Source: an optimization exercise on an open RTL-to-GDS flow (aim: small area, a short achievable clock period and few clock cycles). Production flows keep margins and buffers that such runs may drop. RTL that was checked went through simulation tests only; none was proved equivalent to the original. Not every run is shown, and edits may drop behaviour that the tests do not exercise. Function not checked in runs 7 to 10: the RTL went through the layout flow alone.

**Run 1: signal wires on met1**

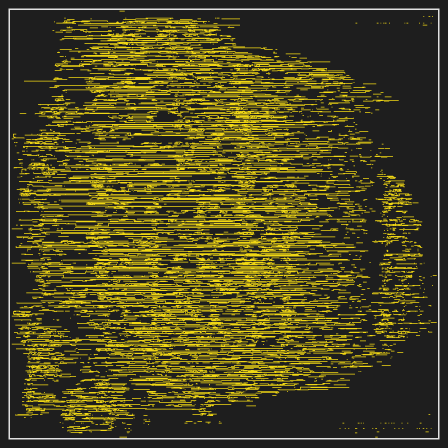
**Run 1: clock network drawn from the DEF**

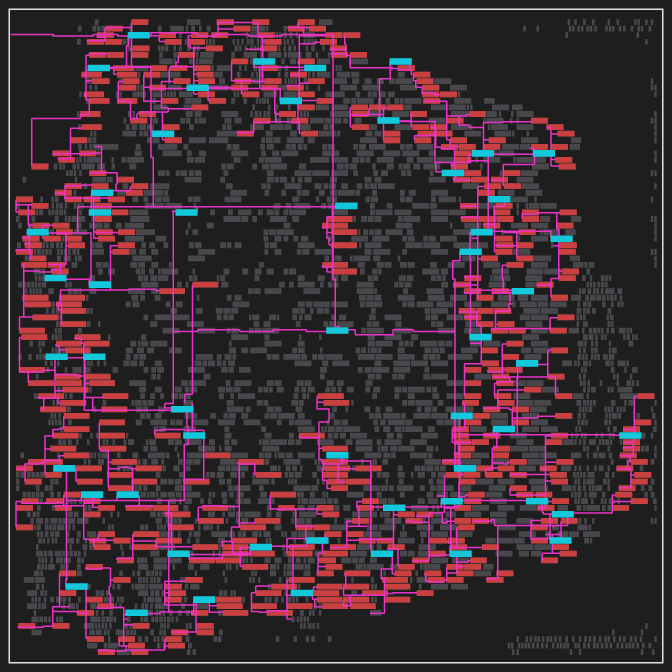
**Run 1: wiring heat map**

Scale bar: 100 um. The die is cut into 27 by 27 equal tiles; black is low, pale yellow is high, scaled to the fullest tile. Values are wire area over tile area, all layers added.
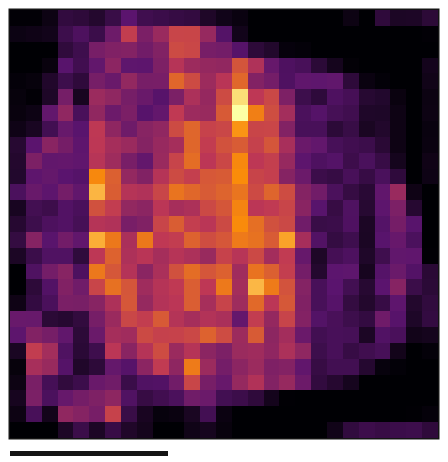
**Run 1: routing congestion map**

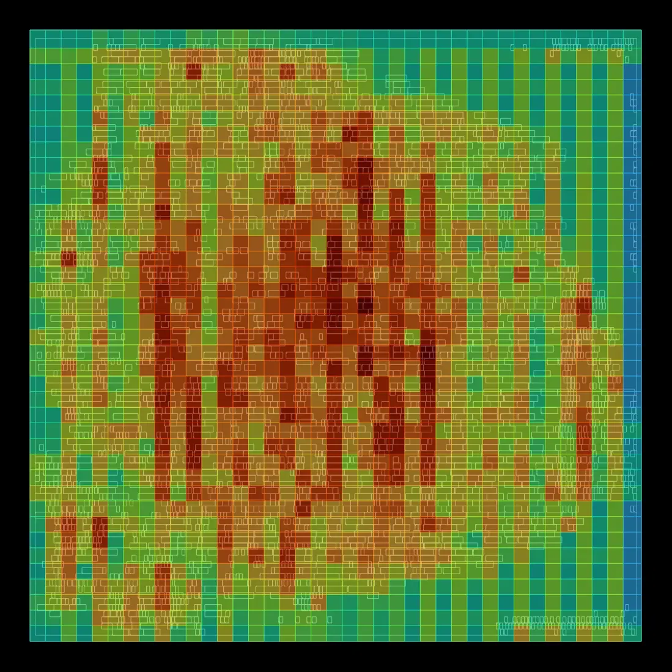
--- flow/design.v: outline only ---
// module MyDesign: 1599 lines
// module fa: 4 lines
module MyDesign (
    input  wire        dut_run,
    output reg         dut_busy,
    input  wire        reset_b,
    input  wire        clk,
    output wire        input_sram_write_enable,
    output wire [11:0] input_sram_write_addresss,
    output wire [15:0] input_sram_write_data,
    output wire [11:0] input_sram_read_address,
    input  wire [15:0] input_sram_read_data,
    output reg         output_sram_write_enable,
    output wire [11:0] output_sram_write_addresss,
    output wire [15:0] output_sram_write_data,
    output wire [11:0] output_sram_read_address,
    input  wire [15:0] output_sram_read_data,
    output wire        scratchpad_sram_write_enable,
    output wire [11:0] scratchpad_sram_write_addresss,
    output wire [15:0] scratchpad_sram_write_data,
    output wire [11:0] scratchpad_sram_read_address,
    input  wire [15:0] scratchpad_sram_read_data,
    output wire        weights_sram_write_enable,
    output wire [11:0] weights_sram_write_addresss,
    output wire [15:0] weights_sram_write_data,
    output wire [11:0] weights_sram_read_address,
    input  wire [15:0] weights_sram_read_data
);
  // ...
==> flow/flow/run.sh <==
#!/bin/bash
# Layout: the standard ORFS flow (standard.sh, unchanged synthesis),
# with repair_timing asked to keep a setup margin of 7.6 ns on the design's
# 11 ns clock, and the port buffers made as buf_2 cells.
# Each ORFS step writes its full log under orfs/logs; make's output goes to
# standard.log.
set -o pipefail
bash standard.sh SETUP_SLACK_MARGIN=7.6 "BUFFER_PORTS_ARGS=-buffer_cell sky130_fd_sc_hd__buf_2" finish > standard.log 2>&1
==> flow/standard.sh <==
#!/bin/bash
# synth_recipe.tcl (not shown) runs the flow's synth.tcl, then flattens the netlist and writes it again
# the make line also repeats each setting of config.mk as NAME=value (left out here)
make -C /OpenROAD-flow-scripts/flow DESIGN_CONFIG=/design/flow/config.mk WORK_HOME=/design/flow/orfs CLKGATE_MAP_FILE= SYNTH_SCRIPT=/design/flow/synth_recipe.tcl "${@:-finish}"
==> flow/config.mk <==
export PLATFORM = sky130hd
export DESIGN_NAME = MyDesign
export DESIGN_NICKNAME = MyDesign
export VERILOG_FILES = /design/flow/design.v
export SDC_FILE = /design/flow/constraint.sdc
export NUM_CORES = 4
export LEC_CHECK = 0
export ABC_AREA = 1
export CAP_MARGIN = 20
export CORE_MARGIN = 2
export CORE_UTILIZATION = 40
export SLEW_MARGIN = 65
export SYNTH_HIERARCHICAL = 1
export SYNTH_MINIMUM_KEEP_SIZE = 0
==> flow/constraint.sdc <==
create_clock -name core_clock -period 11.0 [get_ports {clk}]
set_input_delay 2.2000 -clock core_clock [delete_from_list [all_inputs] [get_ports {clk}]]
set_output_delay 2.2000 -clock core_clock [all_outputs]
set_load 0.01 [all_outputs]
==> impl_summary.txt, run 1 <==
----------------------------------------------------
[Run status]
  Outcome ... no timing/DRC/antenna violations

[Setup path]
  Slowest library cell on the worst path ... dfxtp_4
  Stages on the worst setup path ... 6
  CP max stage delay ... 0.56 ns
  Top delay family on crit path ... adder cells
  Worst Reg2Reg Path Length in Cells ... 6
  Cell with the most instances on the worst path ... fa_1
  Setup crit start kind ... flip-flop
  Required time reported for the critical path endpoint ... 11.45 ns
  Top fanout value on the critical path ... 11
  Total buffers and inverters traversed by the critical path ... 0
  Data arrival, critical path ... approximately 3.8 ns
  Classification of the worst setup path ... flip-flop to flip-flop
  Cell chain of the critical path ... mux2i_4 -> o22ai_1 -> xor2_1 -> fa_1 -> fa_1 -> fa_1
  Crit. End Element ... flip-flop
  Flop2flop setup slack ... 7.68 ns

[Clock tree]
  Post-CTS setup repair buffer count ... 0
  Clock buffer count from CTS ... 53
  Deepest clock path buffer count ... 3
  Level count of the clock H-tree ... 2
  Clock tree from TritonCTS ... done
  Clock-pin slew reported for the worst setup and hold paths after clock tree synthesis ... ~0.060 ns
  Clock net sink count ... approximately 470
  Clk root buf ... clkbuf_16

[Run]
  Number of max-cap violations ... 0

[Cells and area]
  Number of standard cells in the final layout excluding fillers ... about 3800
  ANT cells ... 0
  Area of all sequential standard cells ... 10540 um2
  Number of nets at the end of the flow ... 3303
  Multi-input gate area in the final layout ... 16750 um2
  Synth-to-Final Area Change ... 13.66%
  Most common cell after layout, fill and taps aside ... dfxtp_1
  Number of filler cells placed in the layout ... 6509
  Flip-flop count of the largest register after layout ... 108
  Highest-count cells in the layout ignoring fill and taps ... dfxtp_1, xor2_1, fa_1
  Fraction of layout instances using a drive strength above 1 ... 0.1238

[Placement]
  Total half-perimeter wirelength after legalization and detailed placement ... 75790 um
  Post-placement worst setup slack ... ~7.2 ns
  Cell count after placement ... 3735
  Final weighted congestion in routability-driven placement ... a little under 1
  Number of port buffers ... 67

[Min path]
  Hold Path Depth ... 0
  Worst min-delay path category ... flip-flop to flip-flop

[Global route]
  Pin count of the biggest net entering global routing ... 76
  Initial antenna violation count ... 5
  Sum of overflow across all layers after global routing ... 0
  Number of global-route vias before repair ... 20486
  Wire length of the first global-routing pass ... 132600 um

[STA]
  Finish-stage setup viols ... 0
  Hold violation total from the final report ... 0
  Transition time at the pin with the least slew margin ... 0.5355 ns
  Post-layout worst setup margin ... 7.676 ns
  Final number of max-transition violations ... 0
  Setup repair after global routing missed its margin ... no
  Final TNS setup ... 0 ns
  Worst slew margin ... 0.6430
  Highest clock frequency the design can meet ... between 300 and 400 MHz
  Period Utilization, post-route ... 0.3022
  Final min period ... 3.324 ns
  Hold Worst Slack ... 0.3442 ns

[Die]
  Die height ... 270.2 um
  Number of primary I/O pins ... between 200 and 250
  Core footprint ... 70150 um2
  Row Count ... a little under 100
  X dimension of the die ... 270.2 um
  Area enclosed by the die boundary ... between 70000 and 80000 um2
  Initial cell density of the core ... 0.4041

[Logic synthesis]
  Number of flops mapped to enable cells by yosys ... 108
  Top flip-flop cell by instance count after synthesis ... dfxtp_1
  Portion of the post-synthesis area used by sequential elements ... 0.3707
  Synthesized area per cell ... 10.44 um2
  Async set-reset flop share out of synthesis ... 0
  Number of distinct library cells after synthesis ... 45
  Area of the mapped netlist ... roughly 28000 um2
  YS warnings ... 7
  Synth Instances ... 2716
  Register bit total from synthesis ... about 470

[Routing]
  Initial DRC count ... between 1500 and 2000
  Antenna viol nets, final ... 0
  Total iterations of the first detailed-routing run ... 5
  Vias per inst ... 5.252
  Residual DRC ... 0

----------------------------------------------------
Testbench counts for the RTL of run 1, summed over its fixed seeds: cycles 13,944.
About 'signal wires on met1':
wire length on this layer: 38.7 mm
longest straight run: 91.1 um
nets with wire on the layer: 2988
Via Count: 20127
final wirelength: 90390 um

About 'clock network drawn from the DEF':
[flip-flops] red | count: 471
[clock drivers] cyan | count: 53
[clock wires] magenta | length: 5950 um
flops lie: widely spread
routed clock nets: 54
Clk Latency, worst-skew pair: 0.61 ns
worst clock skew: 0.04177 ns

About 'wiring heat map':
densest ninth of the die: centre
emptiest ninth of the die: upper right
mean over tiles: 0.20
wire per inst: 23.59 um
overall track demand over capacity in global routing: 0.2451

About 'routing congestion map':
Global Route met3 Usage: 0.04259
most used routing layer in global routing: met2
met1 track demand over resource: 0.3323
share of the core filled with cells: 0.4594
met2 layer usage reported by global route: 0.3997

==> run 1: layer usage <==
layer | up-vias | share of wire | track usage
met2 | 939 | 0.46 | 0.3997
met3 | 204 | 0.079 | 0.04259
met1 | 10024 | 0.43 | 0.3323
met5 | - | 0.00014 | 0
met4 | 2 | 0.030 | 0.07778
li1 | 8958 | - | -
==> run 1: synthesized netlist by cell type (86+ instances only) <==
cell type | number | area (um2)
dfxtp_1 | 363 | 7267
xor2_1 | 337 | 2952
fa_1 | 325 | 6506
nand2_1 | 303 | 1137
o22ai_1 | 252 | 1577
inv_1 | 202 | 758.2
buf_4 | 132 | 991.0
o21ai_0 | 131 | 655.6
edfxtp_1 | 108 | 3243
nor2_1 | 101 | 379.1
a21oi_1 | 86 | 430.4
==> run 1: worst register-to-register path: stages (launching register included) <==
cell and delay (ns):
dfxtp_4 0.56, mux2i_4 0.53, o22ai_1 0.15, xor2_1 0.44, fa_1 0.50, fa_1 0.52, fa_1 0.48
==> run 1: layout make-up <==
cell class                      instances  area share
Multi-Input combinational cell       1897      0.5197
Sequential cell                       471      0.3272
Clock buffer                           73     0.04694
Tap cell                              940     0.03650
Timing Repair Buffer                  163     0.03300
Inverter                              265     0.03102
Clock inverter                         23    0.005669
==> run 1: through the flow <==
step                instance area (um2)  utilization
finish                            32220       0.4594
global route                      32220       0.4594
CTS                               32160       0.4584
detailed placement                30460       0.4343
global placement                  29230       0.4167
floorplan                         28840            -
==> run 1: kinds of logic after synthesis <==
kind of cell             synth area share
adder cells (fa/ha/maj)            0.2560
XOR/XNOR                           0.1066
buffers and inverters             0.08138
multiplexers                     0.008474
AO/OA/AOI/OAI                      0.1068
AND/OR/NAND/NOR                   0.06995
flip-flops                         0.3707
other                           0.0001323
==> run 1: repair_timing <==
item	4_1_cts	5_1_grt
endpoints found under the hold margin	0	0
endpoints found under the setup margin	0	2
hold buffers	0	0
resized for setup	0	2
==> run 1 -> run 2 <==
--- a/flow/config.mk
+++ b/flow/config.mk
@@ -9,6 +9,6 @@
 export CAP_MARGIN = 20
 export CORE_MARGIN = 2
 export CORE_UTILIZATION = 40
-export SLEW_MARGIN = 65
+export SLEW_MARGIN = 20
 export SYNTH_HIERARCHICAL = 1
 export SYNTH_MINIMUM_KEEP_SIZE = 0
**Run 2: routing congestion map**

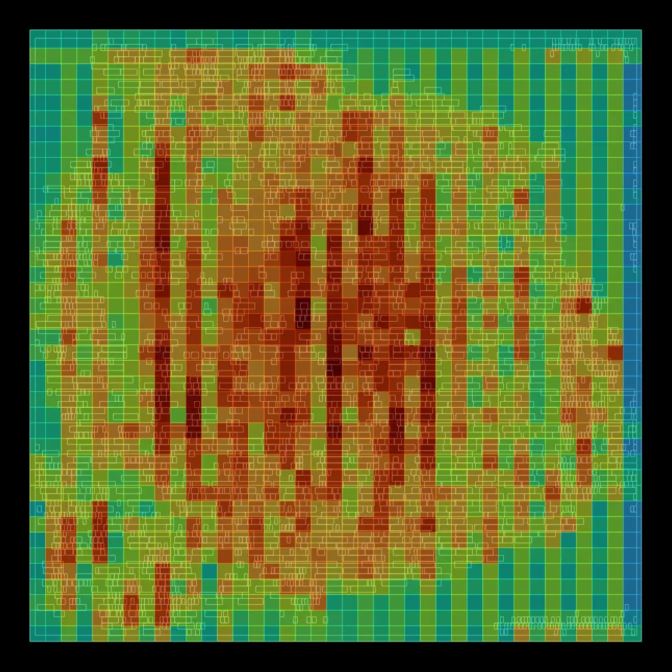
share of the core filled with cells: 0.4477
wire per inst: 24.05 um
overall track demand over capacity in global routing: 0.2452
met1 track demand over resource: 0.3375
Global Route met3 Usage: 0.04116

**Run 2: signal wires on met1**

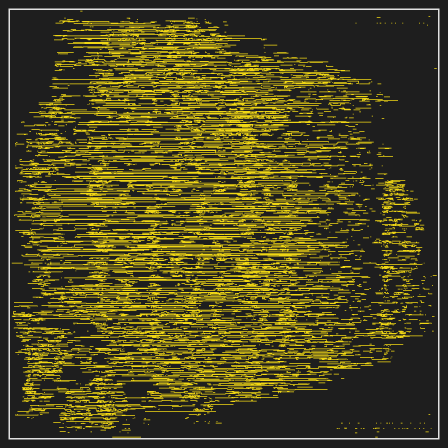
nets with wire on the layer: 2933
longest straight run: 108 um
Via Count: 19884
final wirelength: 90370 um

**Run 2: wiring heat map**

Scale bar: 100 um. The die is cut into 27 by 27 equal tiles; black is low, pale yellow is high, scaled to the fullest tile. Values are wire area over tile area, all layers added.
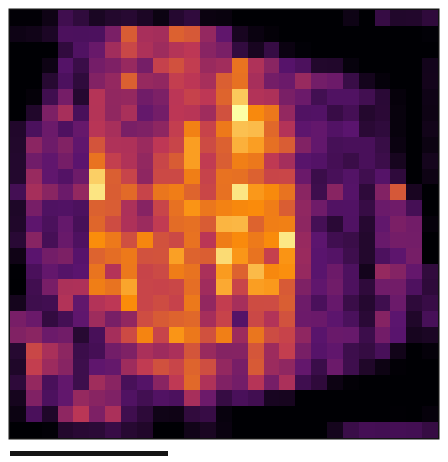
emptiest ninth of the die: upper right
fullest tile: 0.64
mean over tiles: 0.20
tiles over half the peak: 25%

**Run 2: clock network drawn from the DEF**

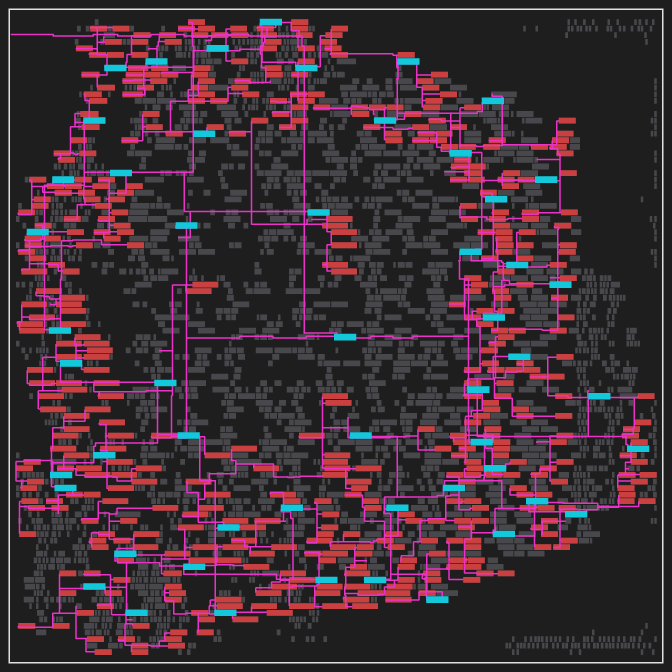
[clock drivers] cyan | count: 52
[clock wires] magenta | length: 6270 um
[flip-flops] red | count: 471
flops lie: widely spread
worst clock skew: 0.04481 ns

==> run 2 against run 1 <==
  * Clock-buffer cell count decreased by 9
  * Final cell count decreased by 2.0%
  * Setup slack got worse by 0.055 ns
  * Sequential cell count is the same
  * Clock skew up 0.0030 ns
  * First-iteration DRC count shrank 4.0%
  * Die area unchanged
  * Sequential share of layout area is 0.81 points higher
  * Wire length is essentially flat
  * Critical endpoint unchanged
  * Largest cell class unchanged
==> impl_summary.txt, run 2 <==
----------------------------------------------------
[Clock tree]
  Clk Latency, worst-skew pair ... 0.62 ns
  Clock net sink count ... 471
  Clock tree from TritonCTS ... done
  Clock buffer count from CTS ... 52
  Clock-pin slew reported for the worst setup and hold paths after clock tree synthesis ... 0.07 ns
  Deepest clock path buffer count ... 3
  Level count of the clock H-tree ... 2
  Post-CTS setup repair buffer count ... 0
  Clk root buf ... clkbuf_16

[Logic synthesis]
  Number of flops mapped to enable cells by yosys ... between 100 and 150
  Post-synthesis compound-gate area fraction ... 0.1068
  Leading cell types by count after synthesis ... dfxtp_1, xor2_1, fa_1, nand2_1, o22ai_1
  Top area cells in the synthesized netlist ... dfxtp_1, fa_1, edfxtp_1, xor2_1, o22ai_1
  Synth Instances ... 2716
  Top flip-flop cell by instance count after synthesis ... dfxtp_1
  Count leader, synth ... dfxtp_1
  XOR/XNOR share of the synthesized area ... 0.1066
  Post-synthesis mux area share ... 0.008474
  Number of distinct library cells after synthesis ... 45
  Area of the mapped netlist ... 28350 um2
  Dominant cell type by area after synthesis ... dfxtp_1
  Register bit total from synthesis ... 471
  Synthesized area per cell ... 10.44 um2
  Post-Synth Simple-Gate Area ... 0.06995
  Largest family of logic cells by synthesized area ... adder cells
  Async set-reset flop share out of synthesis ... 0
  Area share of the largest cell type after synthesis ... 0.2563
  Adder-cell share of the synthesized area ... 0.2560
  Portion of the post-synthesis area used by sequential elements ... 0.3707
  YS warnings ... 7

[Die]
  Initial cell density of the core ... 0.4041
  X dimension of the die ... about 270 um
  Number of primary I/O pins ... 232
  Die height ... about 270 um
  Area enclosed by the die boundary ... 73020 um2
  Core footprint ... between 70000 and 80000 um2
  Row Count ... 97

[STA]
  Final number of max-transition violations ... 0
  Transition time at the pin with the least slew margin ... 1.033 ns
  Hold violation total from the final report ... 0
  Finish-stage setup viols ... 0
  Final TNS setup ... 0 ns
  Period Utilization, post-route ... 0.3072
  Highest clock frequency the design can meet ... 295.9 MHz
  Setup repair after global routing missed its margin ... no
  Final min period ... 3.379 ns
  Worst slew margin ... 0.3085
  Post-layout worst setup margin ... 7.621 ns

[Cells and area]
  ANT cells ... 0
  Fraction of layout instances using a drive strength above 1 ... 0.09762
  Flip-flop count of the largest register after layout ... 108
  Most common cell after layout, fill and taps aside ... dfxtp_1
  Synth-to-Final Area Change ... 10.77%
  Highest-count cells in the layout ignoring fill and taps ... dfxtp_1, xor2_1, fa_1
  Number of nets at the end of the flow ... 3227
  Final standard cell area without fillers ... 31400 um2

[Setup path]
  Data arrival, critical path ... 3.84 ns
  Crit. End Element ... flip-flop
  Cell chain of the critical path ... o21ai_1 -> a21oi_1 -> xor2_1 -> fa_1 -> fa_1 -> inv_1 -> fa_1
  Classification of the worst setup path ... flip-flop to flip-flop
  Top delay family on crit path ... adder cells
  Stages on the worst setup path ... 7
  Cell with the most instances on the worst path ... fa_1
  Required time reported for the critical path endpoint ... 11.46 ns
  Flop2flop setup slack ... between 7 and 8 ns
  Slowest library cell on the worst path ... o21ai_1
  Top fanout value on the critical path ... 17
  Worst Reg2Reg Path Length in Cells ... 7
  Setup crit start kind ... flip-flop
  CP max stage delay ... 0.72 ns
  Total buffers and inverters traversed by the critical path ... 1

[Placement]
  Placed cell area ... 29240 um2
  Total half-perimeter wirelength after legalization and detailed placement ... ~74000 um
  Post-placement worst setup slack ... 6.907 ns
  Number of port buffers ... 67
  Final weighted congestion in routability-driven placement ... 0.9747

[Min path]
  Hold Path Depth ... 0
  Worst min-delay path category ... flip-flop to flip-flop

[Routing]
  Vias per inst ... 5.293
  Antenna viol nets, final ... 0
  Residual DRC ... 0
  Initial DRC count ... 1640
  Total iterations of the first detailed-routing run ... 6

[Run status]
  Outcome ... no timing/DRC/antenna violations

[Global route]
  Initial antenna violation count ... 5
  Wire length of the first global-routing pass ... 132600 um
  Sum of overflow across all layers after global routing ... 0
  Pin count of the biggest net entering global routing ... 76
  Number of global-route vias before repair ... 20289

[Run]
  Number of max-cap violations ... 0

----------------------------------------------------
[run 2: cell counts after synthesis]
Identical to the previous run, type by type.
[run 2: layer usage]
metal / up-vias / GRT usage / routed length, um
met3: 191 / 0.04116 / 7142
met4: 0 / 0.07837 / 2646
met2: 948 / 0.3947 / 41540
met1: 9934 / 0.3375 / 39040
li1: 8811 / - / -
met5: - / 0 / 0
[run 2: stage by stage]
step / std cells / hold slack, ns
global placement: 3661 / 0.3324
CTS: 3757 / 0.3358
detailed placement: 3661 / 0.3328
floorplan: 2847 / 0.3301
global route: 3757 / 0.3508
finish: 3757 / 0.3356
[run 2: area by class of cell]
class / count / area (um2)
Multi-Input combinational cell: 1897 / 16430
Inverter: 265 / 994.7
Fill cell: 6626 / 38750
Sequential cell: 471 / 10530
Clock buffer: 64 / 1459
Timing Repair Buffer: 88 / 493.0
Clock inverter: 32 / 324.1
Tap cell: 940 / 1176
[run 2: logic make-up after synthesis]
| kind of cell | Yosys count |
|---|---|
| AOI/OAI and AO/OA | 531 |
| and+or+nand+nor | 480 |
| buffers and inverters | 479 |
| DFF | 471 |
| adders and majority gates | 385 |
| xor gates and xnor gates | 345 |
| muxes | 24 |
| other | 1 |
[run 2: worst register-to-register path: stages (launching register included)]
cell,delay [ns]
dfxtp_2,0.44
o21ai_1,0.72
a21oi_1,0.13
xor2_1,0.42
fa_1,0.52
fa_1,0.52
inv_1,0.06
fa_1,0.42
[run 2: timing repair]
action	in CTS	in global routing
endpoints found under the setup margin	87	40
gates resized for setup	56	26
hold buffers	0	0
==> run 2 -> run 3 <==
--- a/flow/config.mk
+++ b/flow/config.mk
@@ -9,6 +9,9 @@
 export CAP_MARGIN = 20
 export CORE_MARGIN = 2
 export CORE_UTILIZATION = 40
+export CTS_BUF_LIST = sky130_fd_sc_hd__clkbuf_8 sky130_fd_sc_hd__clkbuf_16
+export CTS_CLUSTER_DIAMETER = 80
+export CTS_CLUSTER_SIZE = 30
 export SLEW_MARGIN = 20
 export SYNTH_HIERARCHICAL = 1
 export SYNTH_MINIMUM_KEEP_SIZE = 0
**Run 3: clock network drawn from the DEF**

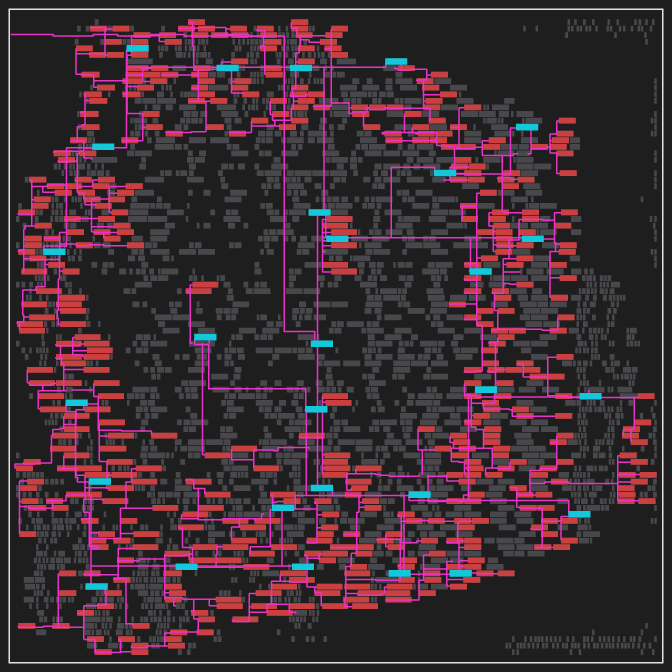
[flip-flops] red | count: 471
[clock wires] magenta | length: 5510 um
[clock drivers] cyan | count: 28
routed clock nets: 29
Clk Latency, worst-skew pair: 0.64 ns
worst clock skew: 0.04772 ns

**Run 3: signal wires on met1**

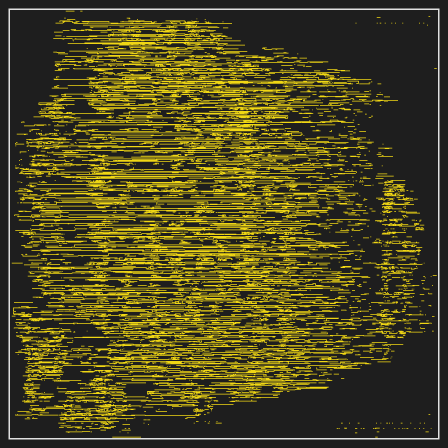
nets with wire on the layer: 2922
wire length on this layer: 38.7 mm
longest straight run: 109 um
main direction: horizontal
share of all routed wire: 43%
met1 track demand over resource: 0.3294
final wirelength: 89640 um
Via Count: 19609

**Run 3: signal wires by layer**

Scale bar: 100 um. Two of the layers only.
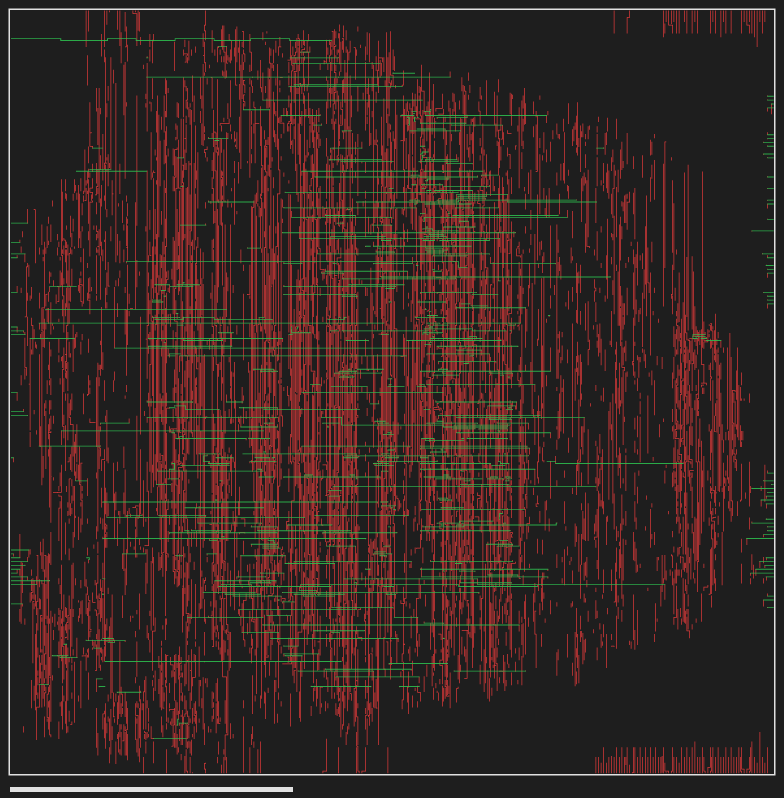
| layer | colour | wire length |
|---|---|---|
| metal 2 | red | 41.1 mm |
| metal 3 | green | 7050 um |
wire per inst: 24.14 um
overall track demand over capacity in global routing: 0.2422

**Run 3: wiring heat map**

Scale bar: 100 um. The die is cut into 27 by 27 equal tiles; black is low, pale yellow is high, scaled to the fullest tile. Values are wire area over tile area, all layers added.
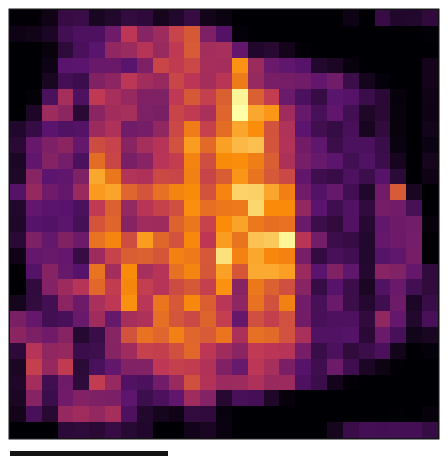
densest ninth of the die: centre
nearly empty tiles: 15%
mean over tiles: 0.20

==> run 3 against run 2 <==
  * Still clean
  * Area after synthesis is the same
  * Maximum frequency shrank 0.19%
  * Via count shrank 1.4%
  * Sequential share of layout area grew 0.76 points
  * Non-clock buffer count is the same
  * Worst hold slack gained 0.018 ns
  * Critical path type unchanged
  * Critical endpoint is now r500
==> impl_summary.txt, run 3 <==
----------------------------------------------------
[Routing]
  Top routing layer in use ... met4
  Initial DRC count ... 1660
  Detailed-routing wirelength on met1 ... between 30000 and 40000 um
  Total iterations of the first detailed-routing run ... 5
  Routed met2 length ... 41110 um
  DR WL met3 ... 7050 um
  Vias per inst ... 5.281
  Antenna viol nets, final ... 0
  Residual DRC ... 0

[Clock tree]
  Number of hold-repair buffers added at the cts stage ... 0
  Clk root buf ... clkbuf_16
  Deepest clock path buffer count ... 3
  Clock-pin slew reported for the worst setup and hold paths after clock tree synthesis ... 0.11 ns
  Post-CTS setup repair buffer count ... 0
  Clock tree from TritonCTS ... done
  Level count of the clock H-tree ... 1
  Clock buffer count from CTS ... 28
  Clock net sink count ... 471

[Cells and area]
  Fraction of layout instances using a drive strength above 1 ... 0.08439
  Number of standard cells in the final layout excluding fillers ... 3713
  Synth-to-Final Area Change ... 8.328%
  Number of nets at the end of the flow ... 3203
  ANT cells ... 0
  Most common cell after layout, fill and taps aside ... dfxtp_1
  Flip-flop count of the largest register after layout ... 108
  Highest-count cells in the layout ignoring fill and taps ... dfxtp_1, xor2_1, fa_1

[Logic synthesis]
  Post-synthesis mux area share ... 0.008474
  Adder-cell share of the synthesized area ... 0.2560
  Dominant cell type by area after synthesis ... dfxtp_1
  Largest family of logic cells by synthesized area ... adder cells
  Post-Synth Simple-Gate Area ... 0.06995
  Post-synthesis compound-gate area fraction ... 0.1068
  Area of the mapped netlist ... approximately 28000 um2
  Synth Instances ... 2716
  Register bit total from synthesis ... 471
  Top flip-flop cell by instance count after synthesis ... dfxtp_1
  Number of distinct library cells after synthesis ... 45
  Number of flops mapped to enable cells by yosys ... roughly 110
  Synthesized area per cell ... roughly 10 um2
  Async set-reset flop share out of synthesis ... 0
  YS warnings ... 7
  Area share of the largest cell type after synthesis ... 0.2563
  XOR/XNOR share of the synthesized area ... 0.1066
  Top area cells in the synthesized netlist ... dfxtp_1, fa_1, edfxtp_1, xor2_1, o22ai_1
  Leading cell types by count after synthesis ... dfxtp_1, xor2_1, fa_1, nand2_1, o22ai_1
  Count leader, synth ... dfxtp_1
  Portion of the post-synthesis area used by sequential elements ... 0.3707

[Die]
  Number of primary I/O pins ... between 200 and 250
  Row Count ... between 90 and 100
  Core footprint ... 70150 um2
  Initial cell density of the core ... 0.4041
  X dimension of the die ... 270.2 um
  Die height ... around 270 um
  Area enclosed by the die boundary ... 73020 um2

[STA]
  Final min period ... 3.386 ns
  Period Utilization, post-route ... 0.3078
  Transition time at the pin with the least slew margin ... 1.048 ns
  Hold violation total from the final report ... 0
  Highest clock frequency the design can meet ... 295.4 MHz
  Final TNS setup ... 0 ns
  Worst slew margin ... 0.2989
  Final number of max-transition violations ... 0
  Finish-stage setup viols ... 0
  Setup repair after global routing missed its margin ... yes

[Setup path]
  Crit. End Element ... flip-flop
  Stages on the worst setup path ... 6
  Worst Reg2Reg Path Length in Cells ... 6
  CP max stage delay ... a little under 0.8 ns
  Data arrival, critical path ... 3.89 ns
  Top fanout value on the critical path ... 17
  Flop2flop setup slack ... 7.61 ns
  Setup crit start kind ... flip-flop
  Cell chain of the critical path ... o21ai_1 -> o22ai_1 -> xor2_1 -> fa_1 -> fa_1 -> fa_1
  Cell with the most instances on the worst path ... fa_1
  Slowest library cell on the worst path ... o21ai_1
  Total buffers and inverters traversed by the critical path ... 0
  Classification of the worst setup path ... flip-flop to flip-flop
  Top delay family on crit path ... adder cells
  Required time reported for the critical path endpoint ... 11.50 ns

[Placement]
  Number of port buffers ... between 60 and 70
  Total half-perimeter wirelength after legalization and detailed placement ... 74420 um
  Cell count after placement ... around 3700
  Final weighted congestion in routability-driven placement ... between 0.9 and 1

[Run status]
  Outcome ... no timing/DRC/antenna violations

[Run]
  Number of max-cap violations ... 0

[Global route]
  Number of global-route vias before repair ... 20043
  Wire length of the first global-routing pass ... 131300 um
  Pin count of the biggest net entering global routing ... 76
  Initial antenna violation count ... 3
  Sum of overflow across all layers after global routing ... 0

[Min path]
  Hold Path Depth ... 0
  Worst min-delay path category ... flip-flop to flip-flop

----------------------------------------------------
run 3: area by class of cell:
class,instances,area [um2]
clock buffer,29,725.7
tap,940,1176
clock inverter,23,382.9
timing repair buffer,88,493.0
sequential,471,10530
fill,6674,39440
multi-input combinational,1897,16410
inverter,265,994.7
run 3: repair_timing:
action / CTS / global route
resized for setup: 55 / 25
setup endpoints to repair: 85 / 45
cloned: 0 / 0
pin swaps: 0 / 0
endpoints found under the hold margin: 0 / 0
run 3: per-stage QoR:
stage | area (um2) | worst slack, ns | hold slack [ns] | util
after global placement | 29230 | 6.967 | 0.3324 | 0.4167
after CTS | 30570 | 7.559 | 0.3538 | 0.4358
after global routing | 30710 | 7.565 | 0.3641 | 0.4378
final | 30710 | 7.614 | 0.3532 | 0.4378
after detailed placement | 29240 | 6.907 | 0.3328 | 0.4168
after floorplan | 28840 | 7.797 | 0.3301 | -
run 3: logic make-up (layout without fill, tap and decap cells):
logic type      Yosys count  in the layout
compound gates          531            531
buf+inv                 479            405
fa+ha+maj               385            385
simple gates            480            480
other cells               1            132
flops                   471            471
xor+xnor                345            345
mux                      24             24
run 3: worst register-to-register path: cells and delay by family, from the launching register on:
kind                       cells  cell delay (ns)
AOI/OAI and AO/OA              2             0.97
xor gates and xnor gates       1             0.20
adders and majority gates      3             1.63
DFF                            1             0.48
run 3: per-layer routing:
layer / vias up / track usage
met3: 186 / 0.04365
met2: 852 / 0.3931
met4: 0 / 0.07575
met5: - / 0
li1: 8736 / -
met1: 9835 / 0.3294
==> run 3 -> run 4 <==
--- a/flow/design.v
+++ b/flow/design.v
@@ -90,17 +90,17 @@
       end
     end
   endfunction
-  reg [107:0] kd;
+  reg [71:0] kr;    
   wire ld = rd & (st == 3'd0);
   always @(posedge clk) begin
-    if (ld && q == 5'd1) kd[23:0]  <= {booth(weights_sram_read_data[7:0]), booth(weights_sram_read_data[15:8])};
-    if (ld && q == 5'd2) kd[47:24] <= {booth(weights_sram_read_data[7:0]), booth(weights_sram_read_data[15:8])};
-    if (ld && q == 5'd3) kd[71:48] <= {booth(weights_sram_read_data[7:0]), booth(weights_sram_read_data[15:8])};
-    if (ld && q == 5'd4) kd[95:72] <= {booth(weights_sram_read_data[7:0]), booth(weights_sram_read_data[15:8])};
-    if (ld && q == 5'd5) kd[107:96] <= booth(weights_sram_read_data[15:8]);
+    if (ld && q == 5'd1) kr[15:0]  <= {weights_sram_read_data[7:0], weights_sram_read_data[15:8]};
+    if (ld && q == 5'd2) kr[31:16] <= {weights_sram_read_data[7:0], weights_sram_read_data[15:8]};
+    if (ld && q == 5'd3) kr[47:32] <= {weights_sram_read_data[7:0], weights_sram_read_data[15:8]};
+    if (ld && q == 5'd4) kr[63:48] <= {weights_sram_read_data[7:0], weights_sram_read_data[15:8]};
+    if (ld && q == 5'd5) kr[71:64] <= weights_sram_read_data[15:8];
     if (sw) begin
-      kd[35:0] <= kd[107:72];
-      kd[107:72] <= kd[35:0];
+      kr[23:0] <= kr[71:48];
+      kr[71:48] <= kr[23:0];
     end
   end
   reg [15:0] x0, x1, x2, x3, x4, x5;
@@ -126,15 +126,15 @@
   wire [7:0] px6 = ph[6] ? x1[15:8] : x2[7:0];
   wire [7:0] px7 = ph[7] ? x1[7:0] : x1[15:8];
   wire [7:0] px8 = ph[8] ? x0[15:8] : x1[7:0];
-  wire [11:0] kd0 = kd[11:0];
-  wire [11:0] kd1 = kd[23:12];
-  wire [11:0] kd2 = kd[35:24];
-  wire [11:0] kd3 = kd[47:36];
-  wire [11:0] kd4 = kd[59:48];
-  wire [11:0] kd5 = kd[71:60];
-  wire [11:0] kd6 = kd[83:72];
-  wire [11:0] kd7 = kd[95:84];
-  wire [11:0] kd8 = kd[107:96];
+  wire [11:0] kd0 = booth(kr[7:0]);
+  wire [11:0] kd1 = booth(kr[15:8]);
+  wire [11:0] kd2 = booth(kr[23:16]);
+  wire [11:0] kd3 = booth(kr[31:24]);
+  wire [11:0] kd4 = booth(kr[39:32]);
+  wire [11:0] kd5 = booth(kr[47:40]);
+  wire [11:0] kd6 = booth(kr[55:48]);
+  wire [11:0] kd7 = booth(kr[63:56]);
+  wire [11:0] kd8 = booth(kr[71:64]);
   wire y0_0_0 = (kd0[0] & px0[0]) ^ kd0[2];
   wire y0_0_1 = ((kd0[0] & px0[1]) | (kd0[1] & px0[0])) ^ kd0[2];
   wire y0_0_2 = ((kd0[0] & px0[2]) | (kd0[1] & px0[1])) ^ kd0[2];
--- a/flow/config.mk
+++ b/flow/config.mk
@@ -9,9 +9,6 @@
 export CAP_MARGIN = 20
 export CORE_MARGIN = 2
 export CORE_UTILIZATION = 40
-export CTS_BUF_LIST = sky130_fd_sc_hd__clkbuf_8 sky130_fd_sc_hd__clkbuf_16
-export CTS_CLUSTER_DIAMETER = 80
-export CTS_CLUSTER_SIZE = 30
 export SLEW_MARGIN = 20
 export SYNTH_HIERARCHICAL = 1
 export SYNTH_MINIMUM_KEEP_SIZE = 0
**Run 4: signal wires by layer**

Scale bar: 100 um. Two of the layers only.
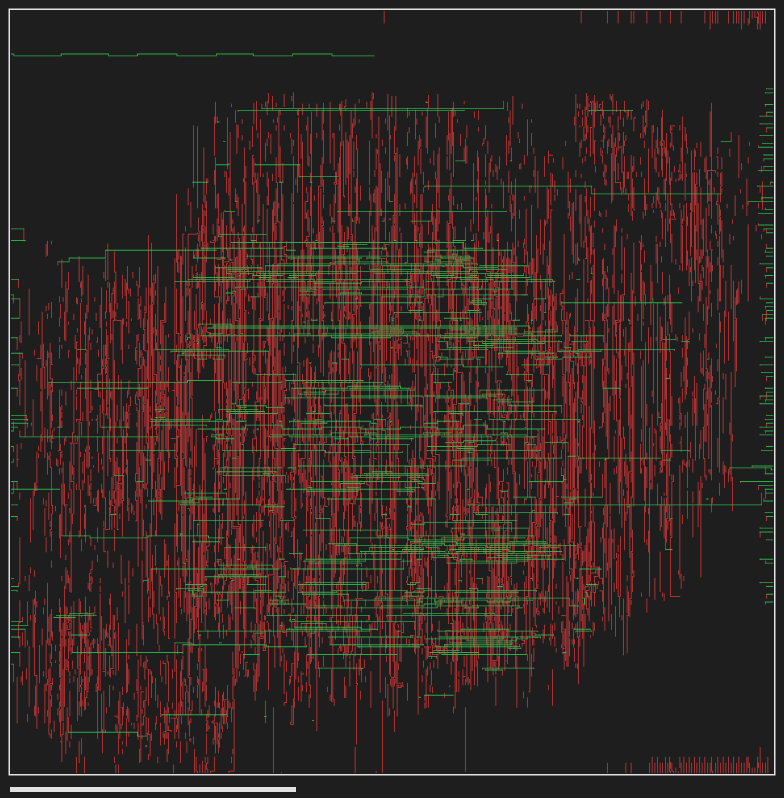
| layer | colour | wire length |
|---|---|---|
| metal 3 | green | 8240 um |
| metal 2 | red | 37.4 mm |
overall track demand over capacity in global routing: 0.2432
wire per inst: 21.86 um
Via Count: 20219
final wirelength: 85980 um

**Run 4: wiring heat map**

Scale bar: 100 um. The die is cut into 27 by 27 equal tiles; black is low, pale yellow is high, scaled to the fullest tile. Values are wire area over tile area, all layers added.
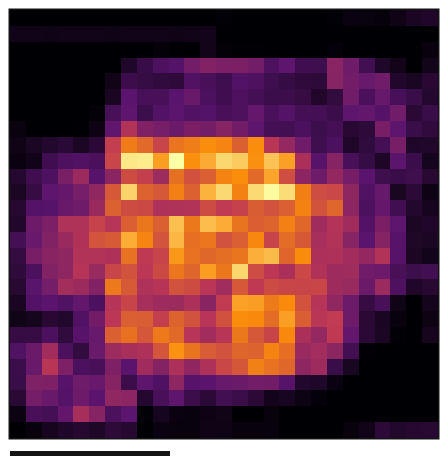
mean over tiles: 0.21
emptiest ninth of the die: upper left
densest ninth of the die: centre
nearly empty tiles: 20%
fullest tile: 0.72
tiles over half the peak: 22%

==> run 4 against run 3 <==
  * Still clean
  * Sequential share of layout area shrank 3.9 points
  * Sequential cell count decreased by 36
  * Die area shrank 2.1%
  * Via count increased by 3.1%
  * Global-route usage up 0.10 points
  * Cell area increased by 1.4%
  * Highest routed layer unchanged
==> impl_summary.txt, run 4 <==
----------------------------------------------------
[Logic synthesis]
  Number of distinct library cells after synthesis ... 43
  Synth Instances ... 2848
  Async set-reset flop share out of synthesis ... 0
  Leading cell types by count after synthesis ... nand2_1, dfxtp_1, fa_1, xor2_1, inv_1
  Number of flops mapped to enable cells by yosys ... 72
  Count leader, synth ... nand2_1
  Register bit total from synthesis ... 435
  Dominant cell type by area after synthesis ... dfxtp_1
  Area share of the largest cell type after synthesis ... 0.2620
  Portion of the post-synthesis area used by sequential elements ... 0.3400
  Top area cells in the synthesized netlist ... dfxtp_1, fa_1, xor2_1, edfxtp_1, nand2_1

[Routing]
  Total iterations of the first detailed-routing run ... 5
  Residual DRC ... 0
  Antenna viol nets, final ... 0
  Vias per inst ... 5.141

[STA]
  Finish-stage setup viols ... 0
  Transition time at the pin with the least slew margin ... 1.038 ns
  Final min period ... 3.387 ns
  Hold violation total from the final report ... 0
  Final TNS setup ... 0 ns
  Period Utilization, post-route ... 0.3079
  Final number of max-transition violations ... 0
  Setup repair after global routing missed its margin ... yes
  Highest clock frequency the design can meet ... 295.2 MHz

[Setup path]
  Required time reported for the critical path endpoint ... 11.46 ns
  Flop2flop setup slack ... 7.61 ns
  Total buffers and inverters traversed by the critical path ... 1
  Slowest library cell on the worst path ... mux2i_2
  Worst Reg2Reg Path Length in Cells ... 7
  Classification of the worst setup path ... flip-flop to flip-flop
  Cell chain of the critical path ... mux2i_2 -> o22ai_1 -> xor2_1 -> fa_1 -> fa_1 -> inv_1 -> fa_1
  Cell with the most instances on the worst path ... fa_1
  Crit. End Element ... flip-flop
  Data arrival, critical path ... 3.85 ns
  Top delay family on crit path ... adder cells
  Stages on the worst setup path ... 7

[Cells and area]
  Number of nets at the end of the flow ... approximately 3400
  Highest-count cells in the layout ignoring fill and taps ... nand2_1, dfxtp_1, fa_1
  Number of filler cells placed in the layout ... 6490
  Final standard cell area without fillers ... 31130 um2
  Synth-to-Final Area Change ... 12.23%
  Fraction of layout instances using a drive strength above 1 ... 0.1123
  Flip-flop count of the largest register after layout ... 72
  Most common cell after layout, fill and taps aside ... nand2_1

[Run status]
  Outcome ... no timing/DRC/antenna violations

[Clock tree]
  Clk root buf ... clkbuf_16
  Deepest clock path buffer count ... 3
  Clock-pin slew reported for the worst setup and hold paths after clock tree synthesis ... 0.06 ns
  Number of hold-repair buffers added at the cts stage ... 0
  Clock net sink count ... 435

[Min path]
  Worst min-delay path category ... flip-flop to flip-flop
  Hold Path Depth ... 0

[Placement]
  Total half-perimeter wirelength after legalization and detailed placement ... 69220 um
  Placed cell area ... 28500 um2
  Final weighted congestion in routability-driven placement ... 0.9815

[Global route]
  Pin count of the biggest net entering global routing ... 86
  Wire length of the first global-routing pass ... 125400 um
  Number of global-route vias before repair ... between 15000 and 20000
  Initial antenna violation count ... 0

[Die]
  Row Count ... 96
  Area enclosed by the die boundary ... 71460 um2
  Core footprint ... 68590 um2

----------------------------------------------------
Testbench counts for the RTL of run 4, summed over its fixed seeds: cycles 13,944.
**Run 4: routing congestion map**

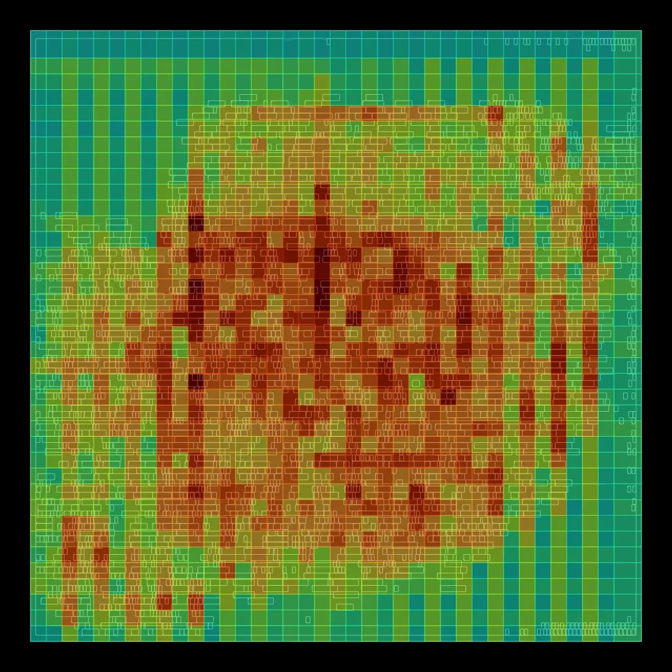
Global Route met3 Usage: 0.04643
share of the core filled with cells: 0.4538
met1 track demand over resource: 0.3300
met2 layer usage reported by global route: 0.3690

**Run 4: signal wires on met1**

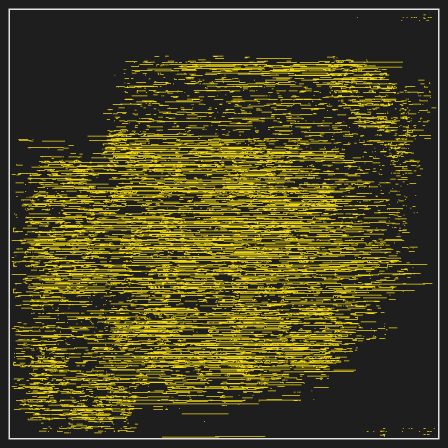
nets with wire on the layer: 3056
wire length on this layer: 35.2 mm
longest straight run: 88.8 um
main direction: horizontal

==> run 4: layout make-up <==
type,instances,area (um2),share of cell area
well taps,931,1165,0.03742
repair buffers,147,985.9,0.03167
clock buffers,58,1287,0.04136
flip-flops and latches,435,9457,0.3038
inverters,314,1182,0.03799
clock inverters,27,320.3,0.01029
multi-input cells,2020,16730,0.5374
diodes,1,2.502,0.00008039
==> run 4: stage by stage <==
step	utilization	std cells	hold WS (ns)	setup slack (ns)
floorplan	-	2979	0.3301	7.989
global placement	0.4155	3781	0.3321	6.744
detailed placement	0.4155	3781	0.3325	6.750
CTS	0.4501	3918	0.3463	7.585
global route	0.4538	3932	0.3531	7.562
finish	0.4538	3933	0.3428	7.613
==> run 4: what timing repair did <==
action                                  CTS  global route
cloned                                    0             0
setup buffers                            52            14
pin swaps                                 0             2
gates resized for setup                  74            33
endpoints found under the setup margin   90            50
==> run 4: routing by layer <==
layer  part of all wire  wire length, um  vias to the layer above
met4              0.061             5231                        0
met2               0.43            37360                     1058
li1                   -                -                     9209
met1               0.41            35150                     9769
met3              0.096             8237                      183
met5                  0                0                        -
==> run 4: logic make-up (layout without fill, tap and decap cells) <==
group / Yosys count / count (layout) / synth area share
other: 1 / 133 / 0.0001352
AO/OA/AOI/OAI: 531 / 531 / 0.1075
AND/OR/NAND/NOR: 631 / 631 / 0.09099
flip-flops: 435 / 435 / 0.3400
adder cells (fa/ha/maj): 385 / 385 / 0.2617
multiplexers: 19 / 19 / 0.006857
buffers and inverters: 524 / 546 / 0.09117
XOR/XNOR: 322 / 322 / 0.1017
==> run 4 -> run 5 <==
--- a/flow/config.mk
+++ b/flow/config.mk
@@ -9,6 +9,9 @@
 export CAP_MARGIN = 20
 export CORE_MARGIN = 2
 export CORE_UTILIZATION = 40
+export CTS_BUF_LIST = sky130_fd_sc_hd__clkbuf_8 sky130_fd_sc_hd__clkbuf_16
+export CTS_CLUSTER_DIAMETER = 80
+export CTS_CLUSTER_SIZE = 30
 export SLEW_MARGIN = 20
 export SYNTH_HIERARCHICAL = 1
 export SYNTH_MINIMUM_KEEP_SIZE = 0
==> run 5 against run 4 <==
  * Sequential share of layout area rose by 0.43 points
  * Register-to-register slack is essentially flat
  * Non-clock buffer count is 10 higher
  * Setup slack worse by 0.0097 ns
  * Wire length shrank 0.51%
  * Sequential cell count is the same
  * Final cell count decreased by 0.64%
  * Worst hold slack better by 0.0071 ns
==> impl_summary.txt, run 5 <==
----------------------------------------------------
[Run status]
  Outcome ... no timing/DRC/antenna violations

[STA]
  Worst clock skew ... between 0.03 and 0.04 ns
  Transition time at the pin with the least slew margin ... 1.070 ns
  Post-layout worst setup margin ... 7.603 ns
  Period Utilization, post-route ... 0.3088
  Final TNS setup ... 0 ns
  Final number of max-transition violations ... 0
  Worst slew margin ... 0.2857
  Finish-stage setup viols ... 0
  Final min period ... 3.397 ns
  Highest clock frequency the design can meet ... 294.4 MHz
  Hold violation total from the final report ... 0
  Setup repair after global routing missed its margin ... yes
  Hold Worst Slack ... between 0.3 and 0.4 ns

[Placement]
  Number of port buffers ... 67
  Total half-perimeter wirelength after legalization and detailed placement ... 69220 um
  Final weighted congestion in routability-driven placement ... 0.9815
  Placed cell area ... ~28000 um2
  Post-placement worst setup slack ... around 6.8 ns

[Clock tree]
  Number of hold-repair buffers added at the cts stage ... 0
  Clock buffer count from CTS ... 28
  Clock tree from TritonCTS ... done
  Level count of the clock H-tree ... 1
  Deepest clock path buffer count ... 3
  Clock-pin slew reported for the worst setup and hold paths after clock tree synthesis ... 0.10 ns
  Clk root buf ... clkbuf_16
  Clk Latency, worst-skew pair ... 0.64 ns
  Clock net sink count ... around 440

[Die]
  Initial cell density of the core ... 0.4044
  Row Count ... 96
  Die height ... 267.3 um
  Number of primary I/O pins ... roughly 230
  Core footprint ... about 69000 um2
  X dimension of the die ... 267.3 um
  Area enclosed by the die boundary ... 71460 um2

[Cells and area]
  Flip-flop count of the largest register after layout ... 72
  Most common cell after layout, fill and taps aside ... nand2_1
  Number of nets at the end of the flow ... 3408
  Synth-to-Final Area Change ... 10.65%
  Fraction of layout instances using a drive strength above 1 ... 0.1058
  ANT cells ... 0
  Final standard cell area without fillers ... around 31000 um2
  Highest-count cells in the layout ignoring fill and taps ... nand2_1, dfxtp_1, fa_1

[Setup path]
  Slowest library cell on the worst path ... fa_1
  Required time reported for the critical path endpoint ... 11.51 ns
  Cell with the most instances on the worst path ... fa_1
  Classification of the worst setup path ... flip-flop to flip-flop
  Data arrival, critical path ... 3.91 ns
  Setup crit start kind ... flip-flop
  Flop2flop setup slack ... 7.60 ns
  Cell chain of the critical path ... nand2_1 -> inv_1 -> nor2_1 -> inv_1 -> o22ai_1 -> xor2_1 -> fa_1 -> fa_1 -> fa_1
  Crit. End Element ... flip-flop
  Worst Reg2Reg Path Length in Cells ... 9
  Top fanout value on the critical path ... 6

[Global route]
  Initial antenna violation count ... 1
  Pin count of the biggest net entering global routing ... 86
  Sum of overflow across all layers after global routing ... 0
  Wire length of the first global-routing pass ... 124200 um
  Number of global-route vias before repair ... 19470

[Logic synthesis]
  Area share of the largest cell type after synthesis ... 0.2620
  Dominant cell type by area after synthesis ... dfxtp_1
  Count leader, synth ... nand2_1
  YS warnings ... 7
  Register bit total from synthesis ... 435
  Async set-reset flop share out of synthesis ... 0
  Top area cells in the synthesized netlist ... dfxtp_1, fa_1, xor2_1, edfxtp_1, nand2_1
  Synth Instances ... 2848
  Synthesized area per cell ... 9.739 um2
  Number of distinct library cells after synthesis ... 43
  Area of the mapped netlist ... 27740 um2
  Number of flops mapped to enable cells by yosys ... 72
  Top flip-flop cell by instance count after synthesis ... dfxtp_1
  Leading cell types by count after synthesis ... nand2_1, dfxtp_1, fa_1, xor2_1, inv_1

[Routing]
  Initial DRC count ... 2227
  Total iterations of the first detailed-routing run ... 6
  Antenna viol nets, final ... 0
  Residual DRC ... 0
  Vias per inst ... about 5

[Min path]
  Hold Path Depth ... 0
  Worst min-delay path category ... flip-flop to flip-flop

[Run]
  Number of max-cap violations ... 0

----------------------------------------------------
==> run 5: kinds of logic (layout without fill, tap and decap cells) <==
group / after synthesis / in the layout / share of synthesized area
and+or+nand+nor: 631 / 631 / 0.09099
adders and majority gates: 385 / 385 / 0.2617
other: 1 / 132 / 0.0001352
DFF: 435 / 435 / 0.3400
AOI/OAI and AO/OA: 531 / 531 / 0.1075
buffers and inverters: 524 / 522 / 0.09117
muxes: 19 / 19 / 0.006857
xor gates and xnor gates: 322 / 322 / 0.1017
==> run 5: through the flow <==
step,cells,utilization
CTS,3884,0.4422
finish,3908,0.4474
global placement,3781,0.4155
global route,3908,0.4474
detailed placement,3781,0.4155
floorplan,2979,-
==> run 5: timing repair <==
action / in CTS / in global routing
setup buffers: 52 / 24
endpoints found under the setup margin: 89 / 50
pin swaps: 0 / 2
resized for setup: 61 / 43
==> run 5: final cells by class <==
type / count / area (um2)
fillers: 6532 / 37900
multi-input cells: 2020 / 16690
flip-flops and latches: 435 / 9457
inverters: 314 / 1179
well taps: 931 / 1165
repair buffers: 157 / 1061
clock buffers: 31 / 764.5
clock inverters: 20 / 372.9
==> run 5: worst max-delay path: cells and delay by family, from the launching register on <==
kind / cells / cell delay (ns)
fa+ha+maj: 3 / 1.61
flops: 1 / 0.54
compound gates: 1 / 0.20
xor+xnor: 1 / 0.41
simple gates: 2 / 0.34
buf+inv: 2 / 0.19
==> run 5: per-layer routing <==
layer,vias to the layer above,routed length (um),global-route usage
met1,9789,35140,0.3244
met4,2,5493,0.1294
met3,169,8000,0.04689
met5,-,8,0
li1,9156,-,-
met2,1027,36890,0.3649
**Run 5: signal wires by layer**

Scale bar: 100 um. Two of the layers only.
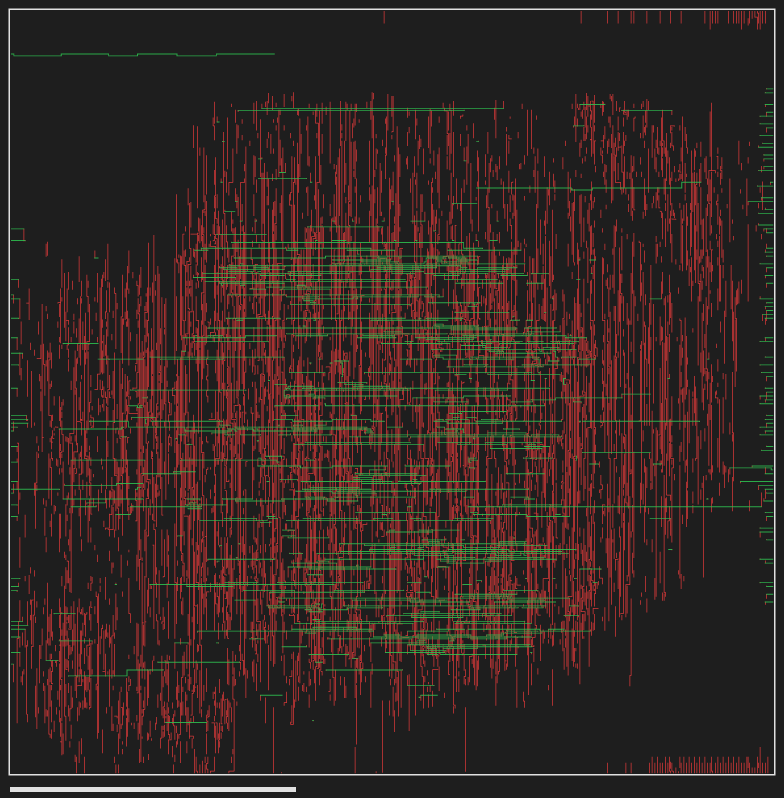
| layer | colour | wire length |
|---|---|---|
| metal 3 | green | 8000 um |
| metal 2 | red | 36.9 mm |
final wirelength: 85540 um
overall track demand over capacity in global routing: 0.2405
Via Count: 20143
wire per inst: 21.89 um

**Run 5: signal wires on met1**

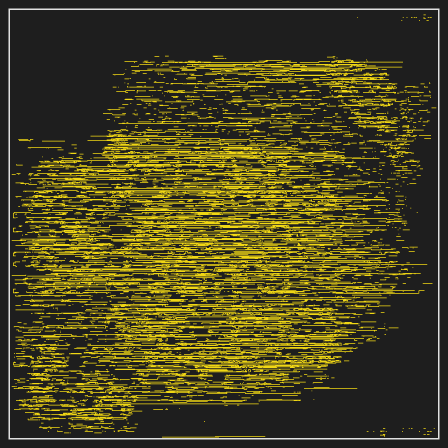
main direction: horizontal
share of all routed wire: 41%
wire length on this layer: 35.1 mm
met1 track demand over resource: 0.3244

**Run 5: wiring heat map**

Scale bar: 100 um. The die is cut into 27 by 27 equal tiles; black is low, pale yellow is high, scaled to the fullest tile. Values are wire area over tile area, all layers added.
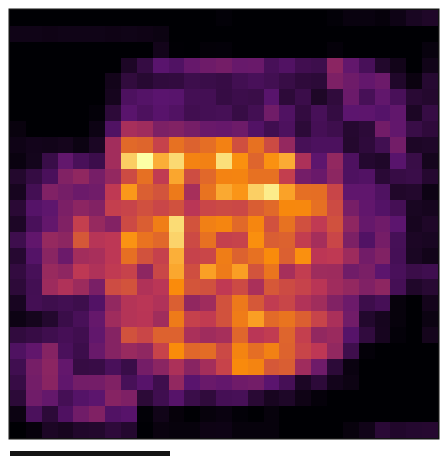
fullest tile: 0.75
mean over tiles: 0.21
densest ninth of the die: centre
tiles over half the peak: 23%

**Run 5: routing congestion map**

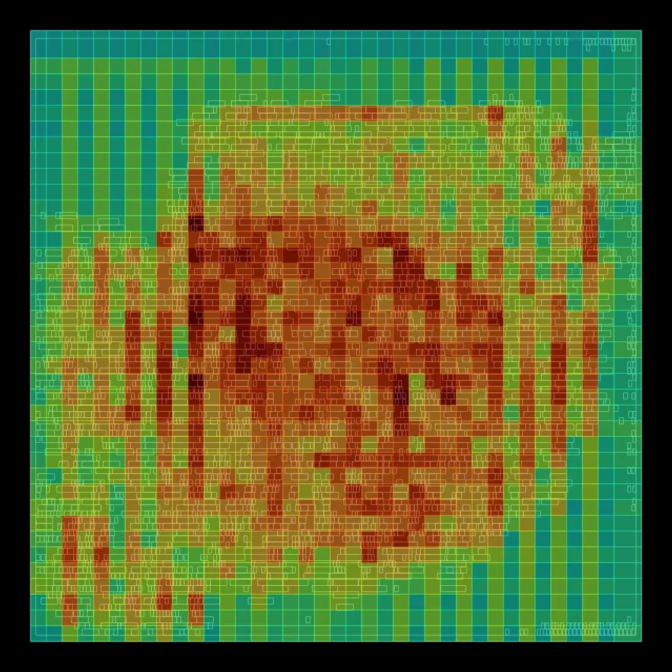
met2 layer usage reported by global route: 0.3649
Global Route met3 Usage: 0.04689
share of the core filled with cells: 0.4474

==> run 5 -> run 6 <==
--- a/flow/config.mk
+++ b/flow/config.mk
@@ -8,7 +8,7 @@
 export ABC_AREA = 1
 export CAP_MARGIN = 20
 export CORE_MARGIN = 2
-export CORE_UTILIZATION = 40
+export CORE_UTILIZATION = 55
 export CTS_BUF_LIST = sky130_fd_sc_hd__clkbuf_8 sky130_fd_sc_hd__clkbuf_16
 export CTS_CLUSTER_DIAMETER = 80
 export CTS_CLUSTER_SIZE = 30
**Run 6: clock network drawn from the DEF**

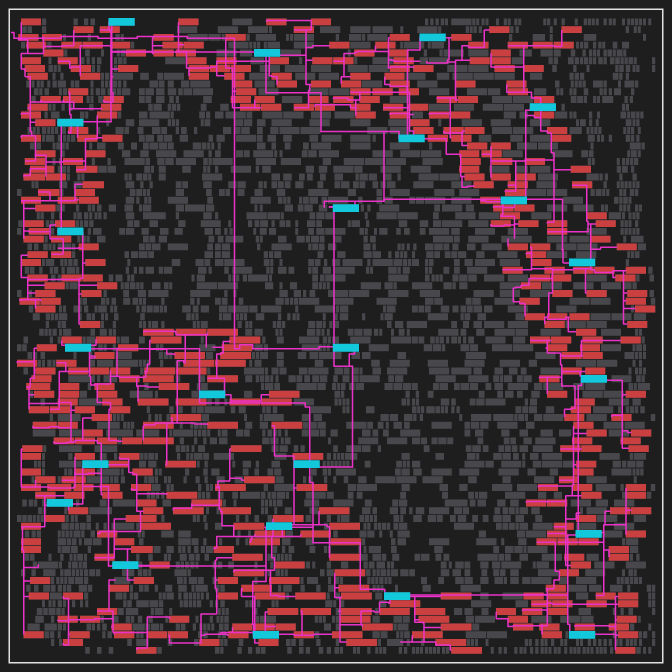
[clock wires] magenta | length: 4730 um
[clock drivers] cyan | count: 23
[flip-flops] red | count: 435
routed clock nets: 24
worst clock skew: 0.04809 ns
Clk Latency, worst-skew pair: 0.61 ns

**Run 6: wiring heat map**

Scale bar: 50 um. The die is cut into 23 by 23 equal tiles; black is low, pale yellow is high, scaled to the fullest tile. Values are wire area over tile area, all layers added.
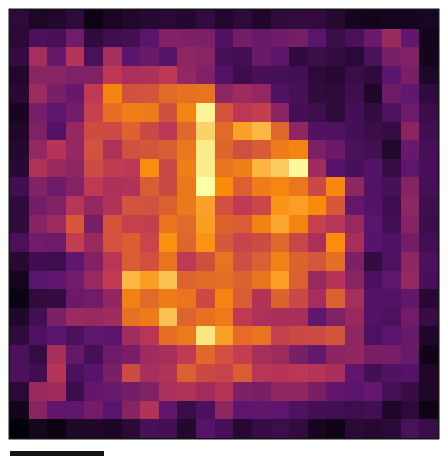
densest ninth of the die: centre
fullest tile: 0.76
mean over tiles: 0.29
emptiest ninth of the die: upper right
nearly empty tiles: 0.20%
tiles over half the peak: 30%
final wirelength: 88050 um
wire per inst: 24.17 um
Via Count: 20550
overall track demand over capacity in global routing: 0.3353

==> run 6 against run 5 <==
  * Still clean on timing, DRC and antenna
  * Register-to-register slack barely moved
  * Area after synthesis unchanged
  * First-iteration DRC count decreased by 10%
  * Largest cell class unchanged
==> impl_summary.txt, run 6 <==
----------------------------------------------------
[Setup path]
  Cell chain of the critical path ... o21ai_2 -> inv_1 -> nand2_1 -> xor2_1 -> fa_1 -> fa_1 -> fa_1
  Data arrival, critical path ... 3.86 ns
  Required time reported for the critical path endpoint ... 11.47 ns
  Crit. End Element ... flip-flop
  Flop2flop setup slack ... 7.61 ns
  Classification of the worst setup path ... flip-flop to flip-flop
  Top fanout value on the critical path ... 17
  Cell with the most instances on the worst path ... fa_1
  Worst Reg2Reg Path Length in Cells ... 7
  Setup crit start kind ... flip-flop
  Slowest library cell on the worst path ... o21ai_2
  CP max stage delay ... 0.63 ns

[Placement]
  Cell count after placement ... 3524
  Total half-perimeter wirelength after legalization and detailed placement ... 72490 um
  Number of port buffers ... 67
  Final weighted congestion in routability-driven placement ... 1.022
  Post-placement worst setup slack ... 6.854 ns

[STA]
  Hold Worst Slack ... between 0.3 and 0.4 ns
  Post-layout worst setup margin ... approximately 7.6 ns
  Setup repair after global routing missed its margin ... yes
  Finish-stage setup viols ... 0
  Worst slew margin ... 0.2665
  Final min period ... 3.393 ns
  Period Utilization, post-route ... 0.3085
  Final TNS setup ... 0 ns
  Hold violation total from the final report ... 0
  Transition time at the pin with the least slew margin ... 1.096 ns
  Final number of max-transition violations ... 0
  Highest clock frequency the design can meet ... 294.7 MHz

[Logic synthesis]
  Synthesized area per cell ... 9.739 um2
  Dominant cell type by area after synthesis ... dfxtp_1
  Count leader, synth ... nand2_1
  Portion of the post-synthesis area used by sequential elements ... 0.3400
  Leading cell types by count after synthesis ... nand2_1, dfxtp_1, fa_1, xor2_1, inv_1
  Top area cells in the synthesized netlist ... dfxtp_1, fa_1, xor2_1, edfxtp_1, nand2_1
  Synth Instances ... 2848
  Top flip-flop cell by instance count after synthesis ... dfxtp_1
  Number of distinct library cells after synthesis ... 43
  Number of flops mapped to enable cells by yosys ... 72
  Register bit total from synthesis ... between 400 and 500
  Area share of the largest cell type after synthesis ... 0.2620
  Area of the mapped netlist ... 27740 um2
  Async set-reset flop share out of synthesis ... 0
  YS warnings ... 7

[Clock tree]
  Clock buffer count from CTS ... 23
  Level count of the clock H-tree ... 1
  Clock net sink count ... 435
  Deepest clock path buffer count ... 3
  Clk root buf ... clkbuf_16
  Clock-pin slew reported for the worst setup and hold paths after clock tree synthesis ... 0.11 ns
  Clock tree from TritonCTS ... done

[Cells and area]
  Highest-count cells in the layout ignoring fill and taps ... nand2_1, dfxtp_1, fa_1
  Flip-flop count of the largest register after layout ... 72
  Most common cell after layout, fill and taps aside ... nand2_1
  Number of standard cells in the final layout excluding fillers ... 3643
  Number of nets at the end of the flow ... 3406
  Fraction of layout instances using a drive strength above 1 ... 0.1027
  Multi-input gate area in the final layout ... 16670 um2
  Number of filler cells placed in the layout ... ~4300
  Synth-to-Final Area Change ... 8.404%
  Area of all sequential standard cells ... 9454 um2

[Routing]
  Residual DRC ... 0
  Antenna viol nets, final ... 0
  Initial DRC count ... 2004
  Total iterations of the first detailed-routing run ... 8
  Vias per inst ... approximately 5.6

[Min path]
  Worst min-delay path category ... flip-flop to flip-flop
  Hold Path Depth ... 0

[Die]
  Initial cell density of the core ... 0.5551
  Core footprint ... 49970 um2
  X dimension of the die ... between 200 and 250 um
  Area enclosed by the die boundary ... 52240 um2
  Row Count ... roughly 80
  Number of primary I/O pins ... 232
  Die height ... approximately 230 um

[Run]
  Number of max-cap violations ... 0

[Global route]
  Sum of overflow across all layers after global routing ... 0
  Number of global-route vias before repair ... 19962
  Initial antenna violation count ... 5
  Pin count of the biggest net entering global routing ... 54
  Wire length of the first global-routing pass ... 127700 um

[Run status]
  Outcome ... no timing/DRC/antenna violations

----------------------------------------------------
**Run 6: signal wires on met1**

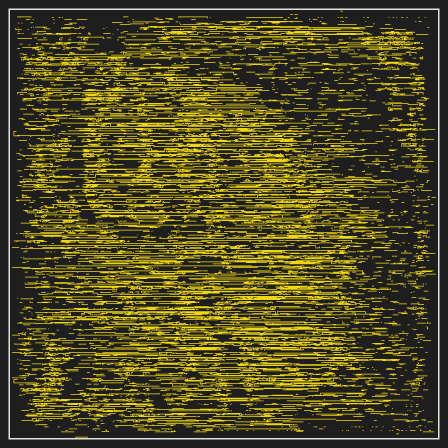
share of all routed wire: 39%
wire length on this layer: 34.5 mm
nets with wire on the layer: 3116
met1 track demand over resource: 0.4368

**Run 6: routing congestion map**

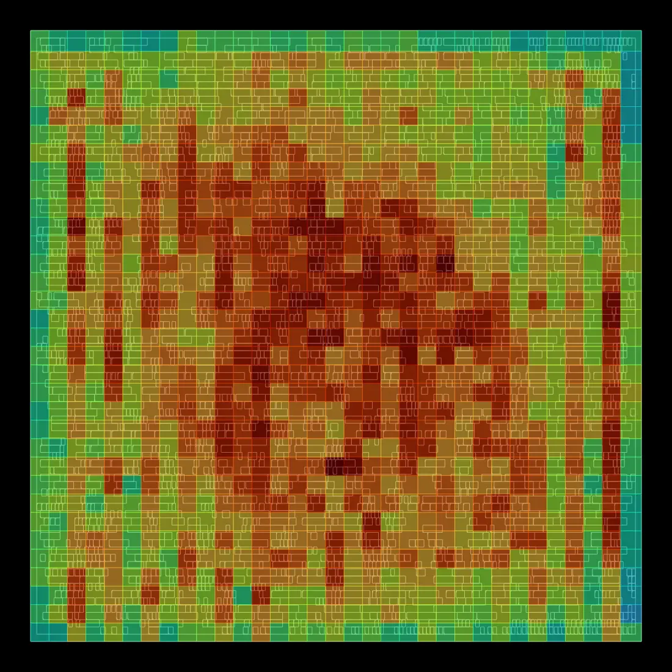
Global Route met3 Usage: 0.04429
met2 layer usage reported by global route: 0.5382
share of the core filled with cells: 0.6017

run 6: final cells by class:
type                       count  share of cell area
multi-input combinational   2020              0.5545
timing repair buffer         160             0.03658
clock buffer                  25             0.02006
clock inverter                16            0.006950
tap                          672             0.02797
antenna                        1          0.00008323
sequential                   435              0.3144
inverter                     314             0.03941
run 6: what timing repair did:
action,in CTS,in global routing
setup buffers,58,19
hold buffers,0,0
gates cloned,0,0
pin swaps,0,7
setup endpoints to repair,89,51
gates resized for setup,57,58
run 6: stage by stage:
stage               instance area, um2  utilization
floorplan                        28230            -
finish                           30070       0.6017
global route                     30060       0.6017
CTS                              29730       0.5950
detailed placement               28180       0.5640
global placement                 28170       0.5639
run 6: kinds of logic after synthesis:
| group | Yosys count | share of synthesized area |
|---|---|---|
| mux | 19 | 0.006857 |
| compound gates | 531 | 0.1075 |
| flops | 435 | 0.3400 |
| simple gates | 631 | 0.09099 |
| buf+inv | 524 | 0.09117 |
| fa+ha+maj | 385 | 0.2617 |
| other cells | 1 | 0.0001352 |
| xor+xnor | 322 | 0.1017 |
run 6: worst max-delay path, delay by kind of cell (launching register included):
family | cells | cell delay (ns)
AO/OA/AOI/OAI | 1 | 0.63
buffers and inverters | 1 | 0.22
flip-flops | 1 | 0.47
adder cells (fa/ha/maj) | 3 | 1.59
XOR/XNOR | 1 | 0.22
AND/OR/NAND/NOR | 1 | 0.13
run 6: layer usage:
layer | track usage | vias up | share of wire
met3 | 0.04429 | 217 | 0.078
met5 | 0 | - | 0.00026
met1 | 0.4368 | 10141 | 0.39
met2 | 0.5382 | 1010 | 0.46
li1 | - | 9178 | -
met4 | 0.1993 | 4 | 0.072
==> run 6 -> run 7 <==
--- a/flow/design.v
+++ b/flow/design.v
@@ -37,6 +37,7 @@
   assign weights_sram_write_data = 16'b0;
   reg busy;
   wire start = ~busy & dut_run;
+  wire runi = dut_run;
   reg       rd;
   reg [2:0] st;
   reg [4:0] q;
@@ -49,34 +50,23 @@
   wire [3:0] row_c  = st_c[0] ? ~q_c[4:1] : q_c[4:1];
   wire [2:0] col_c  = st_c + {2'b0, q_c[0]};
   always @(posedge clk) begin
-    if (~reset_b) begin
-      rd <= 1'b0;
-      st <= 3'd0;
-      q <= 5'd0;
-      raddr <= 7'd0;
-      waddr_w <= 3'd0;
-    end else if (start) begin
-      rd <= 1'b1;
+    if (~reset_b) rd <= 1'b0;
+    else rd <= start | rd_c;
+    if (start) begin
       st <= 3'd0;
       q <= 5'd1;
-      raddr <= 7'd1;
-      waddr_w <= 3'd1;
-    end else begin
-      rd <= rd_c;
-      if (rd) begin
-        st <= st_c;
-        q <= q_c;
-      end
-      raddr <= rd_c ? {row_c, col_c} : 7'd0;
-      waddr_w <= (rd && st == 3'd0 && q_c <= 5'd4) ? q_c[2:0] : 3'd0;
+    end else if (rd) begin
+      st <= st_c;
+      q <= q_c;
     end
+    raddr <= start ? 7'd1 : rd_c ? {row_c, col_c} : 7'd0;
+    waddr_w <= start ? 3'd1 : (rd && st == 3'd0 && q_c <= 5'd4) ? q_c[2:0] : 3'd0;
   end
   assign input_sram_read_address = {5'b0, raddr};
   assign weights_sram_read_address = {9'b0, waddr_w};
   reg sw;
   always @(posedge clk)
-    if (~reset_b) sw <= 1'b0;
-    else sw <= rd & (q == 5'd3) & (st != 3'd0);
+    sw <= rd & (q == 5'd3) & (st != 3'd0);
   function [11:0] booth;
     input [7:0] w;
     integer j;
@@ -1570,28 +1560,24 @@
       dut_busy <= 1'b0;
       vf <= 0;
       output_sram_write_enable <= 1'b0;
-      last <= 1'b0;
-      oa <= 7'd0;
-      odn <= 1'b0;
-      waddr_o <= 7'd0;
     end else begin
       vf <= {vf[3:0], rd & q[0] & (q[4:2] != 3'd0)};
       output_sram_write_enable <= vf[4];
-      last <= vf[4] & (oa == 7'd97);
-      busy <= (~busy & dut_run) | (busy & ~last);
-      dut_busy <= (~dut_busy & dut_run) | (dut_busy & ~last);
-      if (start) begin
-        oa <= 7'd0;
-        odn <= 1'b0;
-      end else if (vf[4]) begin
-        waddr_o <= oa;
-        if (~odn) begin
-          if (oa >= 7'd91) begin oa <= oa + 7'd1; odn <= 1'b1; end
-          else oa <= oa + 7'd7;
-        end else begin
-          if (oa <= 7'd6) begin oa <= oa + 7'd1; odn <= 1'b0; end
-          else oa <= oa - 7'd7;
-        end
+      busy <= (~busy & runi) | (busy & ~last);
+      dut_busy <= (~dut_busy & runi) | (dut_busy & ~last);
+    end
+    last <= vf[4] & (oa == 7'd97);
+    if (start) begin
+      oa <= 7'd0;
+      odn <= 1'b0;
+    end else if (vf[4]) begin
+      waddr_o <= oa;
+      if (~odn) begin
+        if (oa >= 7'd91) begin oa <= oa + 7'd1; odn <= 1'b1; end
+        else oa <= oa + 7'd7;
+      end else begin
+        if (oa <= 7'd6) begin oa <= oa + 7'd1; odn <= 1'b0; end
+        else oa <= oa - 7'd7;
       end
     end
   end
--- a/flow/config.mk
+++ b/flow/config.mk
@@ -8,7 +8,7 @@
 export ABC_AREA = 1
 export CAP_MARGIN = 20
 export CORE_MARGIN = 2
-export CORE_UTILIZATION = 55
+export CORE_UTILIZATION = 40
 export CTS_BUF_LIST = sky130_fd_sc_hd__clkbuf_8 sky130_fd_sc_hd__clkbuf_16
 export CTS_CLUSTER_DIAMETER = 80
 export CTS_CLUSTER_SIZE = 30
**Run 7: clock network drawn from the DEF**

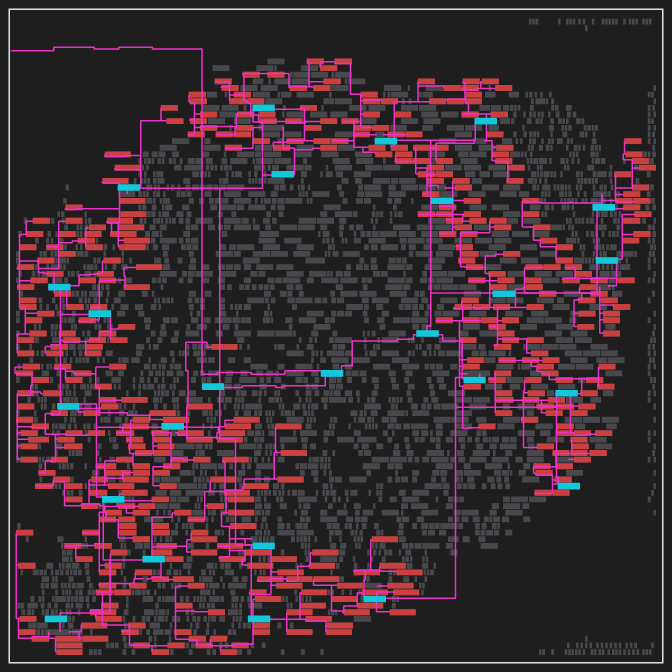
[flip-flops] red | count: 435
[clock wires] magenta | length: 4920 um
[clock drivers] cyan | count: 25
routed clock nets: 26
Clk Latency, worst-skew pair: 0.62 ns
worst clock skew: 0.04688 ns

**Run 7: wiring heat map**

Scale bar: 100 um. The die is cut into 27 by 27 equal tiles; black is low, pale yellow is high, scaled to the fullest tile. Values are wire area over tile area, all layers added.
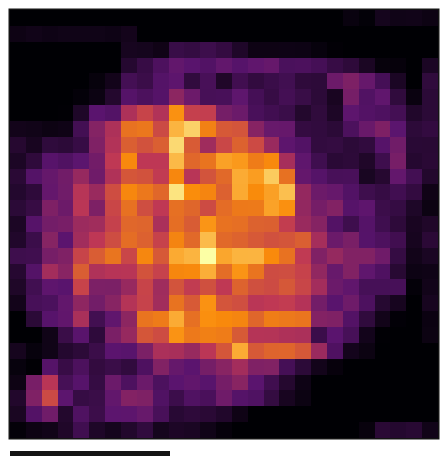
mean over tiles: 0.20
fullest tile: 0.76
nearly empty tiles: 19%
densest ninth of the die: centre
emptiest ninth of the die: lower right
overall track demand over capacity in global routing: 0.2428
final wirelength: 86080 um

==> run 7 against run 6 <==
  * Largest cell class unchanged
  * Setup slack got worse by 0.088 ns
  * Worst hold slack got worse by 0.0063 ns
  * Maximum frequency fell by 2.5%
  * Sequential cell count did not move
  * Clock skew fell by 0.0012 ns
==> impl_summary.txt, run 7 <==
----------------------------------------------------
[Global route]
  Sum of overflow across all layers after global routing ... 0
  Pin count of the biggest net entering global routing ... a little over 80
  Wire length of the first global-routing pass ... 125400 um
  Most used routing layer in global routing ... met2
  Initial antenna violation count ... 2
  Number of global-route vias before repair ... approximately 19000

[Routing]
  Initial DRC count ... 2044
  Vias per inst ... slightly above 5
  Residual DRC ... 0
  Antenna viol nets, final ... 0

[Logic synthesis]
  Portion of the post-synthesis area used by sequential elements ... 0.3427
  Number of distinct library cells after synthesis ... 43
  Synthesized area per cell ... about 10 um2
  Synth Instances ... 2818
  Dominant cell type by area after synthesis ... dfxtp_1
  Async set-reset flop share out of synthesis ... 0
  Area share of the largest cell type after synthesis ... 0.2571
  Number of flops mapped to enable cells by yosys ... just under 80
  Register bit total from synthesis ... between 400 and 500
  Count leader, synth ... nand2_1
  Area of the mapped netlist ... 27720 um2
  YS warnings ... 7
  Leading cell types by count after synthesis ... nand2_1, dfxtp_1, fa_1, xor2_1, inv_1
  Top area cells in the synthesized netlist ... dfxtp_1, fa_1, xor2_1, edfxtp_1, nand2_1
  Top flip-flop cell by instance count after synthesis ... dfxtp_1

[Die]
  Core footprint ... 68590 um2
  Row Count ... 96
  X dimension of the die ... roughly 270 um
  Initial cell density of the core ... 0.4042
  Die height ... 267.3 um
  Area enclosed by the die boundary ... 71420 um2
  Number of primary I/O pins ... ~230

[STA]
  Setup repair after global routing missed its margin ... yes
  Final number of max-transition violations ... 0
  Hold Worst Slack ... 0.3500 ns
  Highest clock frequency the design can meet ... 287.3 MHz
  Final TNS setup ... 0 ns
  Post-layout worst setup margin ... about 7.5 ns
  Worst slew margin ... 0.2557
  Finish-stage setup viols ... 0
  Period Utilization, post-route ... 0.3164

[Cells and area]
  Flip-flop count of the largest register after layout ... 72
  Number of nets at the end of the flow ... 3373
  Fraction of layout instances using a drive strength above 1 ... 0.1041
  Number of filler cells placed in the layout ... 6643
  Synth-to-Final Area Change ... 9.402%
  Number of standard cells in the final layout excluding fillers ... 3870
  ANT cells ... 0
  Highest-count cells in the layout ignoring fill and taps ... nand2_1, dfxtp_1, fa_1

[Clock tree]
  Number of hold-repair buffers added at the cts stage ... 0
  Clock tree from TritonCTS ... done
  Level count of the clock H-tree ... 1
  Clock-pin slew reported for the worst setup and hold paths after clock tree synthesis ... 0.10 ns
  Clock net sink count ... 435

[Min path]
  Hold Path Depth ... 0
  Worst min-delay path category ... flip-flop to flip-flop

[Placement]
  Total half-perimeter wirelength after legalization and detailed placement ... 70620 um
  Post-placement worst setup slack ... about 7.0 ns
  Number of port buffers ... 67
  Final weighted congestion in routability-driven placement ... 1.013
  Cell count after placement ... 3762

[Setup path]
  Flop2flop setup slack ... 7.52 ns
  Crit. End Element ... flip-flop
  Classification of the worst setup path ... flip-flop to flip-flop
  Worst Reg2Reg Path Length in Cells ... 6
  Top fanout value on the critical path ... 10
  Required time reported for the critical path endpoint ... about 11 ns
  Setup crit start kind ... flip-flop

[Run status]
  Outcome ... no timing/DRC/antenna violations

----------------------------------------------------
**Run 7: signal wires on met1**

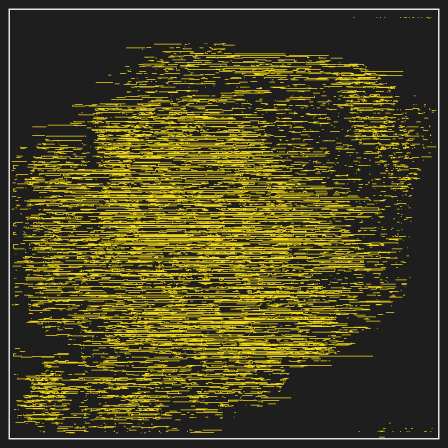
share of all routed wire: 41%
main direction: horizontal
Via Count: 19951
met1 track demand over resource: 0.3261

**Run 7: routing congestion map**

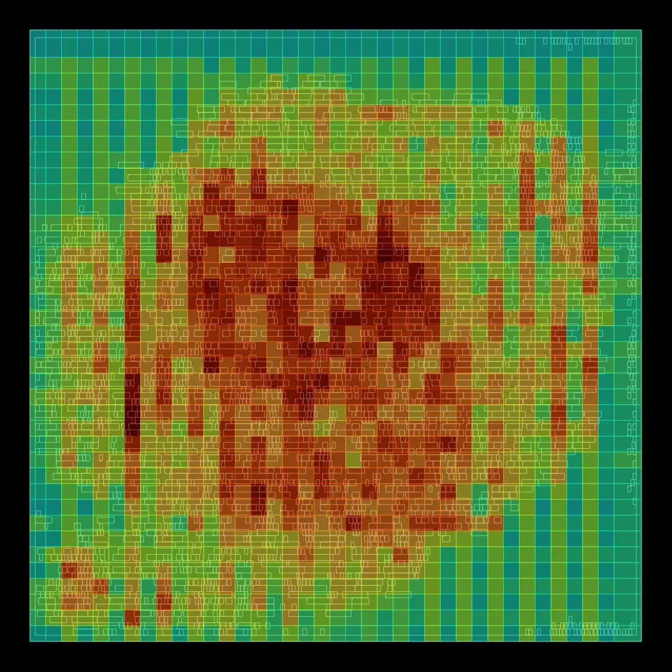
Global Route met3 Usage: 0.03788
wire per inst: 22.24 um
share of the core filled with cells: 0.4422
met2 layer usage reported by global route: 0.3759

[run 7: cell types whose count changed in the layout (fill, tap and decap cells not counted), moves of 4 or more]
cell and change:
mux2i_1 +6, mux2i_2 +8, nor3_1 -4, mux2i_4 -13, nor2_1 -13, dfxtp_1 -7, buf_4 -11, nand2_2 +4
edfxtp_1 +7, nand2_1 -14
[run 7: per-stage QoR]
step           cell area, um2  utilization
2_1_floorplan           28210            -
3_3_place_gp            28560       0.4164
3_5_place_dp            28560       0.4164
4_1_cts                 30060       0.4383
5_1_grt                 30330       0.4422
6_report                30330       0.4422
[run 7: area by class of cell]
type	instances	area [um2]	area share
repair buffers	149	1017	0.03354
inverters	311	1179	0.03886
clock inverters	19	294.0	0.009696
well taps	931	1165	0.03841
repair inverters	1	7.507	0.0002475
multi-input cells	1998	16500	0.5441
flip-flops and latches	435	9524	0.3141
clock buffers	26	639.4	0.02108
[run 7: timing repair]
item	4_1_cts	5_1_grt
buffers inserted	48	14
setup endpoints to repair	83	46
pin swaps	0	6
cloned	0	1
resized for setup	48	53
[run 7: per-layer routing]
| layer | part of all wire | vias to the layer above |
|---|---|---|
| met5 | 0 | - |
| met3 | 0.082 | 198 |
| li1 | - | 9090 |
| met1 | 0.41 | 9740 |
| met4 | 0.066 | 0 |
| met2 | 0.44 | 923 |
[run 7: logic make-up (layout without fill, tap and decap cells)]
| family | after synthesis | count (layout) | share of synthesized area |
|---|---|---|---|
| flip-flops | 435 | 435 | 0.3427 |
| multiplexers | 21 | 21 | 0.007628 |
| XOR/XNOR | 323 | 323 | 0.1021 |
| adder cells (fa/ha/maj) | 385 | 385 | 0.2618 |
| AND/OR/NAND/NOR | 606 | 606 | 0.08811 |
| AO/OA/AOI/OAI | 531 | 531 | 0.1075 |
| buffers and inverters | 516 | 506 | 0.09009 |
| other | 1 | 132 | 0.0001353 |
[run 7: worst max-delay path, stage by stage, from the launching register on]
cell     delay (ns)
dfxtp_4        0.50
mux2i_2        0.65
o22ai_1        0.22
xor2_1         0.45
fa_1           0.50
fa_1           0.50
fa_1           0.50
==> run 7 -> run 8 <==
--- a/flow/config.mk
+++ b/flow/config.mk
@@ -8,7 +8,7 @@
 export ABC_AREA = 1
 export CAP_MARGIN = 20
 export CORE_MARGIN = 2
-export CORE_UTILIZATION = 40
+export CORE_UTILIZATION = 55
 export CTS_BUF_LIST = sky130_fd_sc_hd__clkbuf_8 sky130_fd_sc_hd__clkbuf_16
 export CTS_CLUSTER_DIAMETER = 80
 export CTS_CLUSTER_SIZE = 30
**Run 8: routing congestion map**

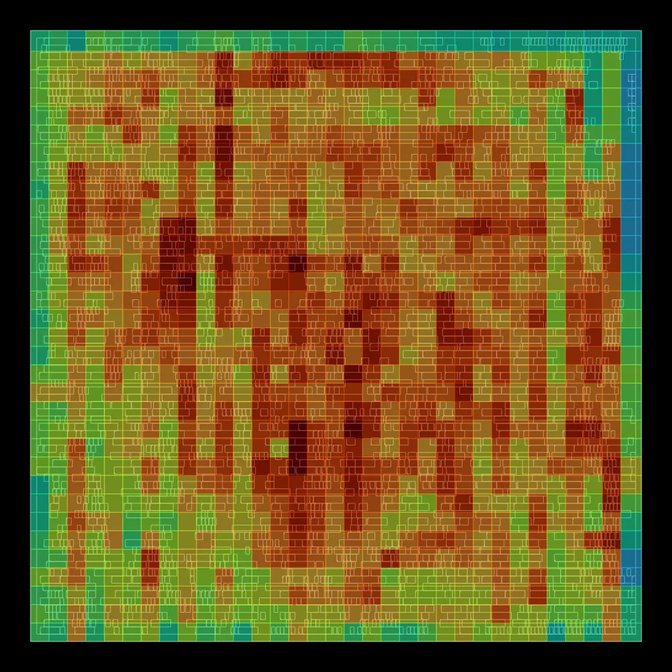
Global Route met3 Usage: 0.06088
overall track demand over capacity in global routing: 0.3483
met2 layer usage reported by global route: 0.5713

**Run 8: signal wires by layer**

Scale bar: 50 um. Two of the layers only.
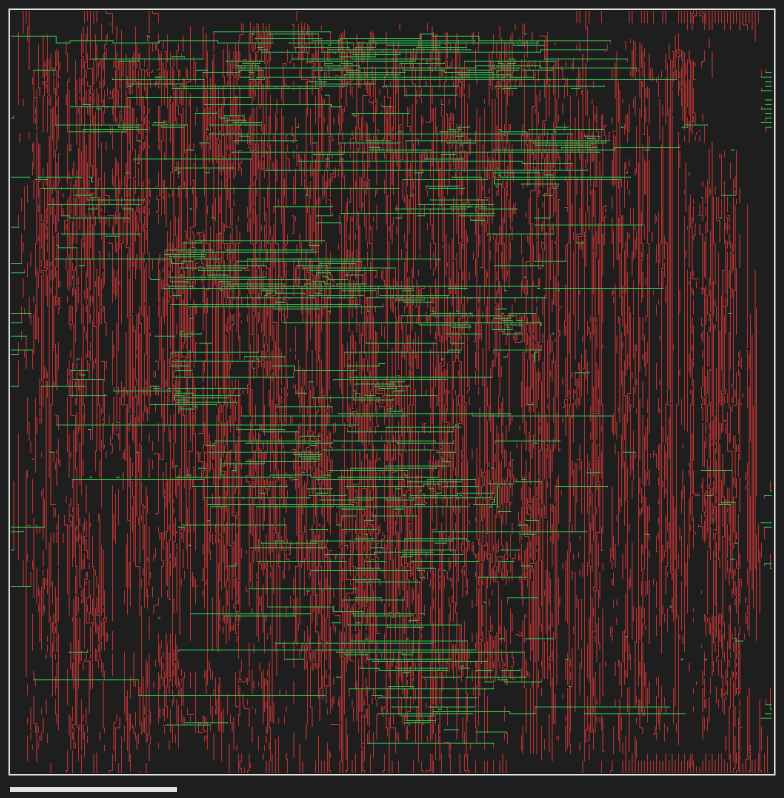
| layer | colour | wire length |
|---|---|---|
| metal 2 | red | 42.6 mm |
| metal 3 | green | 8050 um |
final wirelength: 91360 um
Via Count: 20524
wire per inst: 25.27 um

==> run 8 against run 7 <==
  * Setup slack better by 0.058 ns
  * Die area down 27%
  * Cell area down 0.35%
  * Largest cell class unchanged
  * Utilization up 16 points
  * Clock skew down 0.010 ns
  * Sequential cell count unchanged
  * Non-clock buffer count up 1
  * Critical path type unchanged
  * Synthesized cell count unchanged
  * Sequential share of layout area up 0.10 points
  * Wire length up 6.1%
==> impl_summary.txt, run 8 <==
----------------------------------------------------
[STA]
  Highest clock frequency the design can meet ... 292.2 MHz
  Final min period ... 3.422 ns
  Final number of max-transition violations ... 0
  Hold violation total from the final report ... 0
  Setup repair after global routing missed its margin ... yes
  Worst slew margin ... 0.2369
  Final TNS setup ... 0 ns
  Period Utilization, post-route ... 0.3111
  Transition time at the pin with the least slew margin ... 1.135 ns
  Finish-stage setup viols ... 0
  Post-layout worst setup margin ... 7.578 ns

[Die]
  Number of primary I/O pins ... ~230
  X dimension of the die ... 228.5 um
  Initial cell density of the core ... 0.5548
  Core footprint ... 49970 um2
  Die height ... about 230 um
  Area enclosed by the die boundary ... between 50000 and 60000 um2
  Row Count ... between 80 and 90

[Setup path]
  Classification of the worst setup path ... flip-flop to flip-flop
  Worst Reg2Reg Path Length in Cells ... 6
  Setup crit start kind ... flip-flop
  Required time reported for the critical path endpoint ... 11.48 ns
  CP max stage delay ... 0.76 ns
  Slowest library cell on the worst path ... o21ai_1
  Total buffers and inverters traversed by the critical path ... 0
  Top fanout value on the critical path ... 17
  Crit. End Element ... flip-flop
  Cell chain of the critical path ... o21ai_1 -> o22ai_1 -> xor2_1 -> fa_1 -> fa_1 -> fa_1
  Stages on the worst setup path ... 6
  Flop2flop setup slack ... approximately 7.6 ns
  Data arrival, critical path ... slightly below 4 ns
  Top delay family on crit path ... adder cells
  Cell with the most instances on the worst path ... fa_1

[Cells and area]
  Highest-count cells in the layout ignoring fill and taps ... nand2_1, dfxtp_1, fa_1
  Flip-flop count of the largest register after layout ... 72
  Fraction of layout instances using a drive strength above 1 ... 0.1098
  Number of nets at the end of the flow ... ~3400
  Most common cell after layout, fill and taps aside ... nand2_1
  Synth-to-Final Area Change ... 9.014%

[Logic synthesis]
  Largest family of logic cells by synthesized area ... adder cells
  Number of flops mapped to enable cells by yosys ... 79
  Synthesized area per cell ... 9.837 um2
  Adder-cell share of the synthesized area ... 0.2618
  Async set-reset flop share out of synthesis ... 0
  YS warnings ... 7
  XOR/XNOR share of the synthesized area ... 0.1021
  Area of the mapped netlist ... 27720 um2
  Synth Instances ... 2818
  Leading cell types by count after synthesis ... nand2_1, dfxtp_1, fa_1, xor2_1, inv_1
  Post-Synth Simple-Gate Area ... 0.08811
  Area share of the largest cell type after synthesis ... 0.2571
  Dominant cell type by area after synthesis ... dfxtp_1
  Register bit total from synthesis ... 435
  Number of distinct library cells after synthesis ... 43
  Count leader, synth ... nand2_1
  Top flip-flop cell by instance count after synthesis ... dfxtp_1
  Post-synthesis compound-gate area fraction ... 0.1075
  Post-synthesis mux area share ... 0.007628
  Portion of the post-synthesis area used by sequential elements ... 0.3427
  Top area cells in the synthesized netlist ... dfxtp_1, fa_1, xor2_1, edfxtp_1, nand2_1

[Routing]
  Residual DRC ... 0
  Vias per inst ... 5.676
  Total iterations of the first detailed-routing run ... 6
  Initial DRC count ... 2048
  Antenna viol nets, final ... 0

[Run]
  Number of max-cap violations ... 0

[Global route]
  Wire length of the first global-routing pass ... 131600 um
  Initial antenna violation count ... 0
  Sum of overflow across all layers after global routing ... 0
  Pin count of the biggest net entering global routing ... 78
  Number of global-route vias before repair ... 20140

[Clock tree]
  Clock-pin slew reported for the worst setup and hold paths after clock tree synthesis ... 0.11 ns
  Clock net sink count ... 435
  Clock tree from TritonCTS ... done
  Clk Latency, worst-skew pair ... approximately 0.62 ns
  Clk root buf ... clkbuf_16
  Level count of the clock H-tree ... 1
  Deepest clock path buffer count ... 3
  Clock buffer count from CTS ... 26

[Placement]
  Final weighted congestion in routability-driven placement ... 0.9889
  Post-placement worst setup slack ... between 6 and 7 ns
  Number of port buffers ... 67
  Total half-perimeter wirelength after legalization and detailed placement ... about 74000 um

[Run status]
  Outcome ... no timing/DRC/antenna violations

[Min path]
  Hold Path Depth ... 0
  Worst min-delay path category ... flip-flop to flip-flop

----------------------------------------------------
**Run 8: clock network drawn from the DEF**

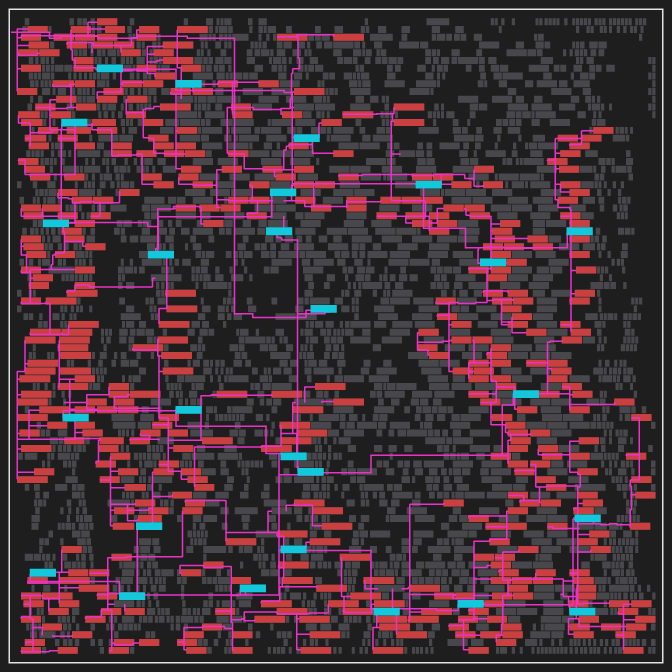
[clock wires] magenta | length: 4910 um
[flip-flops] red | count: 435
[clock drivers] cyan | count: 26
flops lie: widely spread
worst clock skew: 0.03658 ns

**Run 8: wiring heat map**

Scale bar: 50 um. The die is cut into 23 by 23 equal tiles; black is low, pale yellow is high, scaled to the fullest tile. Values are wire area over tile area, all layers added.
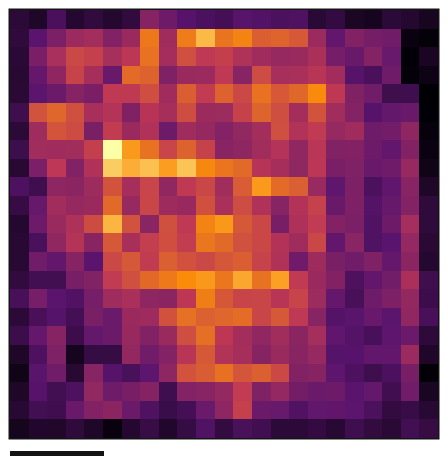
nearly empty tiles: 1.3%
mean over tiles: 0.30
densest ninth of the die: centre

[run 8: routing by layer]
| layer | routed length [um] | track usage | up-vias | share of wire |
|---|---|---|---|---|
| met5 | 0 | 0 | - | 0 |
| met4 | 5782 | 0.1683 | 0 | 0.063 |
| met3 | 8051 | 0.06088 | 201 | 0.088 |
| met2 | 42570 | 0.5713 | 1071 | 0.47 |
| met1 | 34950 | 0.4489 | 10175 | 0.38 |
| li1 | - | - | 9077 | - |
[run 8: area by class of cell]
type / count / area [um2]
antenna: 2 / 5.005
clock buffer: 27 / 675.6
clock inverter: 21 / 361.6
fill: 4264 / 19750
inverter: 311 / 1175
multi-input combinational: 1998 / 16600
sequential: 435 / 9522
tap: 672 / 840.8
timing repair buffer: 150 / 1040
[run 8: timing repair]
| item | CTS | global route |
|---|---|---|
| pin swaps | 0 | 6 |
| setup endpoints to repair | 86 | 34 |
| buffers inserted | 53 | 13 |
| hold buffers | 0 | 0 |
| resized for setup | 57 | 66 |
[run 8: cell families (layout without fill, tap and decap cells)]
group | count (synthesis) | in the layout
simple gates | 606 | 606
compound gates | 531 | 531
buf+inv | 516 | 509
flops | 435 | 435
fa+ha+maj | 385 | 385
xor+xnor | 323 | 323
mux | 21 | 21
other cells | 1 | 134
[run 8: through the flow]
step	instances	instance area (um2)	utilization	hold WS (ns)
after global routing	3614	30210	0.6047	0.3661
after global placement	3500	28200	0.5644	0.3323
final	3616	30220	0.6048	0.3510
after floorplan	2949	28210	-	0.3301
after detailed placement	3500	28200	0.5644	0.3341
after CTS	3601	29920	0.5987	0.3514
**Run 8: signal wires on met1**

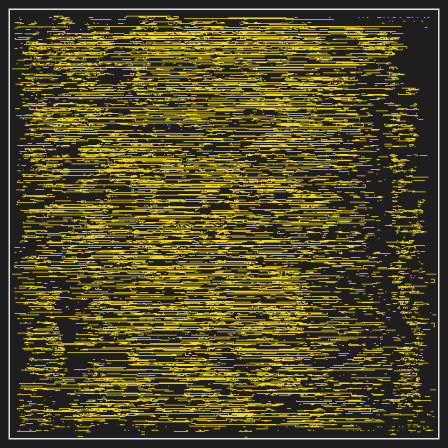

==> run 8 -> run 9 <==
--- a/flow/config.mk
+++ b/flow/config.mk
@@ -8,7 +8,7 @@
 export ABC_AREA = 1
 export CAP_MARGIN = 20
 export CORE_MARGIN = 2
-export CORE_UTILIZATION = 55
+export CORE_UTILIZATION = 65
 export CTS_BUF_LIST = sky130_fd_sc_hd__clkbuf_8 sky130_fd_sc_hd__clkbuf_16
 export CTS_CLUSTER_DIAMETER = 80
 export CTS_CLUSTER_SIZE = 30
**Run 9: signal wires on met1**

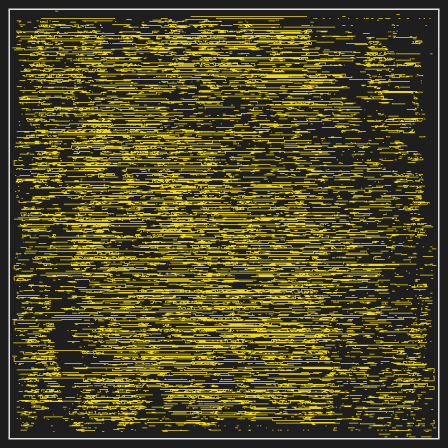
wire length on this layer: 31.0 mm
nets with wire on the layer: 3053
longest straight run: 64.4 um
final wirelength: 88750 um
met1 track demand over resource: 0.4920

**Run 9: wiring heat map**

Scale bar: 50 um. The die is cut into 21 by 21 equal tiles; black is low, pale yellow is high, scaled to the fullest tile. Values are wire area over tile area, all layers added.
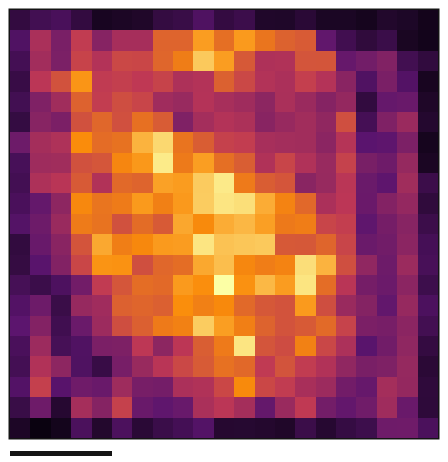
emptiest ninth of the die: upper right
fullest tile: 0.79
tiles over half the peak: 40%
mean over tiles: 0.36
Via Count: 20895
wire per inst: 25.58 um

**Run 9: signal wires by layer**

Scale bar: 50 um. Two of the layers only.
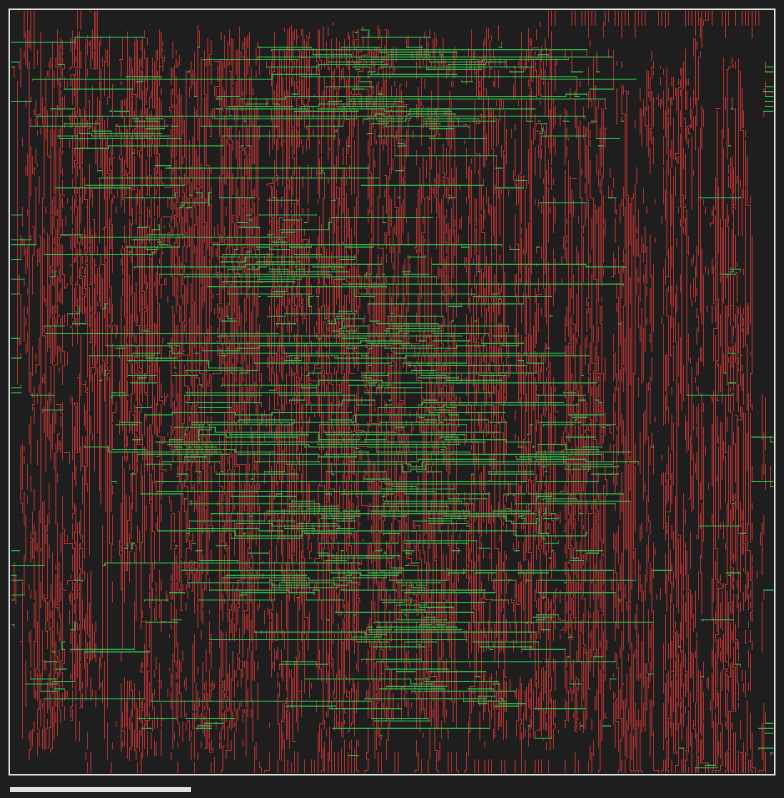
| layer | colour | wire length |
|---|---|---|
| metal 3 | green | 9520 um |
| metal 2 | red | 40.5 mm |
overall track demand over capacity in global routing: 0.4055

**Run 9: routing congestion map**

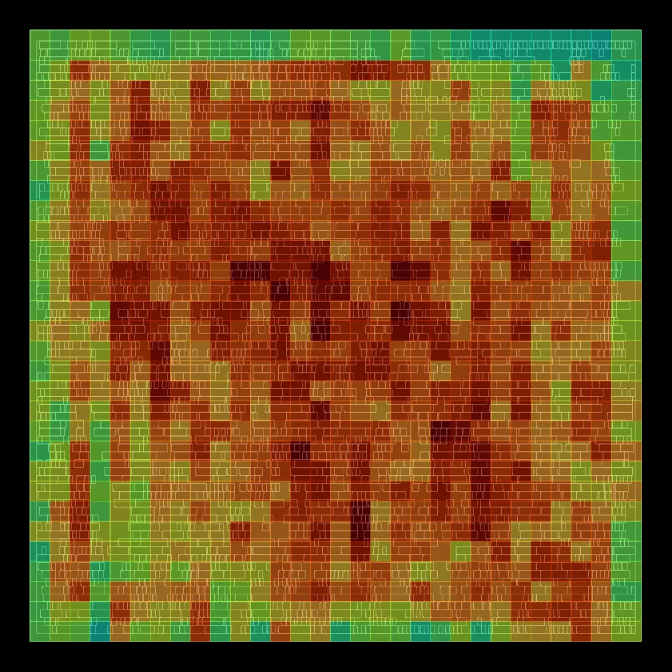
Global Route met3 Usage: 0.09401
share of the core filled with cells: 0.7084

==> run 9 against run 8 <==
  * Final cell count fell by 4.1%
  * Critical path type unchanged
  * Clock-buffer cell count fell by 1
  * Setup slack improved by 0.011 ns
==> impl_summary.txt, run 9 <==
----------------------------------------------------
[Run status]
  Outcome ... no timing/DRC/antenna violations

[STA]
  Worst slew margin ... 0.2581
  Hold violation total from the final report ... 0
  Post-layout worst setup margin ... 7.589 ns
  Transition time at the pin with the least slew margin ... 1.109 ns
  Setup repair after global routing missed its margin ... yes
  Finish-stage setup viols ... 0
  Final min period ... 3.411 ns
  Period Utilization, post-route ... 0.3101
  Worst clock skew ... 0.02954 ns
  Highest clock frequency the design can meet ... 293.2 MHz
  Final number of max-transition violations ... 0

[Setup path]
  Data arrival, critical path ... roughly 3.9 ns
  Slowest library cell on the worst path ... fa_2
  Cell chain of the critical path ... inv_1 -> o21ai_1 -> o22ai_1 -> xor2_1 -> fa_1 -> fa_2 -> fa_1
  CP max stage delay ... around 0.66 ns
  Top fanout value on the critical path ... 7
  Classification of the worst setup path ... flip-flop to flip-flop
  Required time reported for the critical path endpoint ... 11.46 ns
  Worst Reg2Reg Path Length in Cells ... 7
  Cell with the most instances on the worst path ... fa_1
  Crit. End Element ... flip-flop

[Routing]
  Top routing layer in use ... met5
  Total iterations of the first detailed-routing run ... 7
  Routed met2 length ... 40510 um
  Initial DRC count ... 2786
  Residual DRC ... 0
  Detailed-routing wirelength on met1 ... 31000 um
  Vias per inst ... approximately 6
  DR WL met3 ... 9518 um
  Antenna viol nets, final ... 0

[Global route]
  Initial antenna violation count ... 4
  Pin count of the biggest net entering global routing ... 82
  Number of global-route vias before repair ... about 21000
  Wire length of the first global-routing pass ... 129000 um
  Sum of overflow across all layers after global routing ... 0

[Die]
  Row Count ... 75
  Die height ... 210.5 um
  Core footprint ... 42040 um2
  Number of primary I/O pins ... 232
  Initial cell density of the core ... 0.6594
  X dimension of the die ... 210.5 um
  Area enclosed by the die boundary ... 44310 um2

[Clock tree]
  Level count of the clock H-tree ... 1
  Clock buffer count from CTS ... 25
  Clock-pin slew reported for the worst setup and hold paths after clock tree synthesis ... 0.11 ns
  Clock tree from TritonCTS ... done
  Clk root buf ... clkbuf_16
  Clock net sink count ... roughly 440
  Deepest clock path buffer count ... 3
  Clk Latency, worst-skew pair ... 0.59 ns

[Logic synthesis]
  Largest family of logic cells by synthesized area ... adder cells
  Dominant cell type by area after synthesis ... dfxtp_1
  Async set-reset flop share out of synthesis ... 0
  Post-synthesis mux area share ... 0.007628
  Area of the mapped netlist ... 27720 um2
  Leading cell types by count after synthesis ... nand2_1, dfxtp_1, fa_1, xor2_1, inv_1
  Post-Synth Simple-Gate Area ... 0.08811
  YS warnings ... 7
  Portion of the post-synthesis area used by sequential elements ... 0.3427
  Number of flops mapped to enable cells by yosys ... 79
  Post-synthesis compound-gate area fraction ... 0.1075
  Adder-cell share of the synthesized area ... 0.2618
  Synth Instances ... 2818
  Area share of the largest cell type after synthesis ... 0.2571
  Number of distinct library cells after synthesis ... 43
  Top flip-flop cell by instance count after synthesis ... dfxtp_1
  Synthesized area per cell ... slightly below 10 um2
  XOR/XNOR share of the synthesized area ... 0.1021

[Min path]
  Worst min-delay path category ... flip-flop to flip-flop
  Hold Path Depth ... 0

[Run]
  Number of max-cap violations ... 0

[Placement]
  Post-placement worst setup slack ... between 6 and 7 ns
  Number of port buffers ... 67
  Final weighted congestion in routability-driven placement ... 1.034

[Cells and area]
  Synth-to-Final Area Change ... 7.429%
  Highest-count cells in the layout ignoring fill and taps ... nand2_1, dfxtp_1, fa_1
  Number of nets at the end of the flow ... 3365
  Fraction of layout instances using a drive strength above 1 ... 0.1014
  Flip-flop count of the largest register after layout ... 72
  Number of filler cells placed in the layout ... 3152

----------------------------------------------------
-- run 9: kinds of logic after synthesis --
group / Yosys count
adders and majority gates: 385
DFF: 435
buffers and inverters: 516
other: 1
xor gates and xnor gates: 323
muxes: 21
AOI/OAI and AO/OA: 531
and+or+nand+nor: 606
-- run 9: per-layer routing --
metal / up-vias / track usage
met5: - / 0
met4: 2 / 0.2778
met3: 303 / 0.09401
met2: 1296 / 0.6483
met1: 10234 / 0.4920
li1: 9060 / -
-- run 9: what timing repair did --
item,4_1_cts,5_1_grt
gates cloned,1,0
setup buffers,40,20
gates resized for setup,48,51
endpoints found under the setup margin,91,73
hold buffers,0,0
-- run 9: final cells by class --
cell class,instances,area (um2),area share
antenna,1,2.502,0.00008403
clock buffer,26,650.6,0.02185
clock inverter,17,287.8,0.009663
inverter,311,1175,0.03945
multi-input combinational,1998,16520,0.5549
sequential,435,9522,0.3197
tap,539,674.4,0.02265
timing repair buffer,141,935.9,0.03143
timing repair inverter,1,7.507,0.0002521
-- run 9: critical path, delay by kind of cell (launching register included) --
family	cells	cell delay [ns]
buf+inv	1	0.21
flops	1	0.54
fa+ha+maj	3	1.61
compound gates	2	0.67
xor+xnor	1	0.23
-- run 9: stage by stage --
| stage | instances | cell area (um2) | util | hold WS (ns) |
|---|---|---|---|---|
| 6_report | 3469 | 29780 | 0.7084 | 0.3544 |
| 2_1_floorplan | 2949 | 28210 | - | 0.3301 |
| 5_1_grt | 3468 | 29780 | 0.7083 | 0.3614 |
| 3_5_place_dp | 3364 | 28010 | 0.6663 | 0.3321 |
| 4_1_cts | 3448 | 29440 | 0.7003 | 0.3552 |
| 3_3_place_gp | 3364 | 28010 | 0.6662 | 0.3346 |
==> run 9 -> run 10 <==
==> flow/flow/run.sh (replaced) <==
#!/bin/bash
# Layout: the standard ORFS flow (standard.sh, unchanged synthesis),
# with repair_timing asked to keep a setup margin of 7.9 ns on the design's
# 11 ns clock, and the port buffers made as buf_2 cells.
# Each ORFS step writes its full log under orfs/logs; make's output goes to
# standard.log.
set -o pipefail
bash standard.sh SETUP_SLACK_MARGIN=7.9 "BUFFER_PORTS_ARGS=-buffer_cell sky130_fd_sc_hd__buf_2" finish > standard.log 2>&1
--- a/flow/config.mk
+++ b/flow/config.mk
@@ -8,7 +8,7 @@
 export ABC_AREA = 1
 export CAP_MARGIN = 20
 export CORE_MARGIN = 2
-export CORE_UTILIZATION = 65
+export CORE_UTILIZATION = 40
 export CTS_BUF_LIST = sky130_fd_sc_hd__clkbuf_8 sky130_fd_sc_hd__clkbuf_16
 export CTS_CLUSTER_DIAMETER = 80
 export CTS_CLUSTER_SIZE = 30
**Run 10: wiring heat map**

Scale bar: 100 um. The die is cut into 27 by 27 equal tiles; black is low, pale yellow is high, scaled to the fullest tile. Values are wire area over tile area, all layers added.
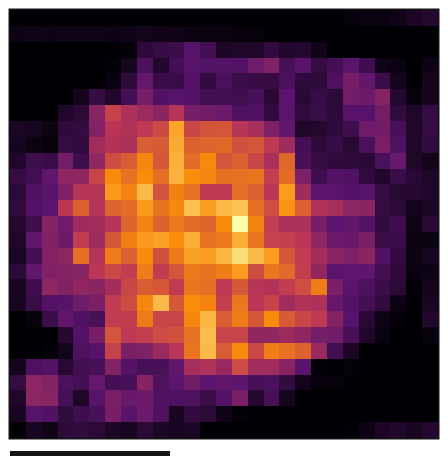
emptiest ninth of the die: lower right
nearly empty tiles: 19%
mean over tiles: 0.22
wire per inst: 22.56 um
Via Count: 20686
final wirelength: 90010 um
overall track demand over capacity in global routing: 0.2477

**Run 10: clock network drawn from the DEF**

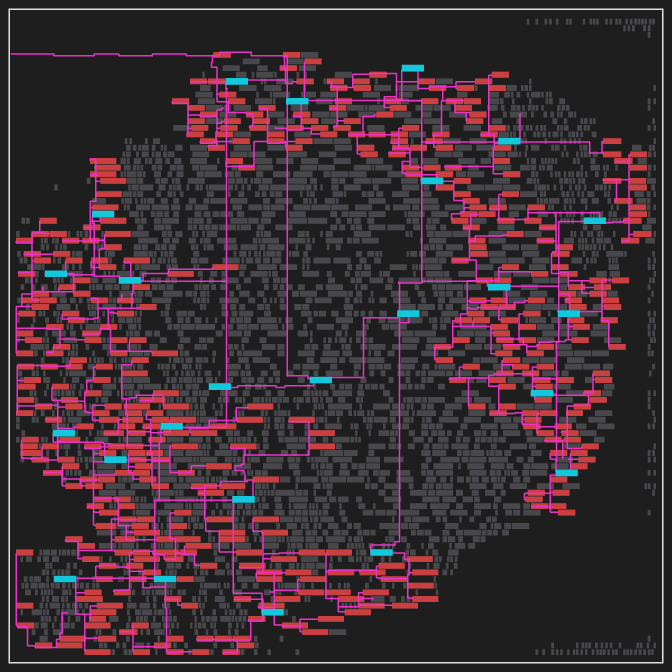
[clock drivers] cyan | count: 24
[clock wires] magenta | length: 5070 um
[flip-flops] red | count: 435
routed clock nets: 25
worst clock skew: 0.02783 ns
Clk Latency, worst-skew pair: 0.61 ns

**Run 10: signal wires on met1**

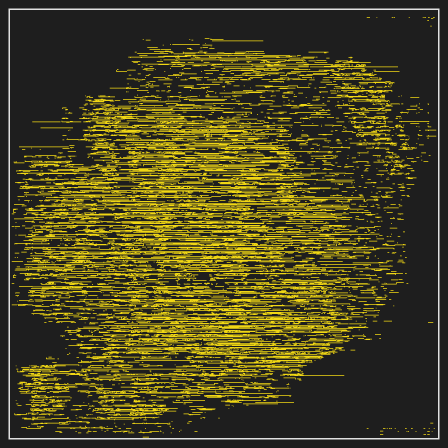
nets with wire on the layer: 3124
main direction: horizontal
met1 track demand over resource: 0.3338

**Run 10: routing congestion map**

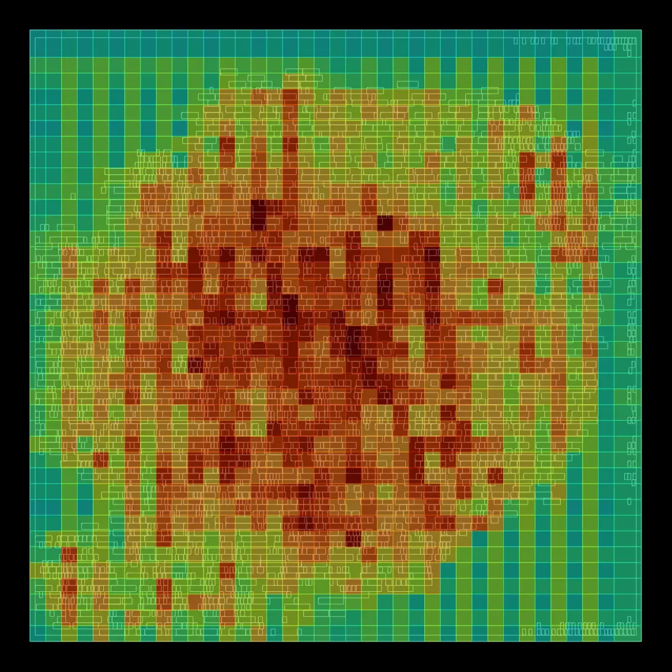
met2 layer usage reported by global route: 0.3830
Global Route met3 Usage: 0.04009
share of the core filled with cells: 0.4823

==> run 10 against run 9 <==
  * Register-to-register slack improved by 0.20 ns
  * Sequential share of layout area decreased by 3.1 points
  * Wire length increased by 1.4%
  * Critical endpoint is now output_sram_write_addresss[2]
  * Highest routed layer is now met4
==> impl_summary.txt, run 10 <==
----------------------------------------------------
[Logic synthesis]
  Top area cells in the synthesized netlist ... dfxtp_1, fa_1, xor2_1, edfxtp_1, nand2_1
  Area share of the largest cell type after synthesis ... 0.2571
  Area of the mapped netlist ... between 20000 and 30000 um2
  Synthesized area per cell ... 9.837 um2
  Synth Instances ... 2818
  Number of flops mapped to enable cells by yosys ... 79
  Dominant cell type by area after synthesis ... dfxtp_1
  Number of distinct library cells after synthesis ... 43
  Async set-reset flop share out of synthesis ... 0
  Count leader, synth ... nand2_1
  Register bit total from synthesis ... 435
  Top flip-flop cell by instance count after synthesis ... dfxtp_1
  Leading cell types by count after synthesis ... nand2_1, dfxtp_1, fa_1, xor2_1, inv_1
  YS warnings ... 7
  Portion of the post-synthesis area used by sequential elements ... 0.3427

[STA]
  Finish-stage setup viols ... 0
  Setup repair after global routing missed its margin ... yes
  Final TNS setup ... 0 ns
  Final number of max-transition violations ... 0
  Final min period ... 3.321 ns
  Transition time at the pin with the least slew margin ... 0.9906 ns
  Worst slew margin ... 0.3396
  Period Utilization, post-route ... 0.3019
  Hold violation total from the final report ... 0
  Post-layout worst setup margin ... 7.679 ns
  Highest clock frequency the design can meet ... 301.1 MHz

[Setup path]
  CP max stage delay ... about 0.38 ns
  Top delay family on crit path ... flip-flops
  Stages on the worst setup path ... 1
  Cell chain of the critical path ... buf_2
  Slowest library cell on the worst path ... edfxtp_1
  Flop2flop setup slack ... 7.79 ns
  Setup crit start kind ... flip-flop
  Top fanout value on the critical path ... 1
  Data arrival, critical path ... between 1 and 1.5 ns
  Total buffers and inverters traversed by the critical path ... 1
  Classification of the worst setup path ... flip-flop to output port
  Crit. End Element ... output port
  Worst Reg2Reg Path Length in Cells ... 12
  Required time reported for the critical path endpoint ... between 8 and 9 ns

[Placement]
  Number of port buffers ... 67
  Post-placement worst setup slack ... 7.071 ns
  Cell count after placement ... 3757
  Total half-perimeter wirelength after legalization and detailed placement ... 70790 um
  Final weighted congestion in routability-driven placement ... approximately 1

[Cells and area]
  Number of nets at the end of the flow ... 3492
  Most common cell after layout, fill and taps aside ... nand2_1
  Number of filler cells placed in the layout ... 6390
  Highest-count cells in the layout ignoring fill and taps ... nand2_1, dfxtp_1, xor2_1
  Number of standard cells in the final layout excluding fillers ... 3990
  Synth-to-Final Area Change ... 19.33%
  Flip-flop count of the largest register after layout ... 72
  Fraction of layout instances using a drive strength above 1 ... 0.2247

[Min path]
  Hold Path Depth ... 0
  Worst min-delay path category ... flip-flop to flip-flop

[Clock tree]
  Level count of the clock H-tree ... 1
  Clock buffer count from CTS ... 24
  Clock net sink count ... 435
  Number of hold-repair buffers added at the cts stage ... 0
  Clock-pin slew reported for the worst setup and hold paths after clock tree synthesis ... 0.10 ns
  Clk root buf ... clkbuf_16
  Clock tree from TritonCTS ... done
  Deepest clock path buffer count ... 3

[Global route]
  Pin count of the biggest net entering global routing ... 84
  Sum of overflow across all layers after global routing ... 0
  Wire length of the first global-routing pass ... 128100 um
  Number of global-route vias before repair ... between 15000 and 20000
  Initial antenna violation count ... 3

[Die]
  Row Count ... between 90 and 100
  Area enclosed by the die boundary ... between 70000 and 80000 um2
  Die height ... 267.3 um
  X dimension of the die ... 267.3 um
  Core footprint ... 68590 um2
  Initial cell density of the core ... 0.4042
  Number of primary I/O pins ... 232

[Routing]
  Initial DRC count ... between 2000 and 2500
  Antenna viol nets, final ... 0
  Vias per inst ... between 5 and 6
  Total iterations of the first detailed-routing run ... 6
  Residual DRC ... 0

[Run status]
  Outcome ... no timing/DRC/antenna violations

[Run]
  Number of max-cap violations ... 0

----------------------------------------------------
-- run 10: cell types whose count changed in the layout (fill, tap and decap cells not counted), moves of 32 or more --
cell and change:
buf_4 +95, o22ai_1 -60, inv_1 -52, o22ai_2 +48, inv_2 +44, nor2_1 -38, fa_1 -37, fa_2 +37
o21ai_4 +32
-- run 10: timing repair --
| action | CTS | global route |
|---|---|---|
| resized for setup | 234 | 279 |
| endpoints found under the setup margin | 128 | 98 |
| gates cloned | 1 | 1 |
| setup buffers | 91 | 95 |
| pin swaps | 43 | 145 |
-- run 10: cells by family after synthesis --
| family | count (synthesis) | synth area share |
|---|---|---|
| and+or+nand+nor | 606 | 0.08811 |
| buffers and inverters | 516 | 0.09009 |
| DFF | 435 | 0.3427 |
| AOI/OAI and AO/OA | 531 | 0.1075 |
| xor gates and xnor gates | 323 | 0.1021 |
| other | 1 | 0.0001353 |
| muxes | 21 | 0.007628 |
| adders and majority gates | 385 | 0.2618 |
-- run 10: cell type report --
| type | count | area, um2 | area share |
|---|---|---|---|
| Antenna cell | 1 | 2.502 | 0.00007565 |
| Clock buffer | 26 | 650.6 | 0.01967 |
| Clock inverter | 18 | 249.0 | 0.007527 |
| Inverter | 311 | 1205 | 0.03643 |
| Multi-Input combinational cell | 1998 | 17950 | 0.5428 |
| Sequential cell | 435 | 9547 | 0.2886 |
| Tap cell | 931 | 1165 | 0.03522 |
| Timing Repair Buffer | 269 | 2301 | 0.06956 |
| Timing Repair inverter | 1 | 5.005 | 0.0001513 |
-- run 10: routing by layer --
metal | vias up | wire length (um) | part of all wire | GRT usage
met5 | - | 0 | 0 | 0
met4 | 0 | 6521 | 0.072 | 0.1319
met3 | 206 | 7987 | 0.089 | 0.04009
met2 | 1004 | 39470 | 0.44 | 0.3830
met1 | 10164 | 36030 | 0.40 | 0.3338
li1 | 9312 | - | - | -
-- run 10: through the flow --
stage          cell area [um2]  hold slack (ns)
2_1_floorplan            28210           0.3301
3_3_place_gp             28520           0.3322
3_5_place_dp             28520           0.3340
4_1_cts                  31030           0.3576
5_1_grt                  33080           0.3630
6_report                 33080           0.3591

==> notes/layouts.md <==
Pictures saved along the way, in no particular order.

Clock network drawn from the DEF.
shot_01.png
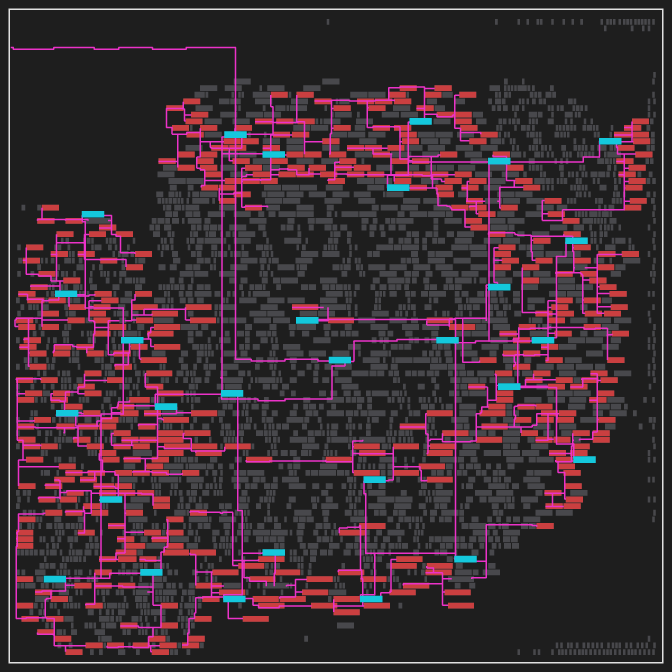
shot_02.png
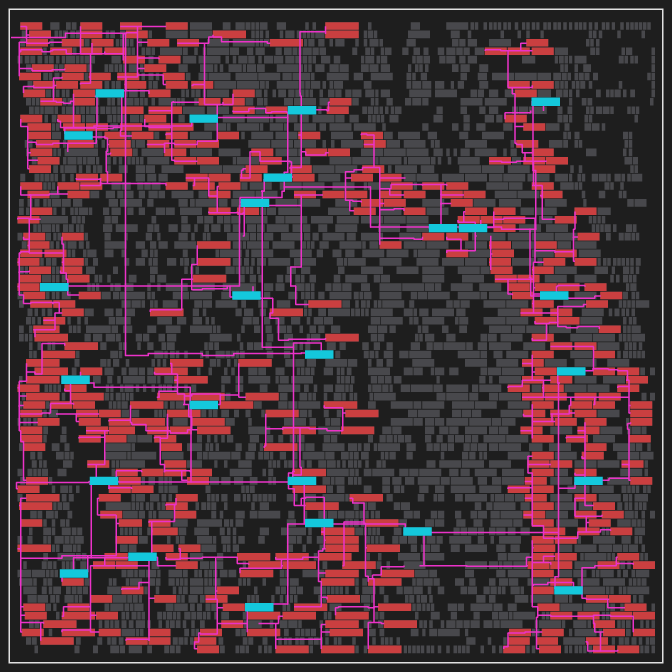
run 9: shot_02.png
run 5: shot_01.png


==> layout pictures side by side <==
Signal wires by layer.
Plate I
Scale bar: 100 um. Two of the layers only.
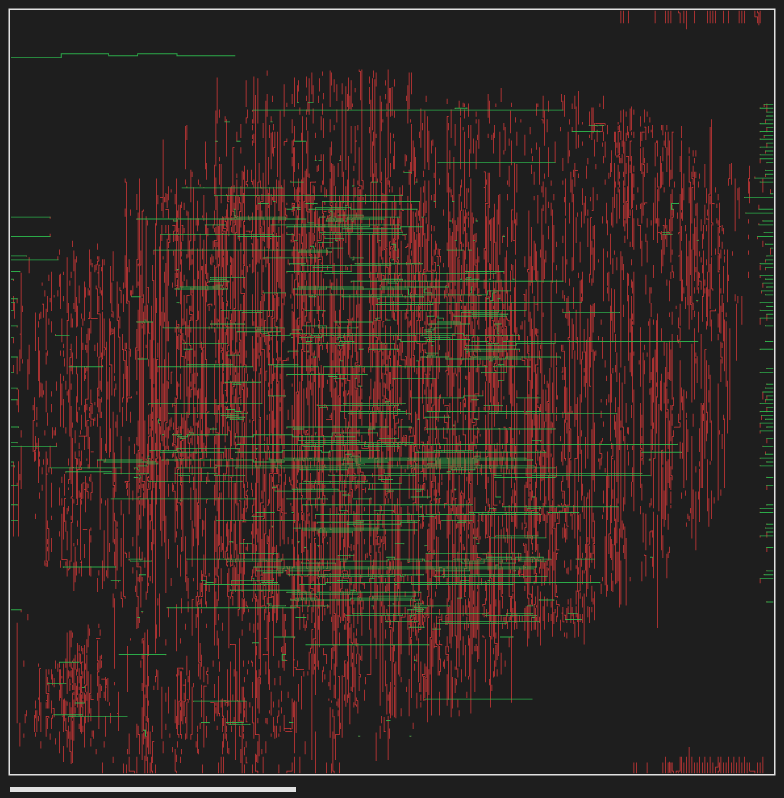
Plate II
Scale bar: 100 um. Two of the layers only.
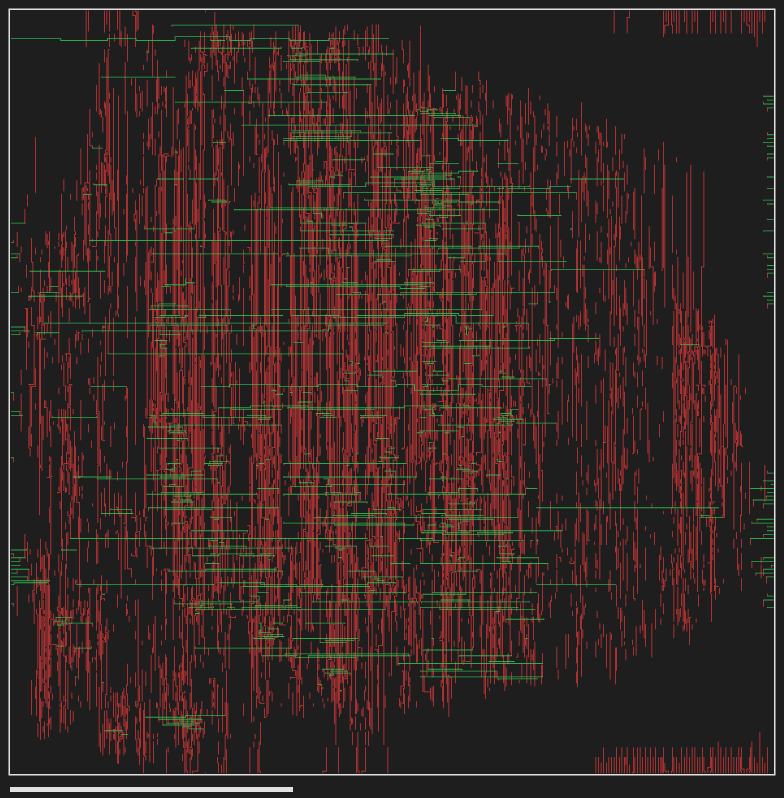
Plate III
Scale bar: 50 um. Two of the layers only.
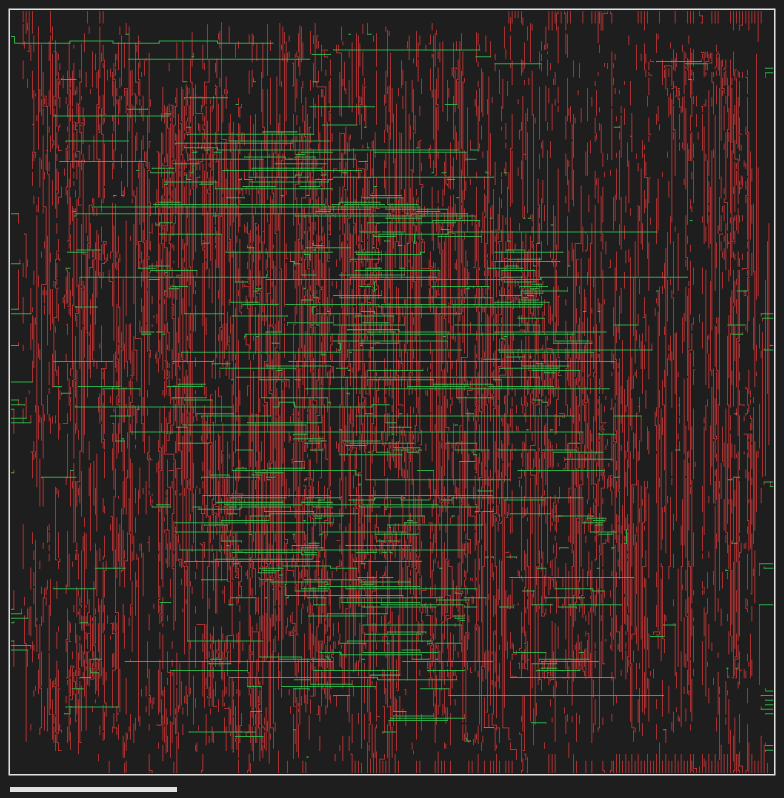
Plate II is run 1.
Plate III is run 6.
Plate I is run 7.
Of these, smallest die: Plate III

Key to Plate I:
| layer | colour | wire length |
|---|---|---|
| metal 3 | green | 7090 um |
| metal 2 | red | 37.6 mm |

-- re-timing with driven ports --
Ports are ideal in the flow. The routed layouts listed here were re-timed in OpenROAD. Step 1 assumes that a clkbuf_16 drives the clock port and a buf_2 every other input. Step 2 times the ports against the registers' clock, not the clock port: input delays grow and output delays shrink by t, the midpoint of the rising clock arrivals with the driver on. Slacks: ideal / step 1 / step 2; pairs: ideal / step 1.
run | shift t [ns] | setup WS [ns] | latest minus earliest clock arrival (ns)
run 1 | 0.662 | 7.676 / 7.630 / 7.371 | 0.042 / 0.042
run 2 | 0.663 | 7.621 / 7.621 / 7.193 | 0.045 / 0.045
run 3 | 0.688 | 7.614 / 7.602 / 7.204 | 0.050 / 0.050
run 4 | 0.651 | 7.613 / 7.613 / 7.377 | 0.028 / 0.029
run 5 | 0.681 | 7.603 / 7.603 / 7.377 | 0.038 / 0.038
run 6 | 0.652 | 7.607 / 7.607 / 7.147 | 0.048 / 0.048
run 7 | 0.667 | 7.519 / 7.519 / 7.285 | 0.047 / 0.047
run 8 | 0.661 | 7.578 / 7.578 / 7.282 | 0.038 / 0.038
run 9 | 0.639 | 7.589 / 7.589 / 7.175 | 0.030 / 0.030
run 10 | 0.659 | 7.679 / 7.615 / 7.443 | 0.028 / 0.029
After both steps every run listed still meets setup and hold. The setup slack of run 6, which loses most, moves by 0.000 ns with the drivers and by -0.460 ns with both steps.
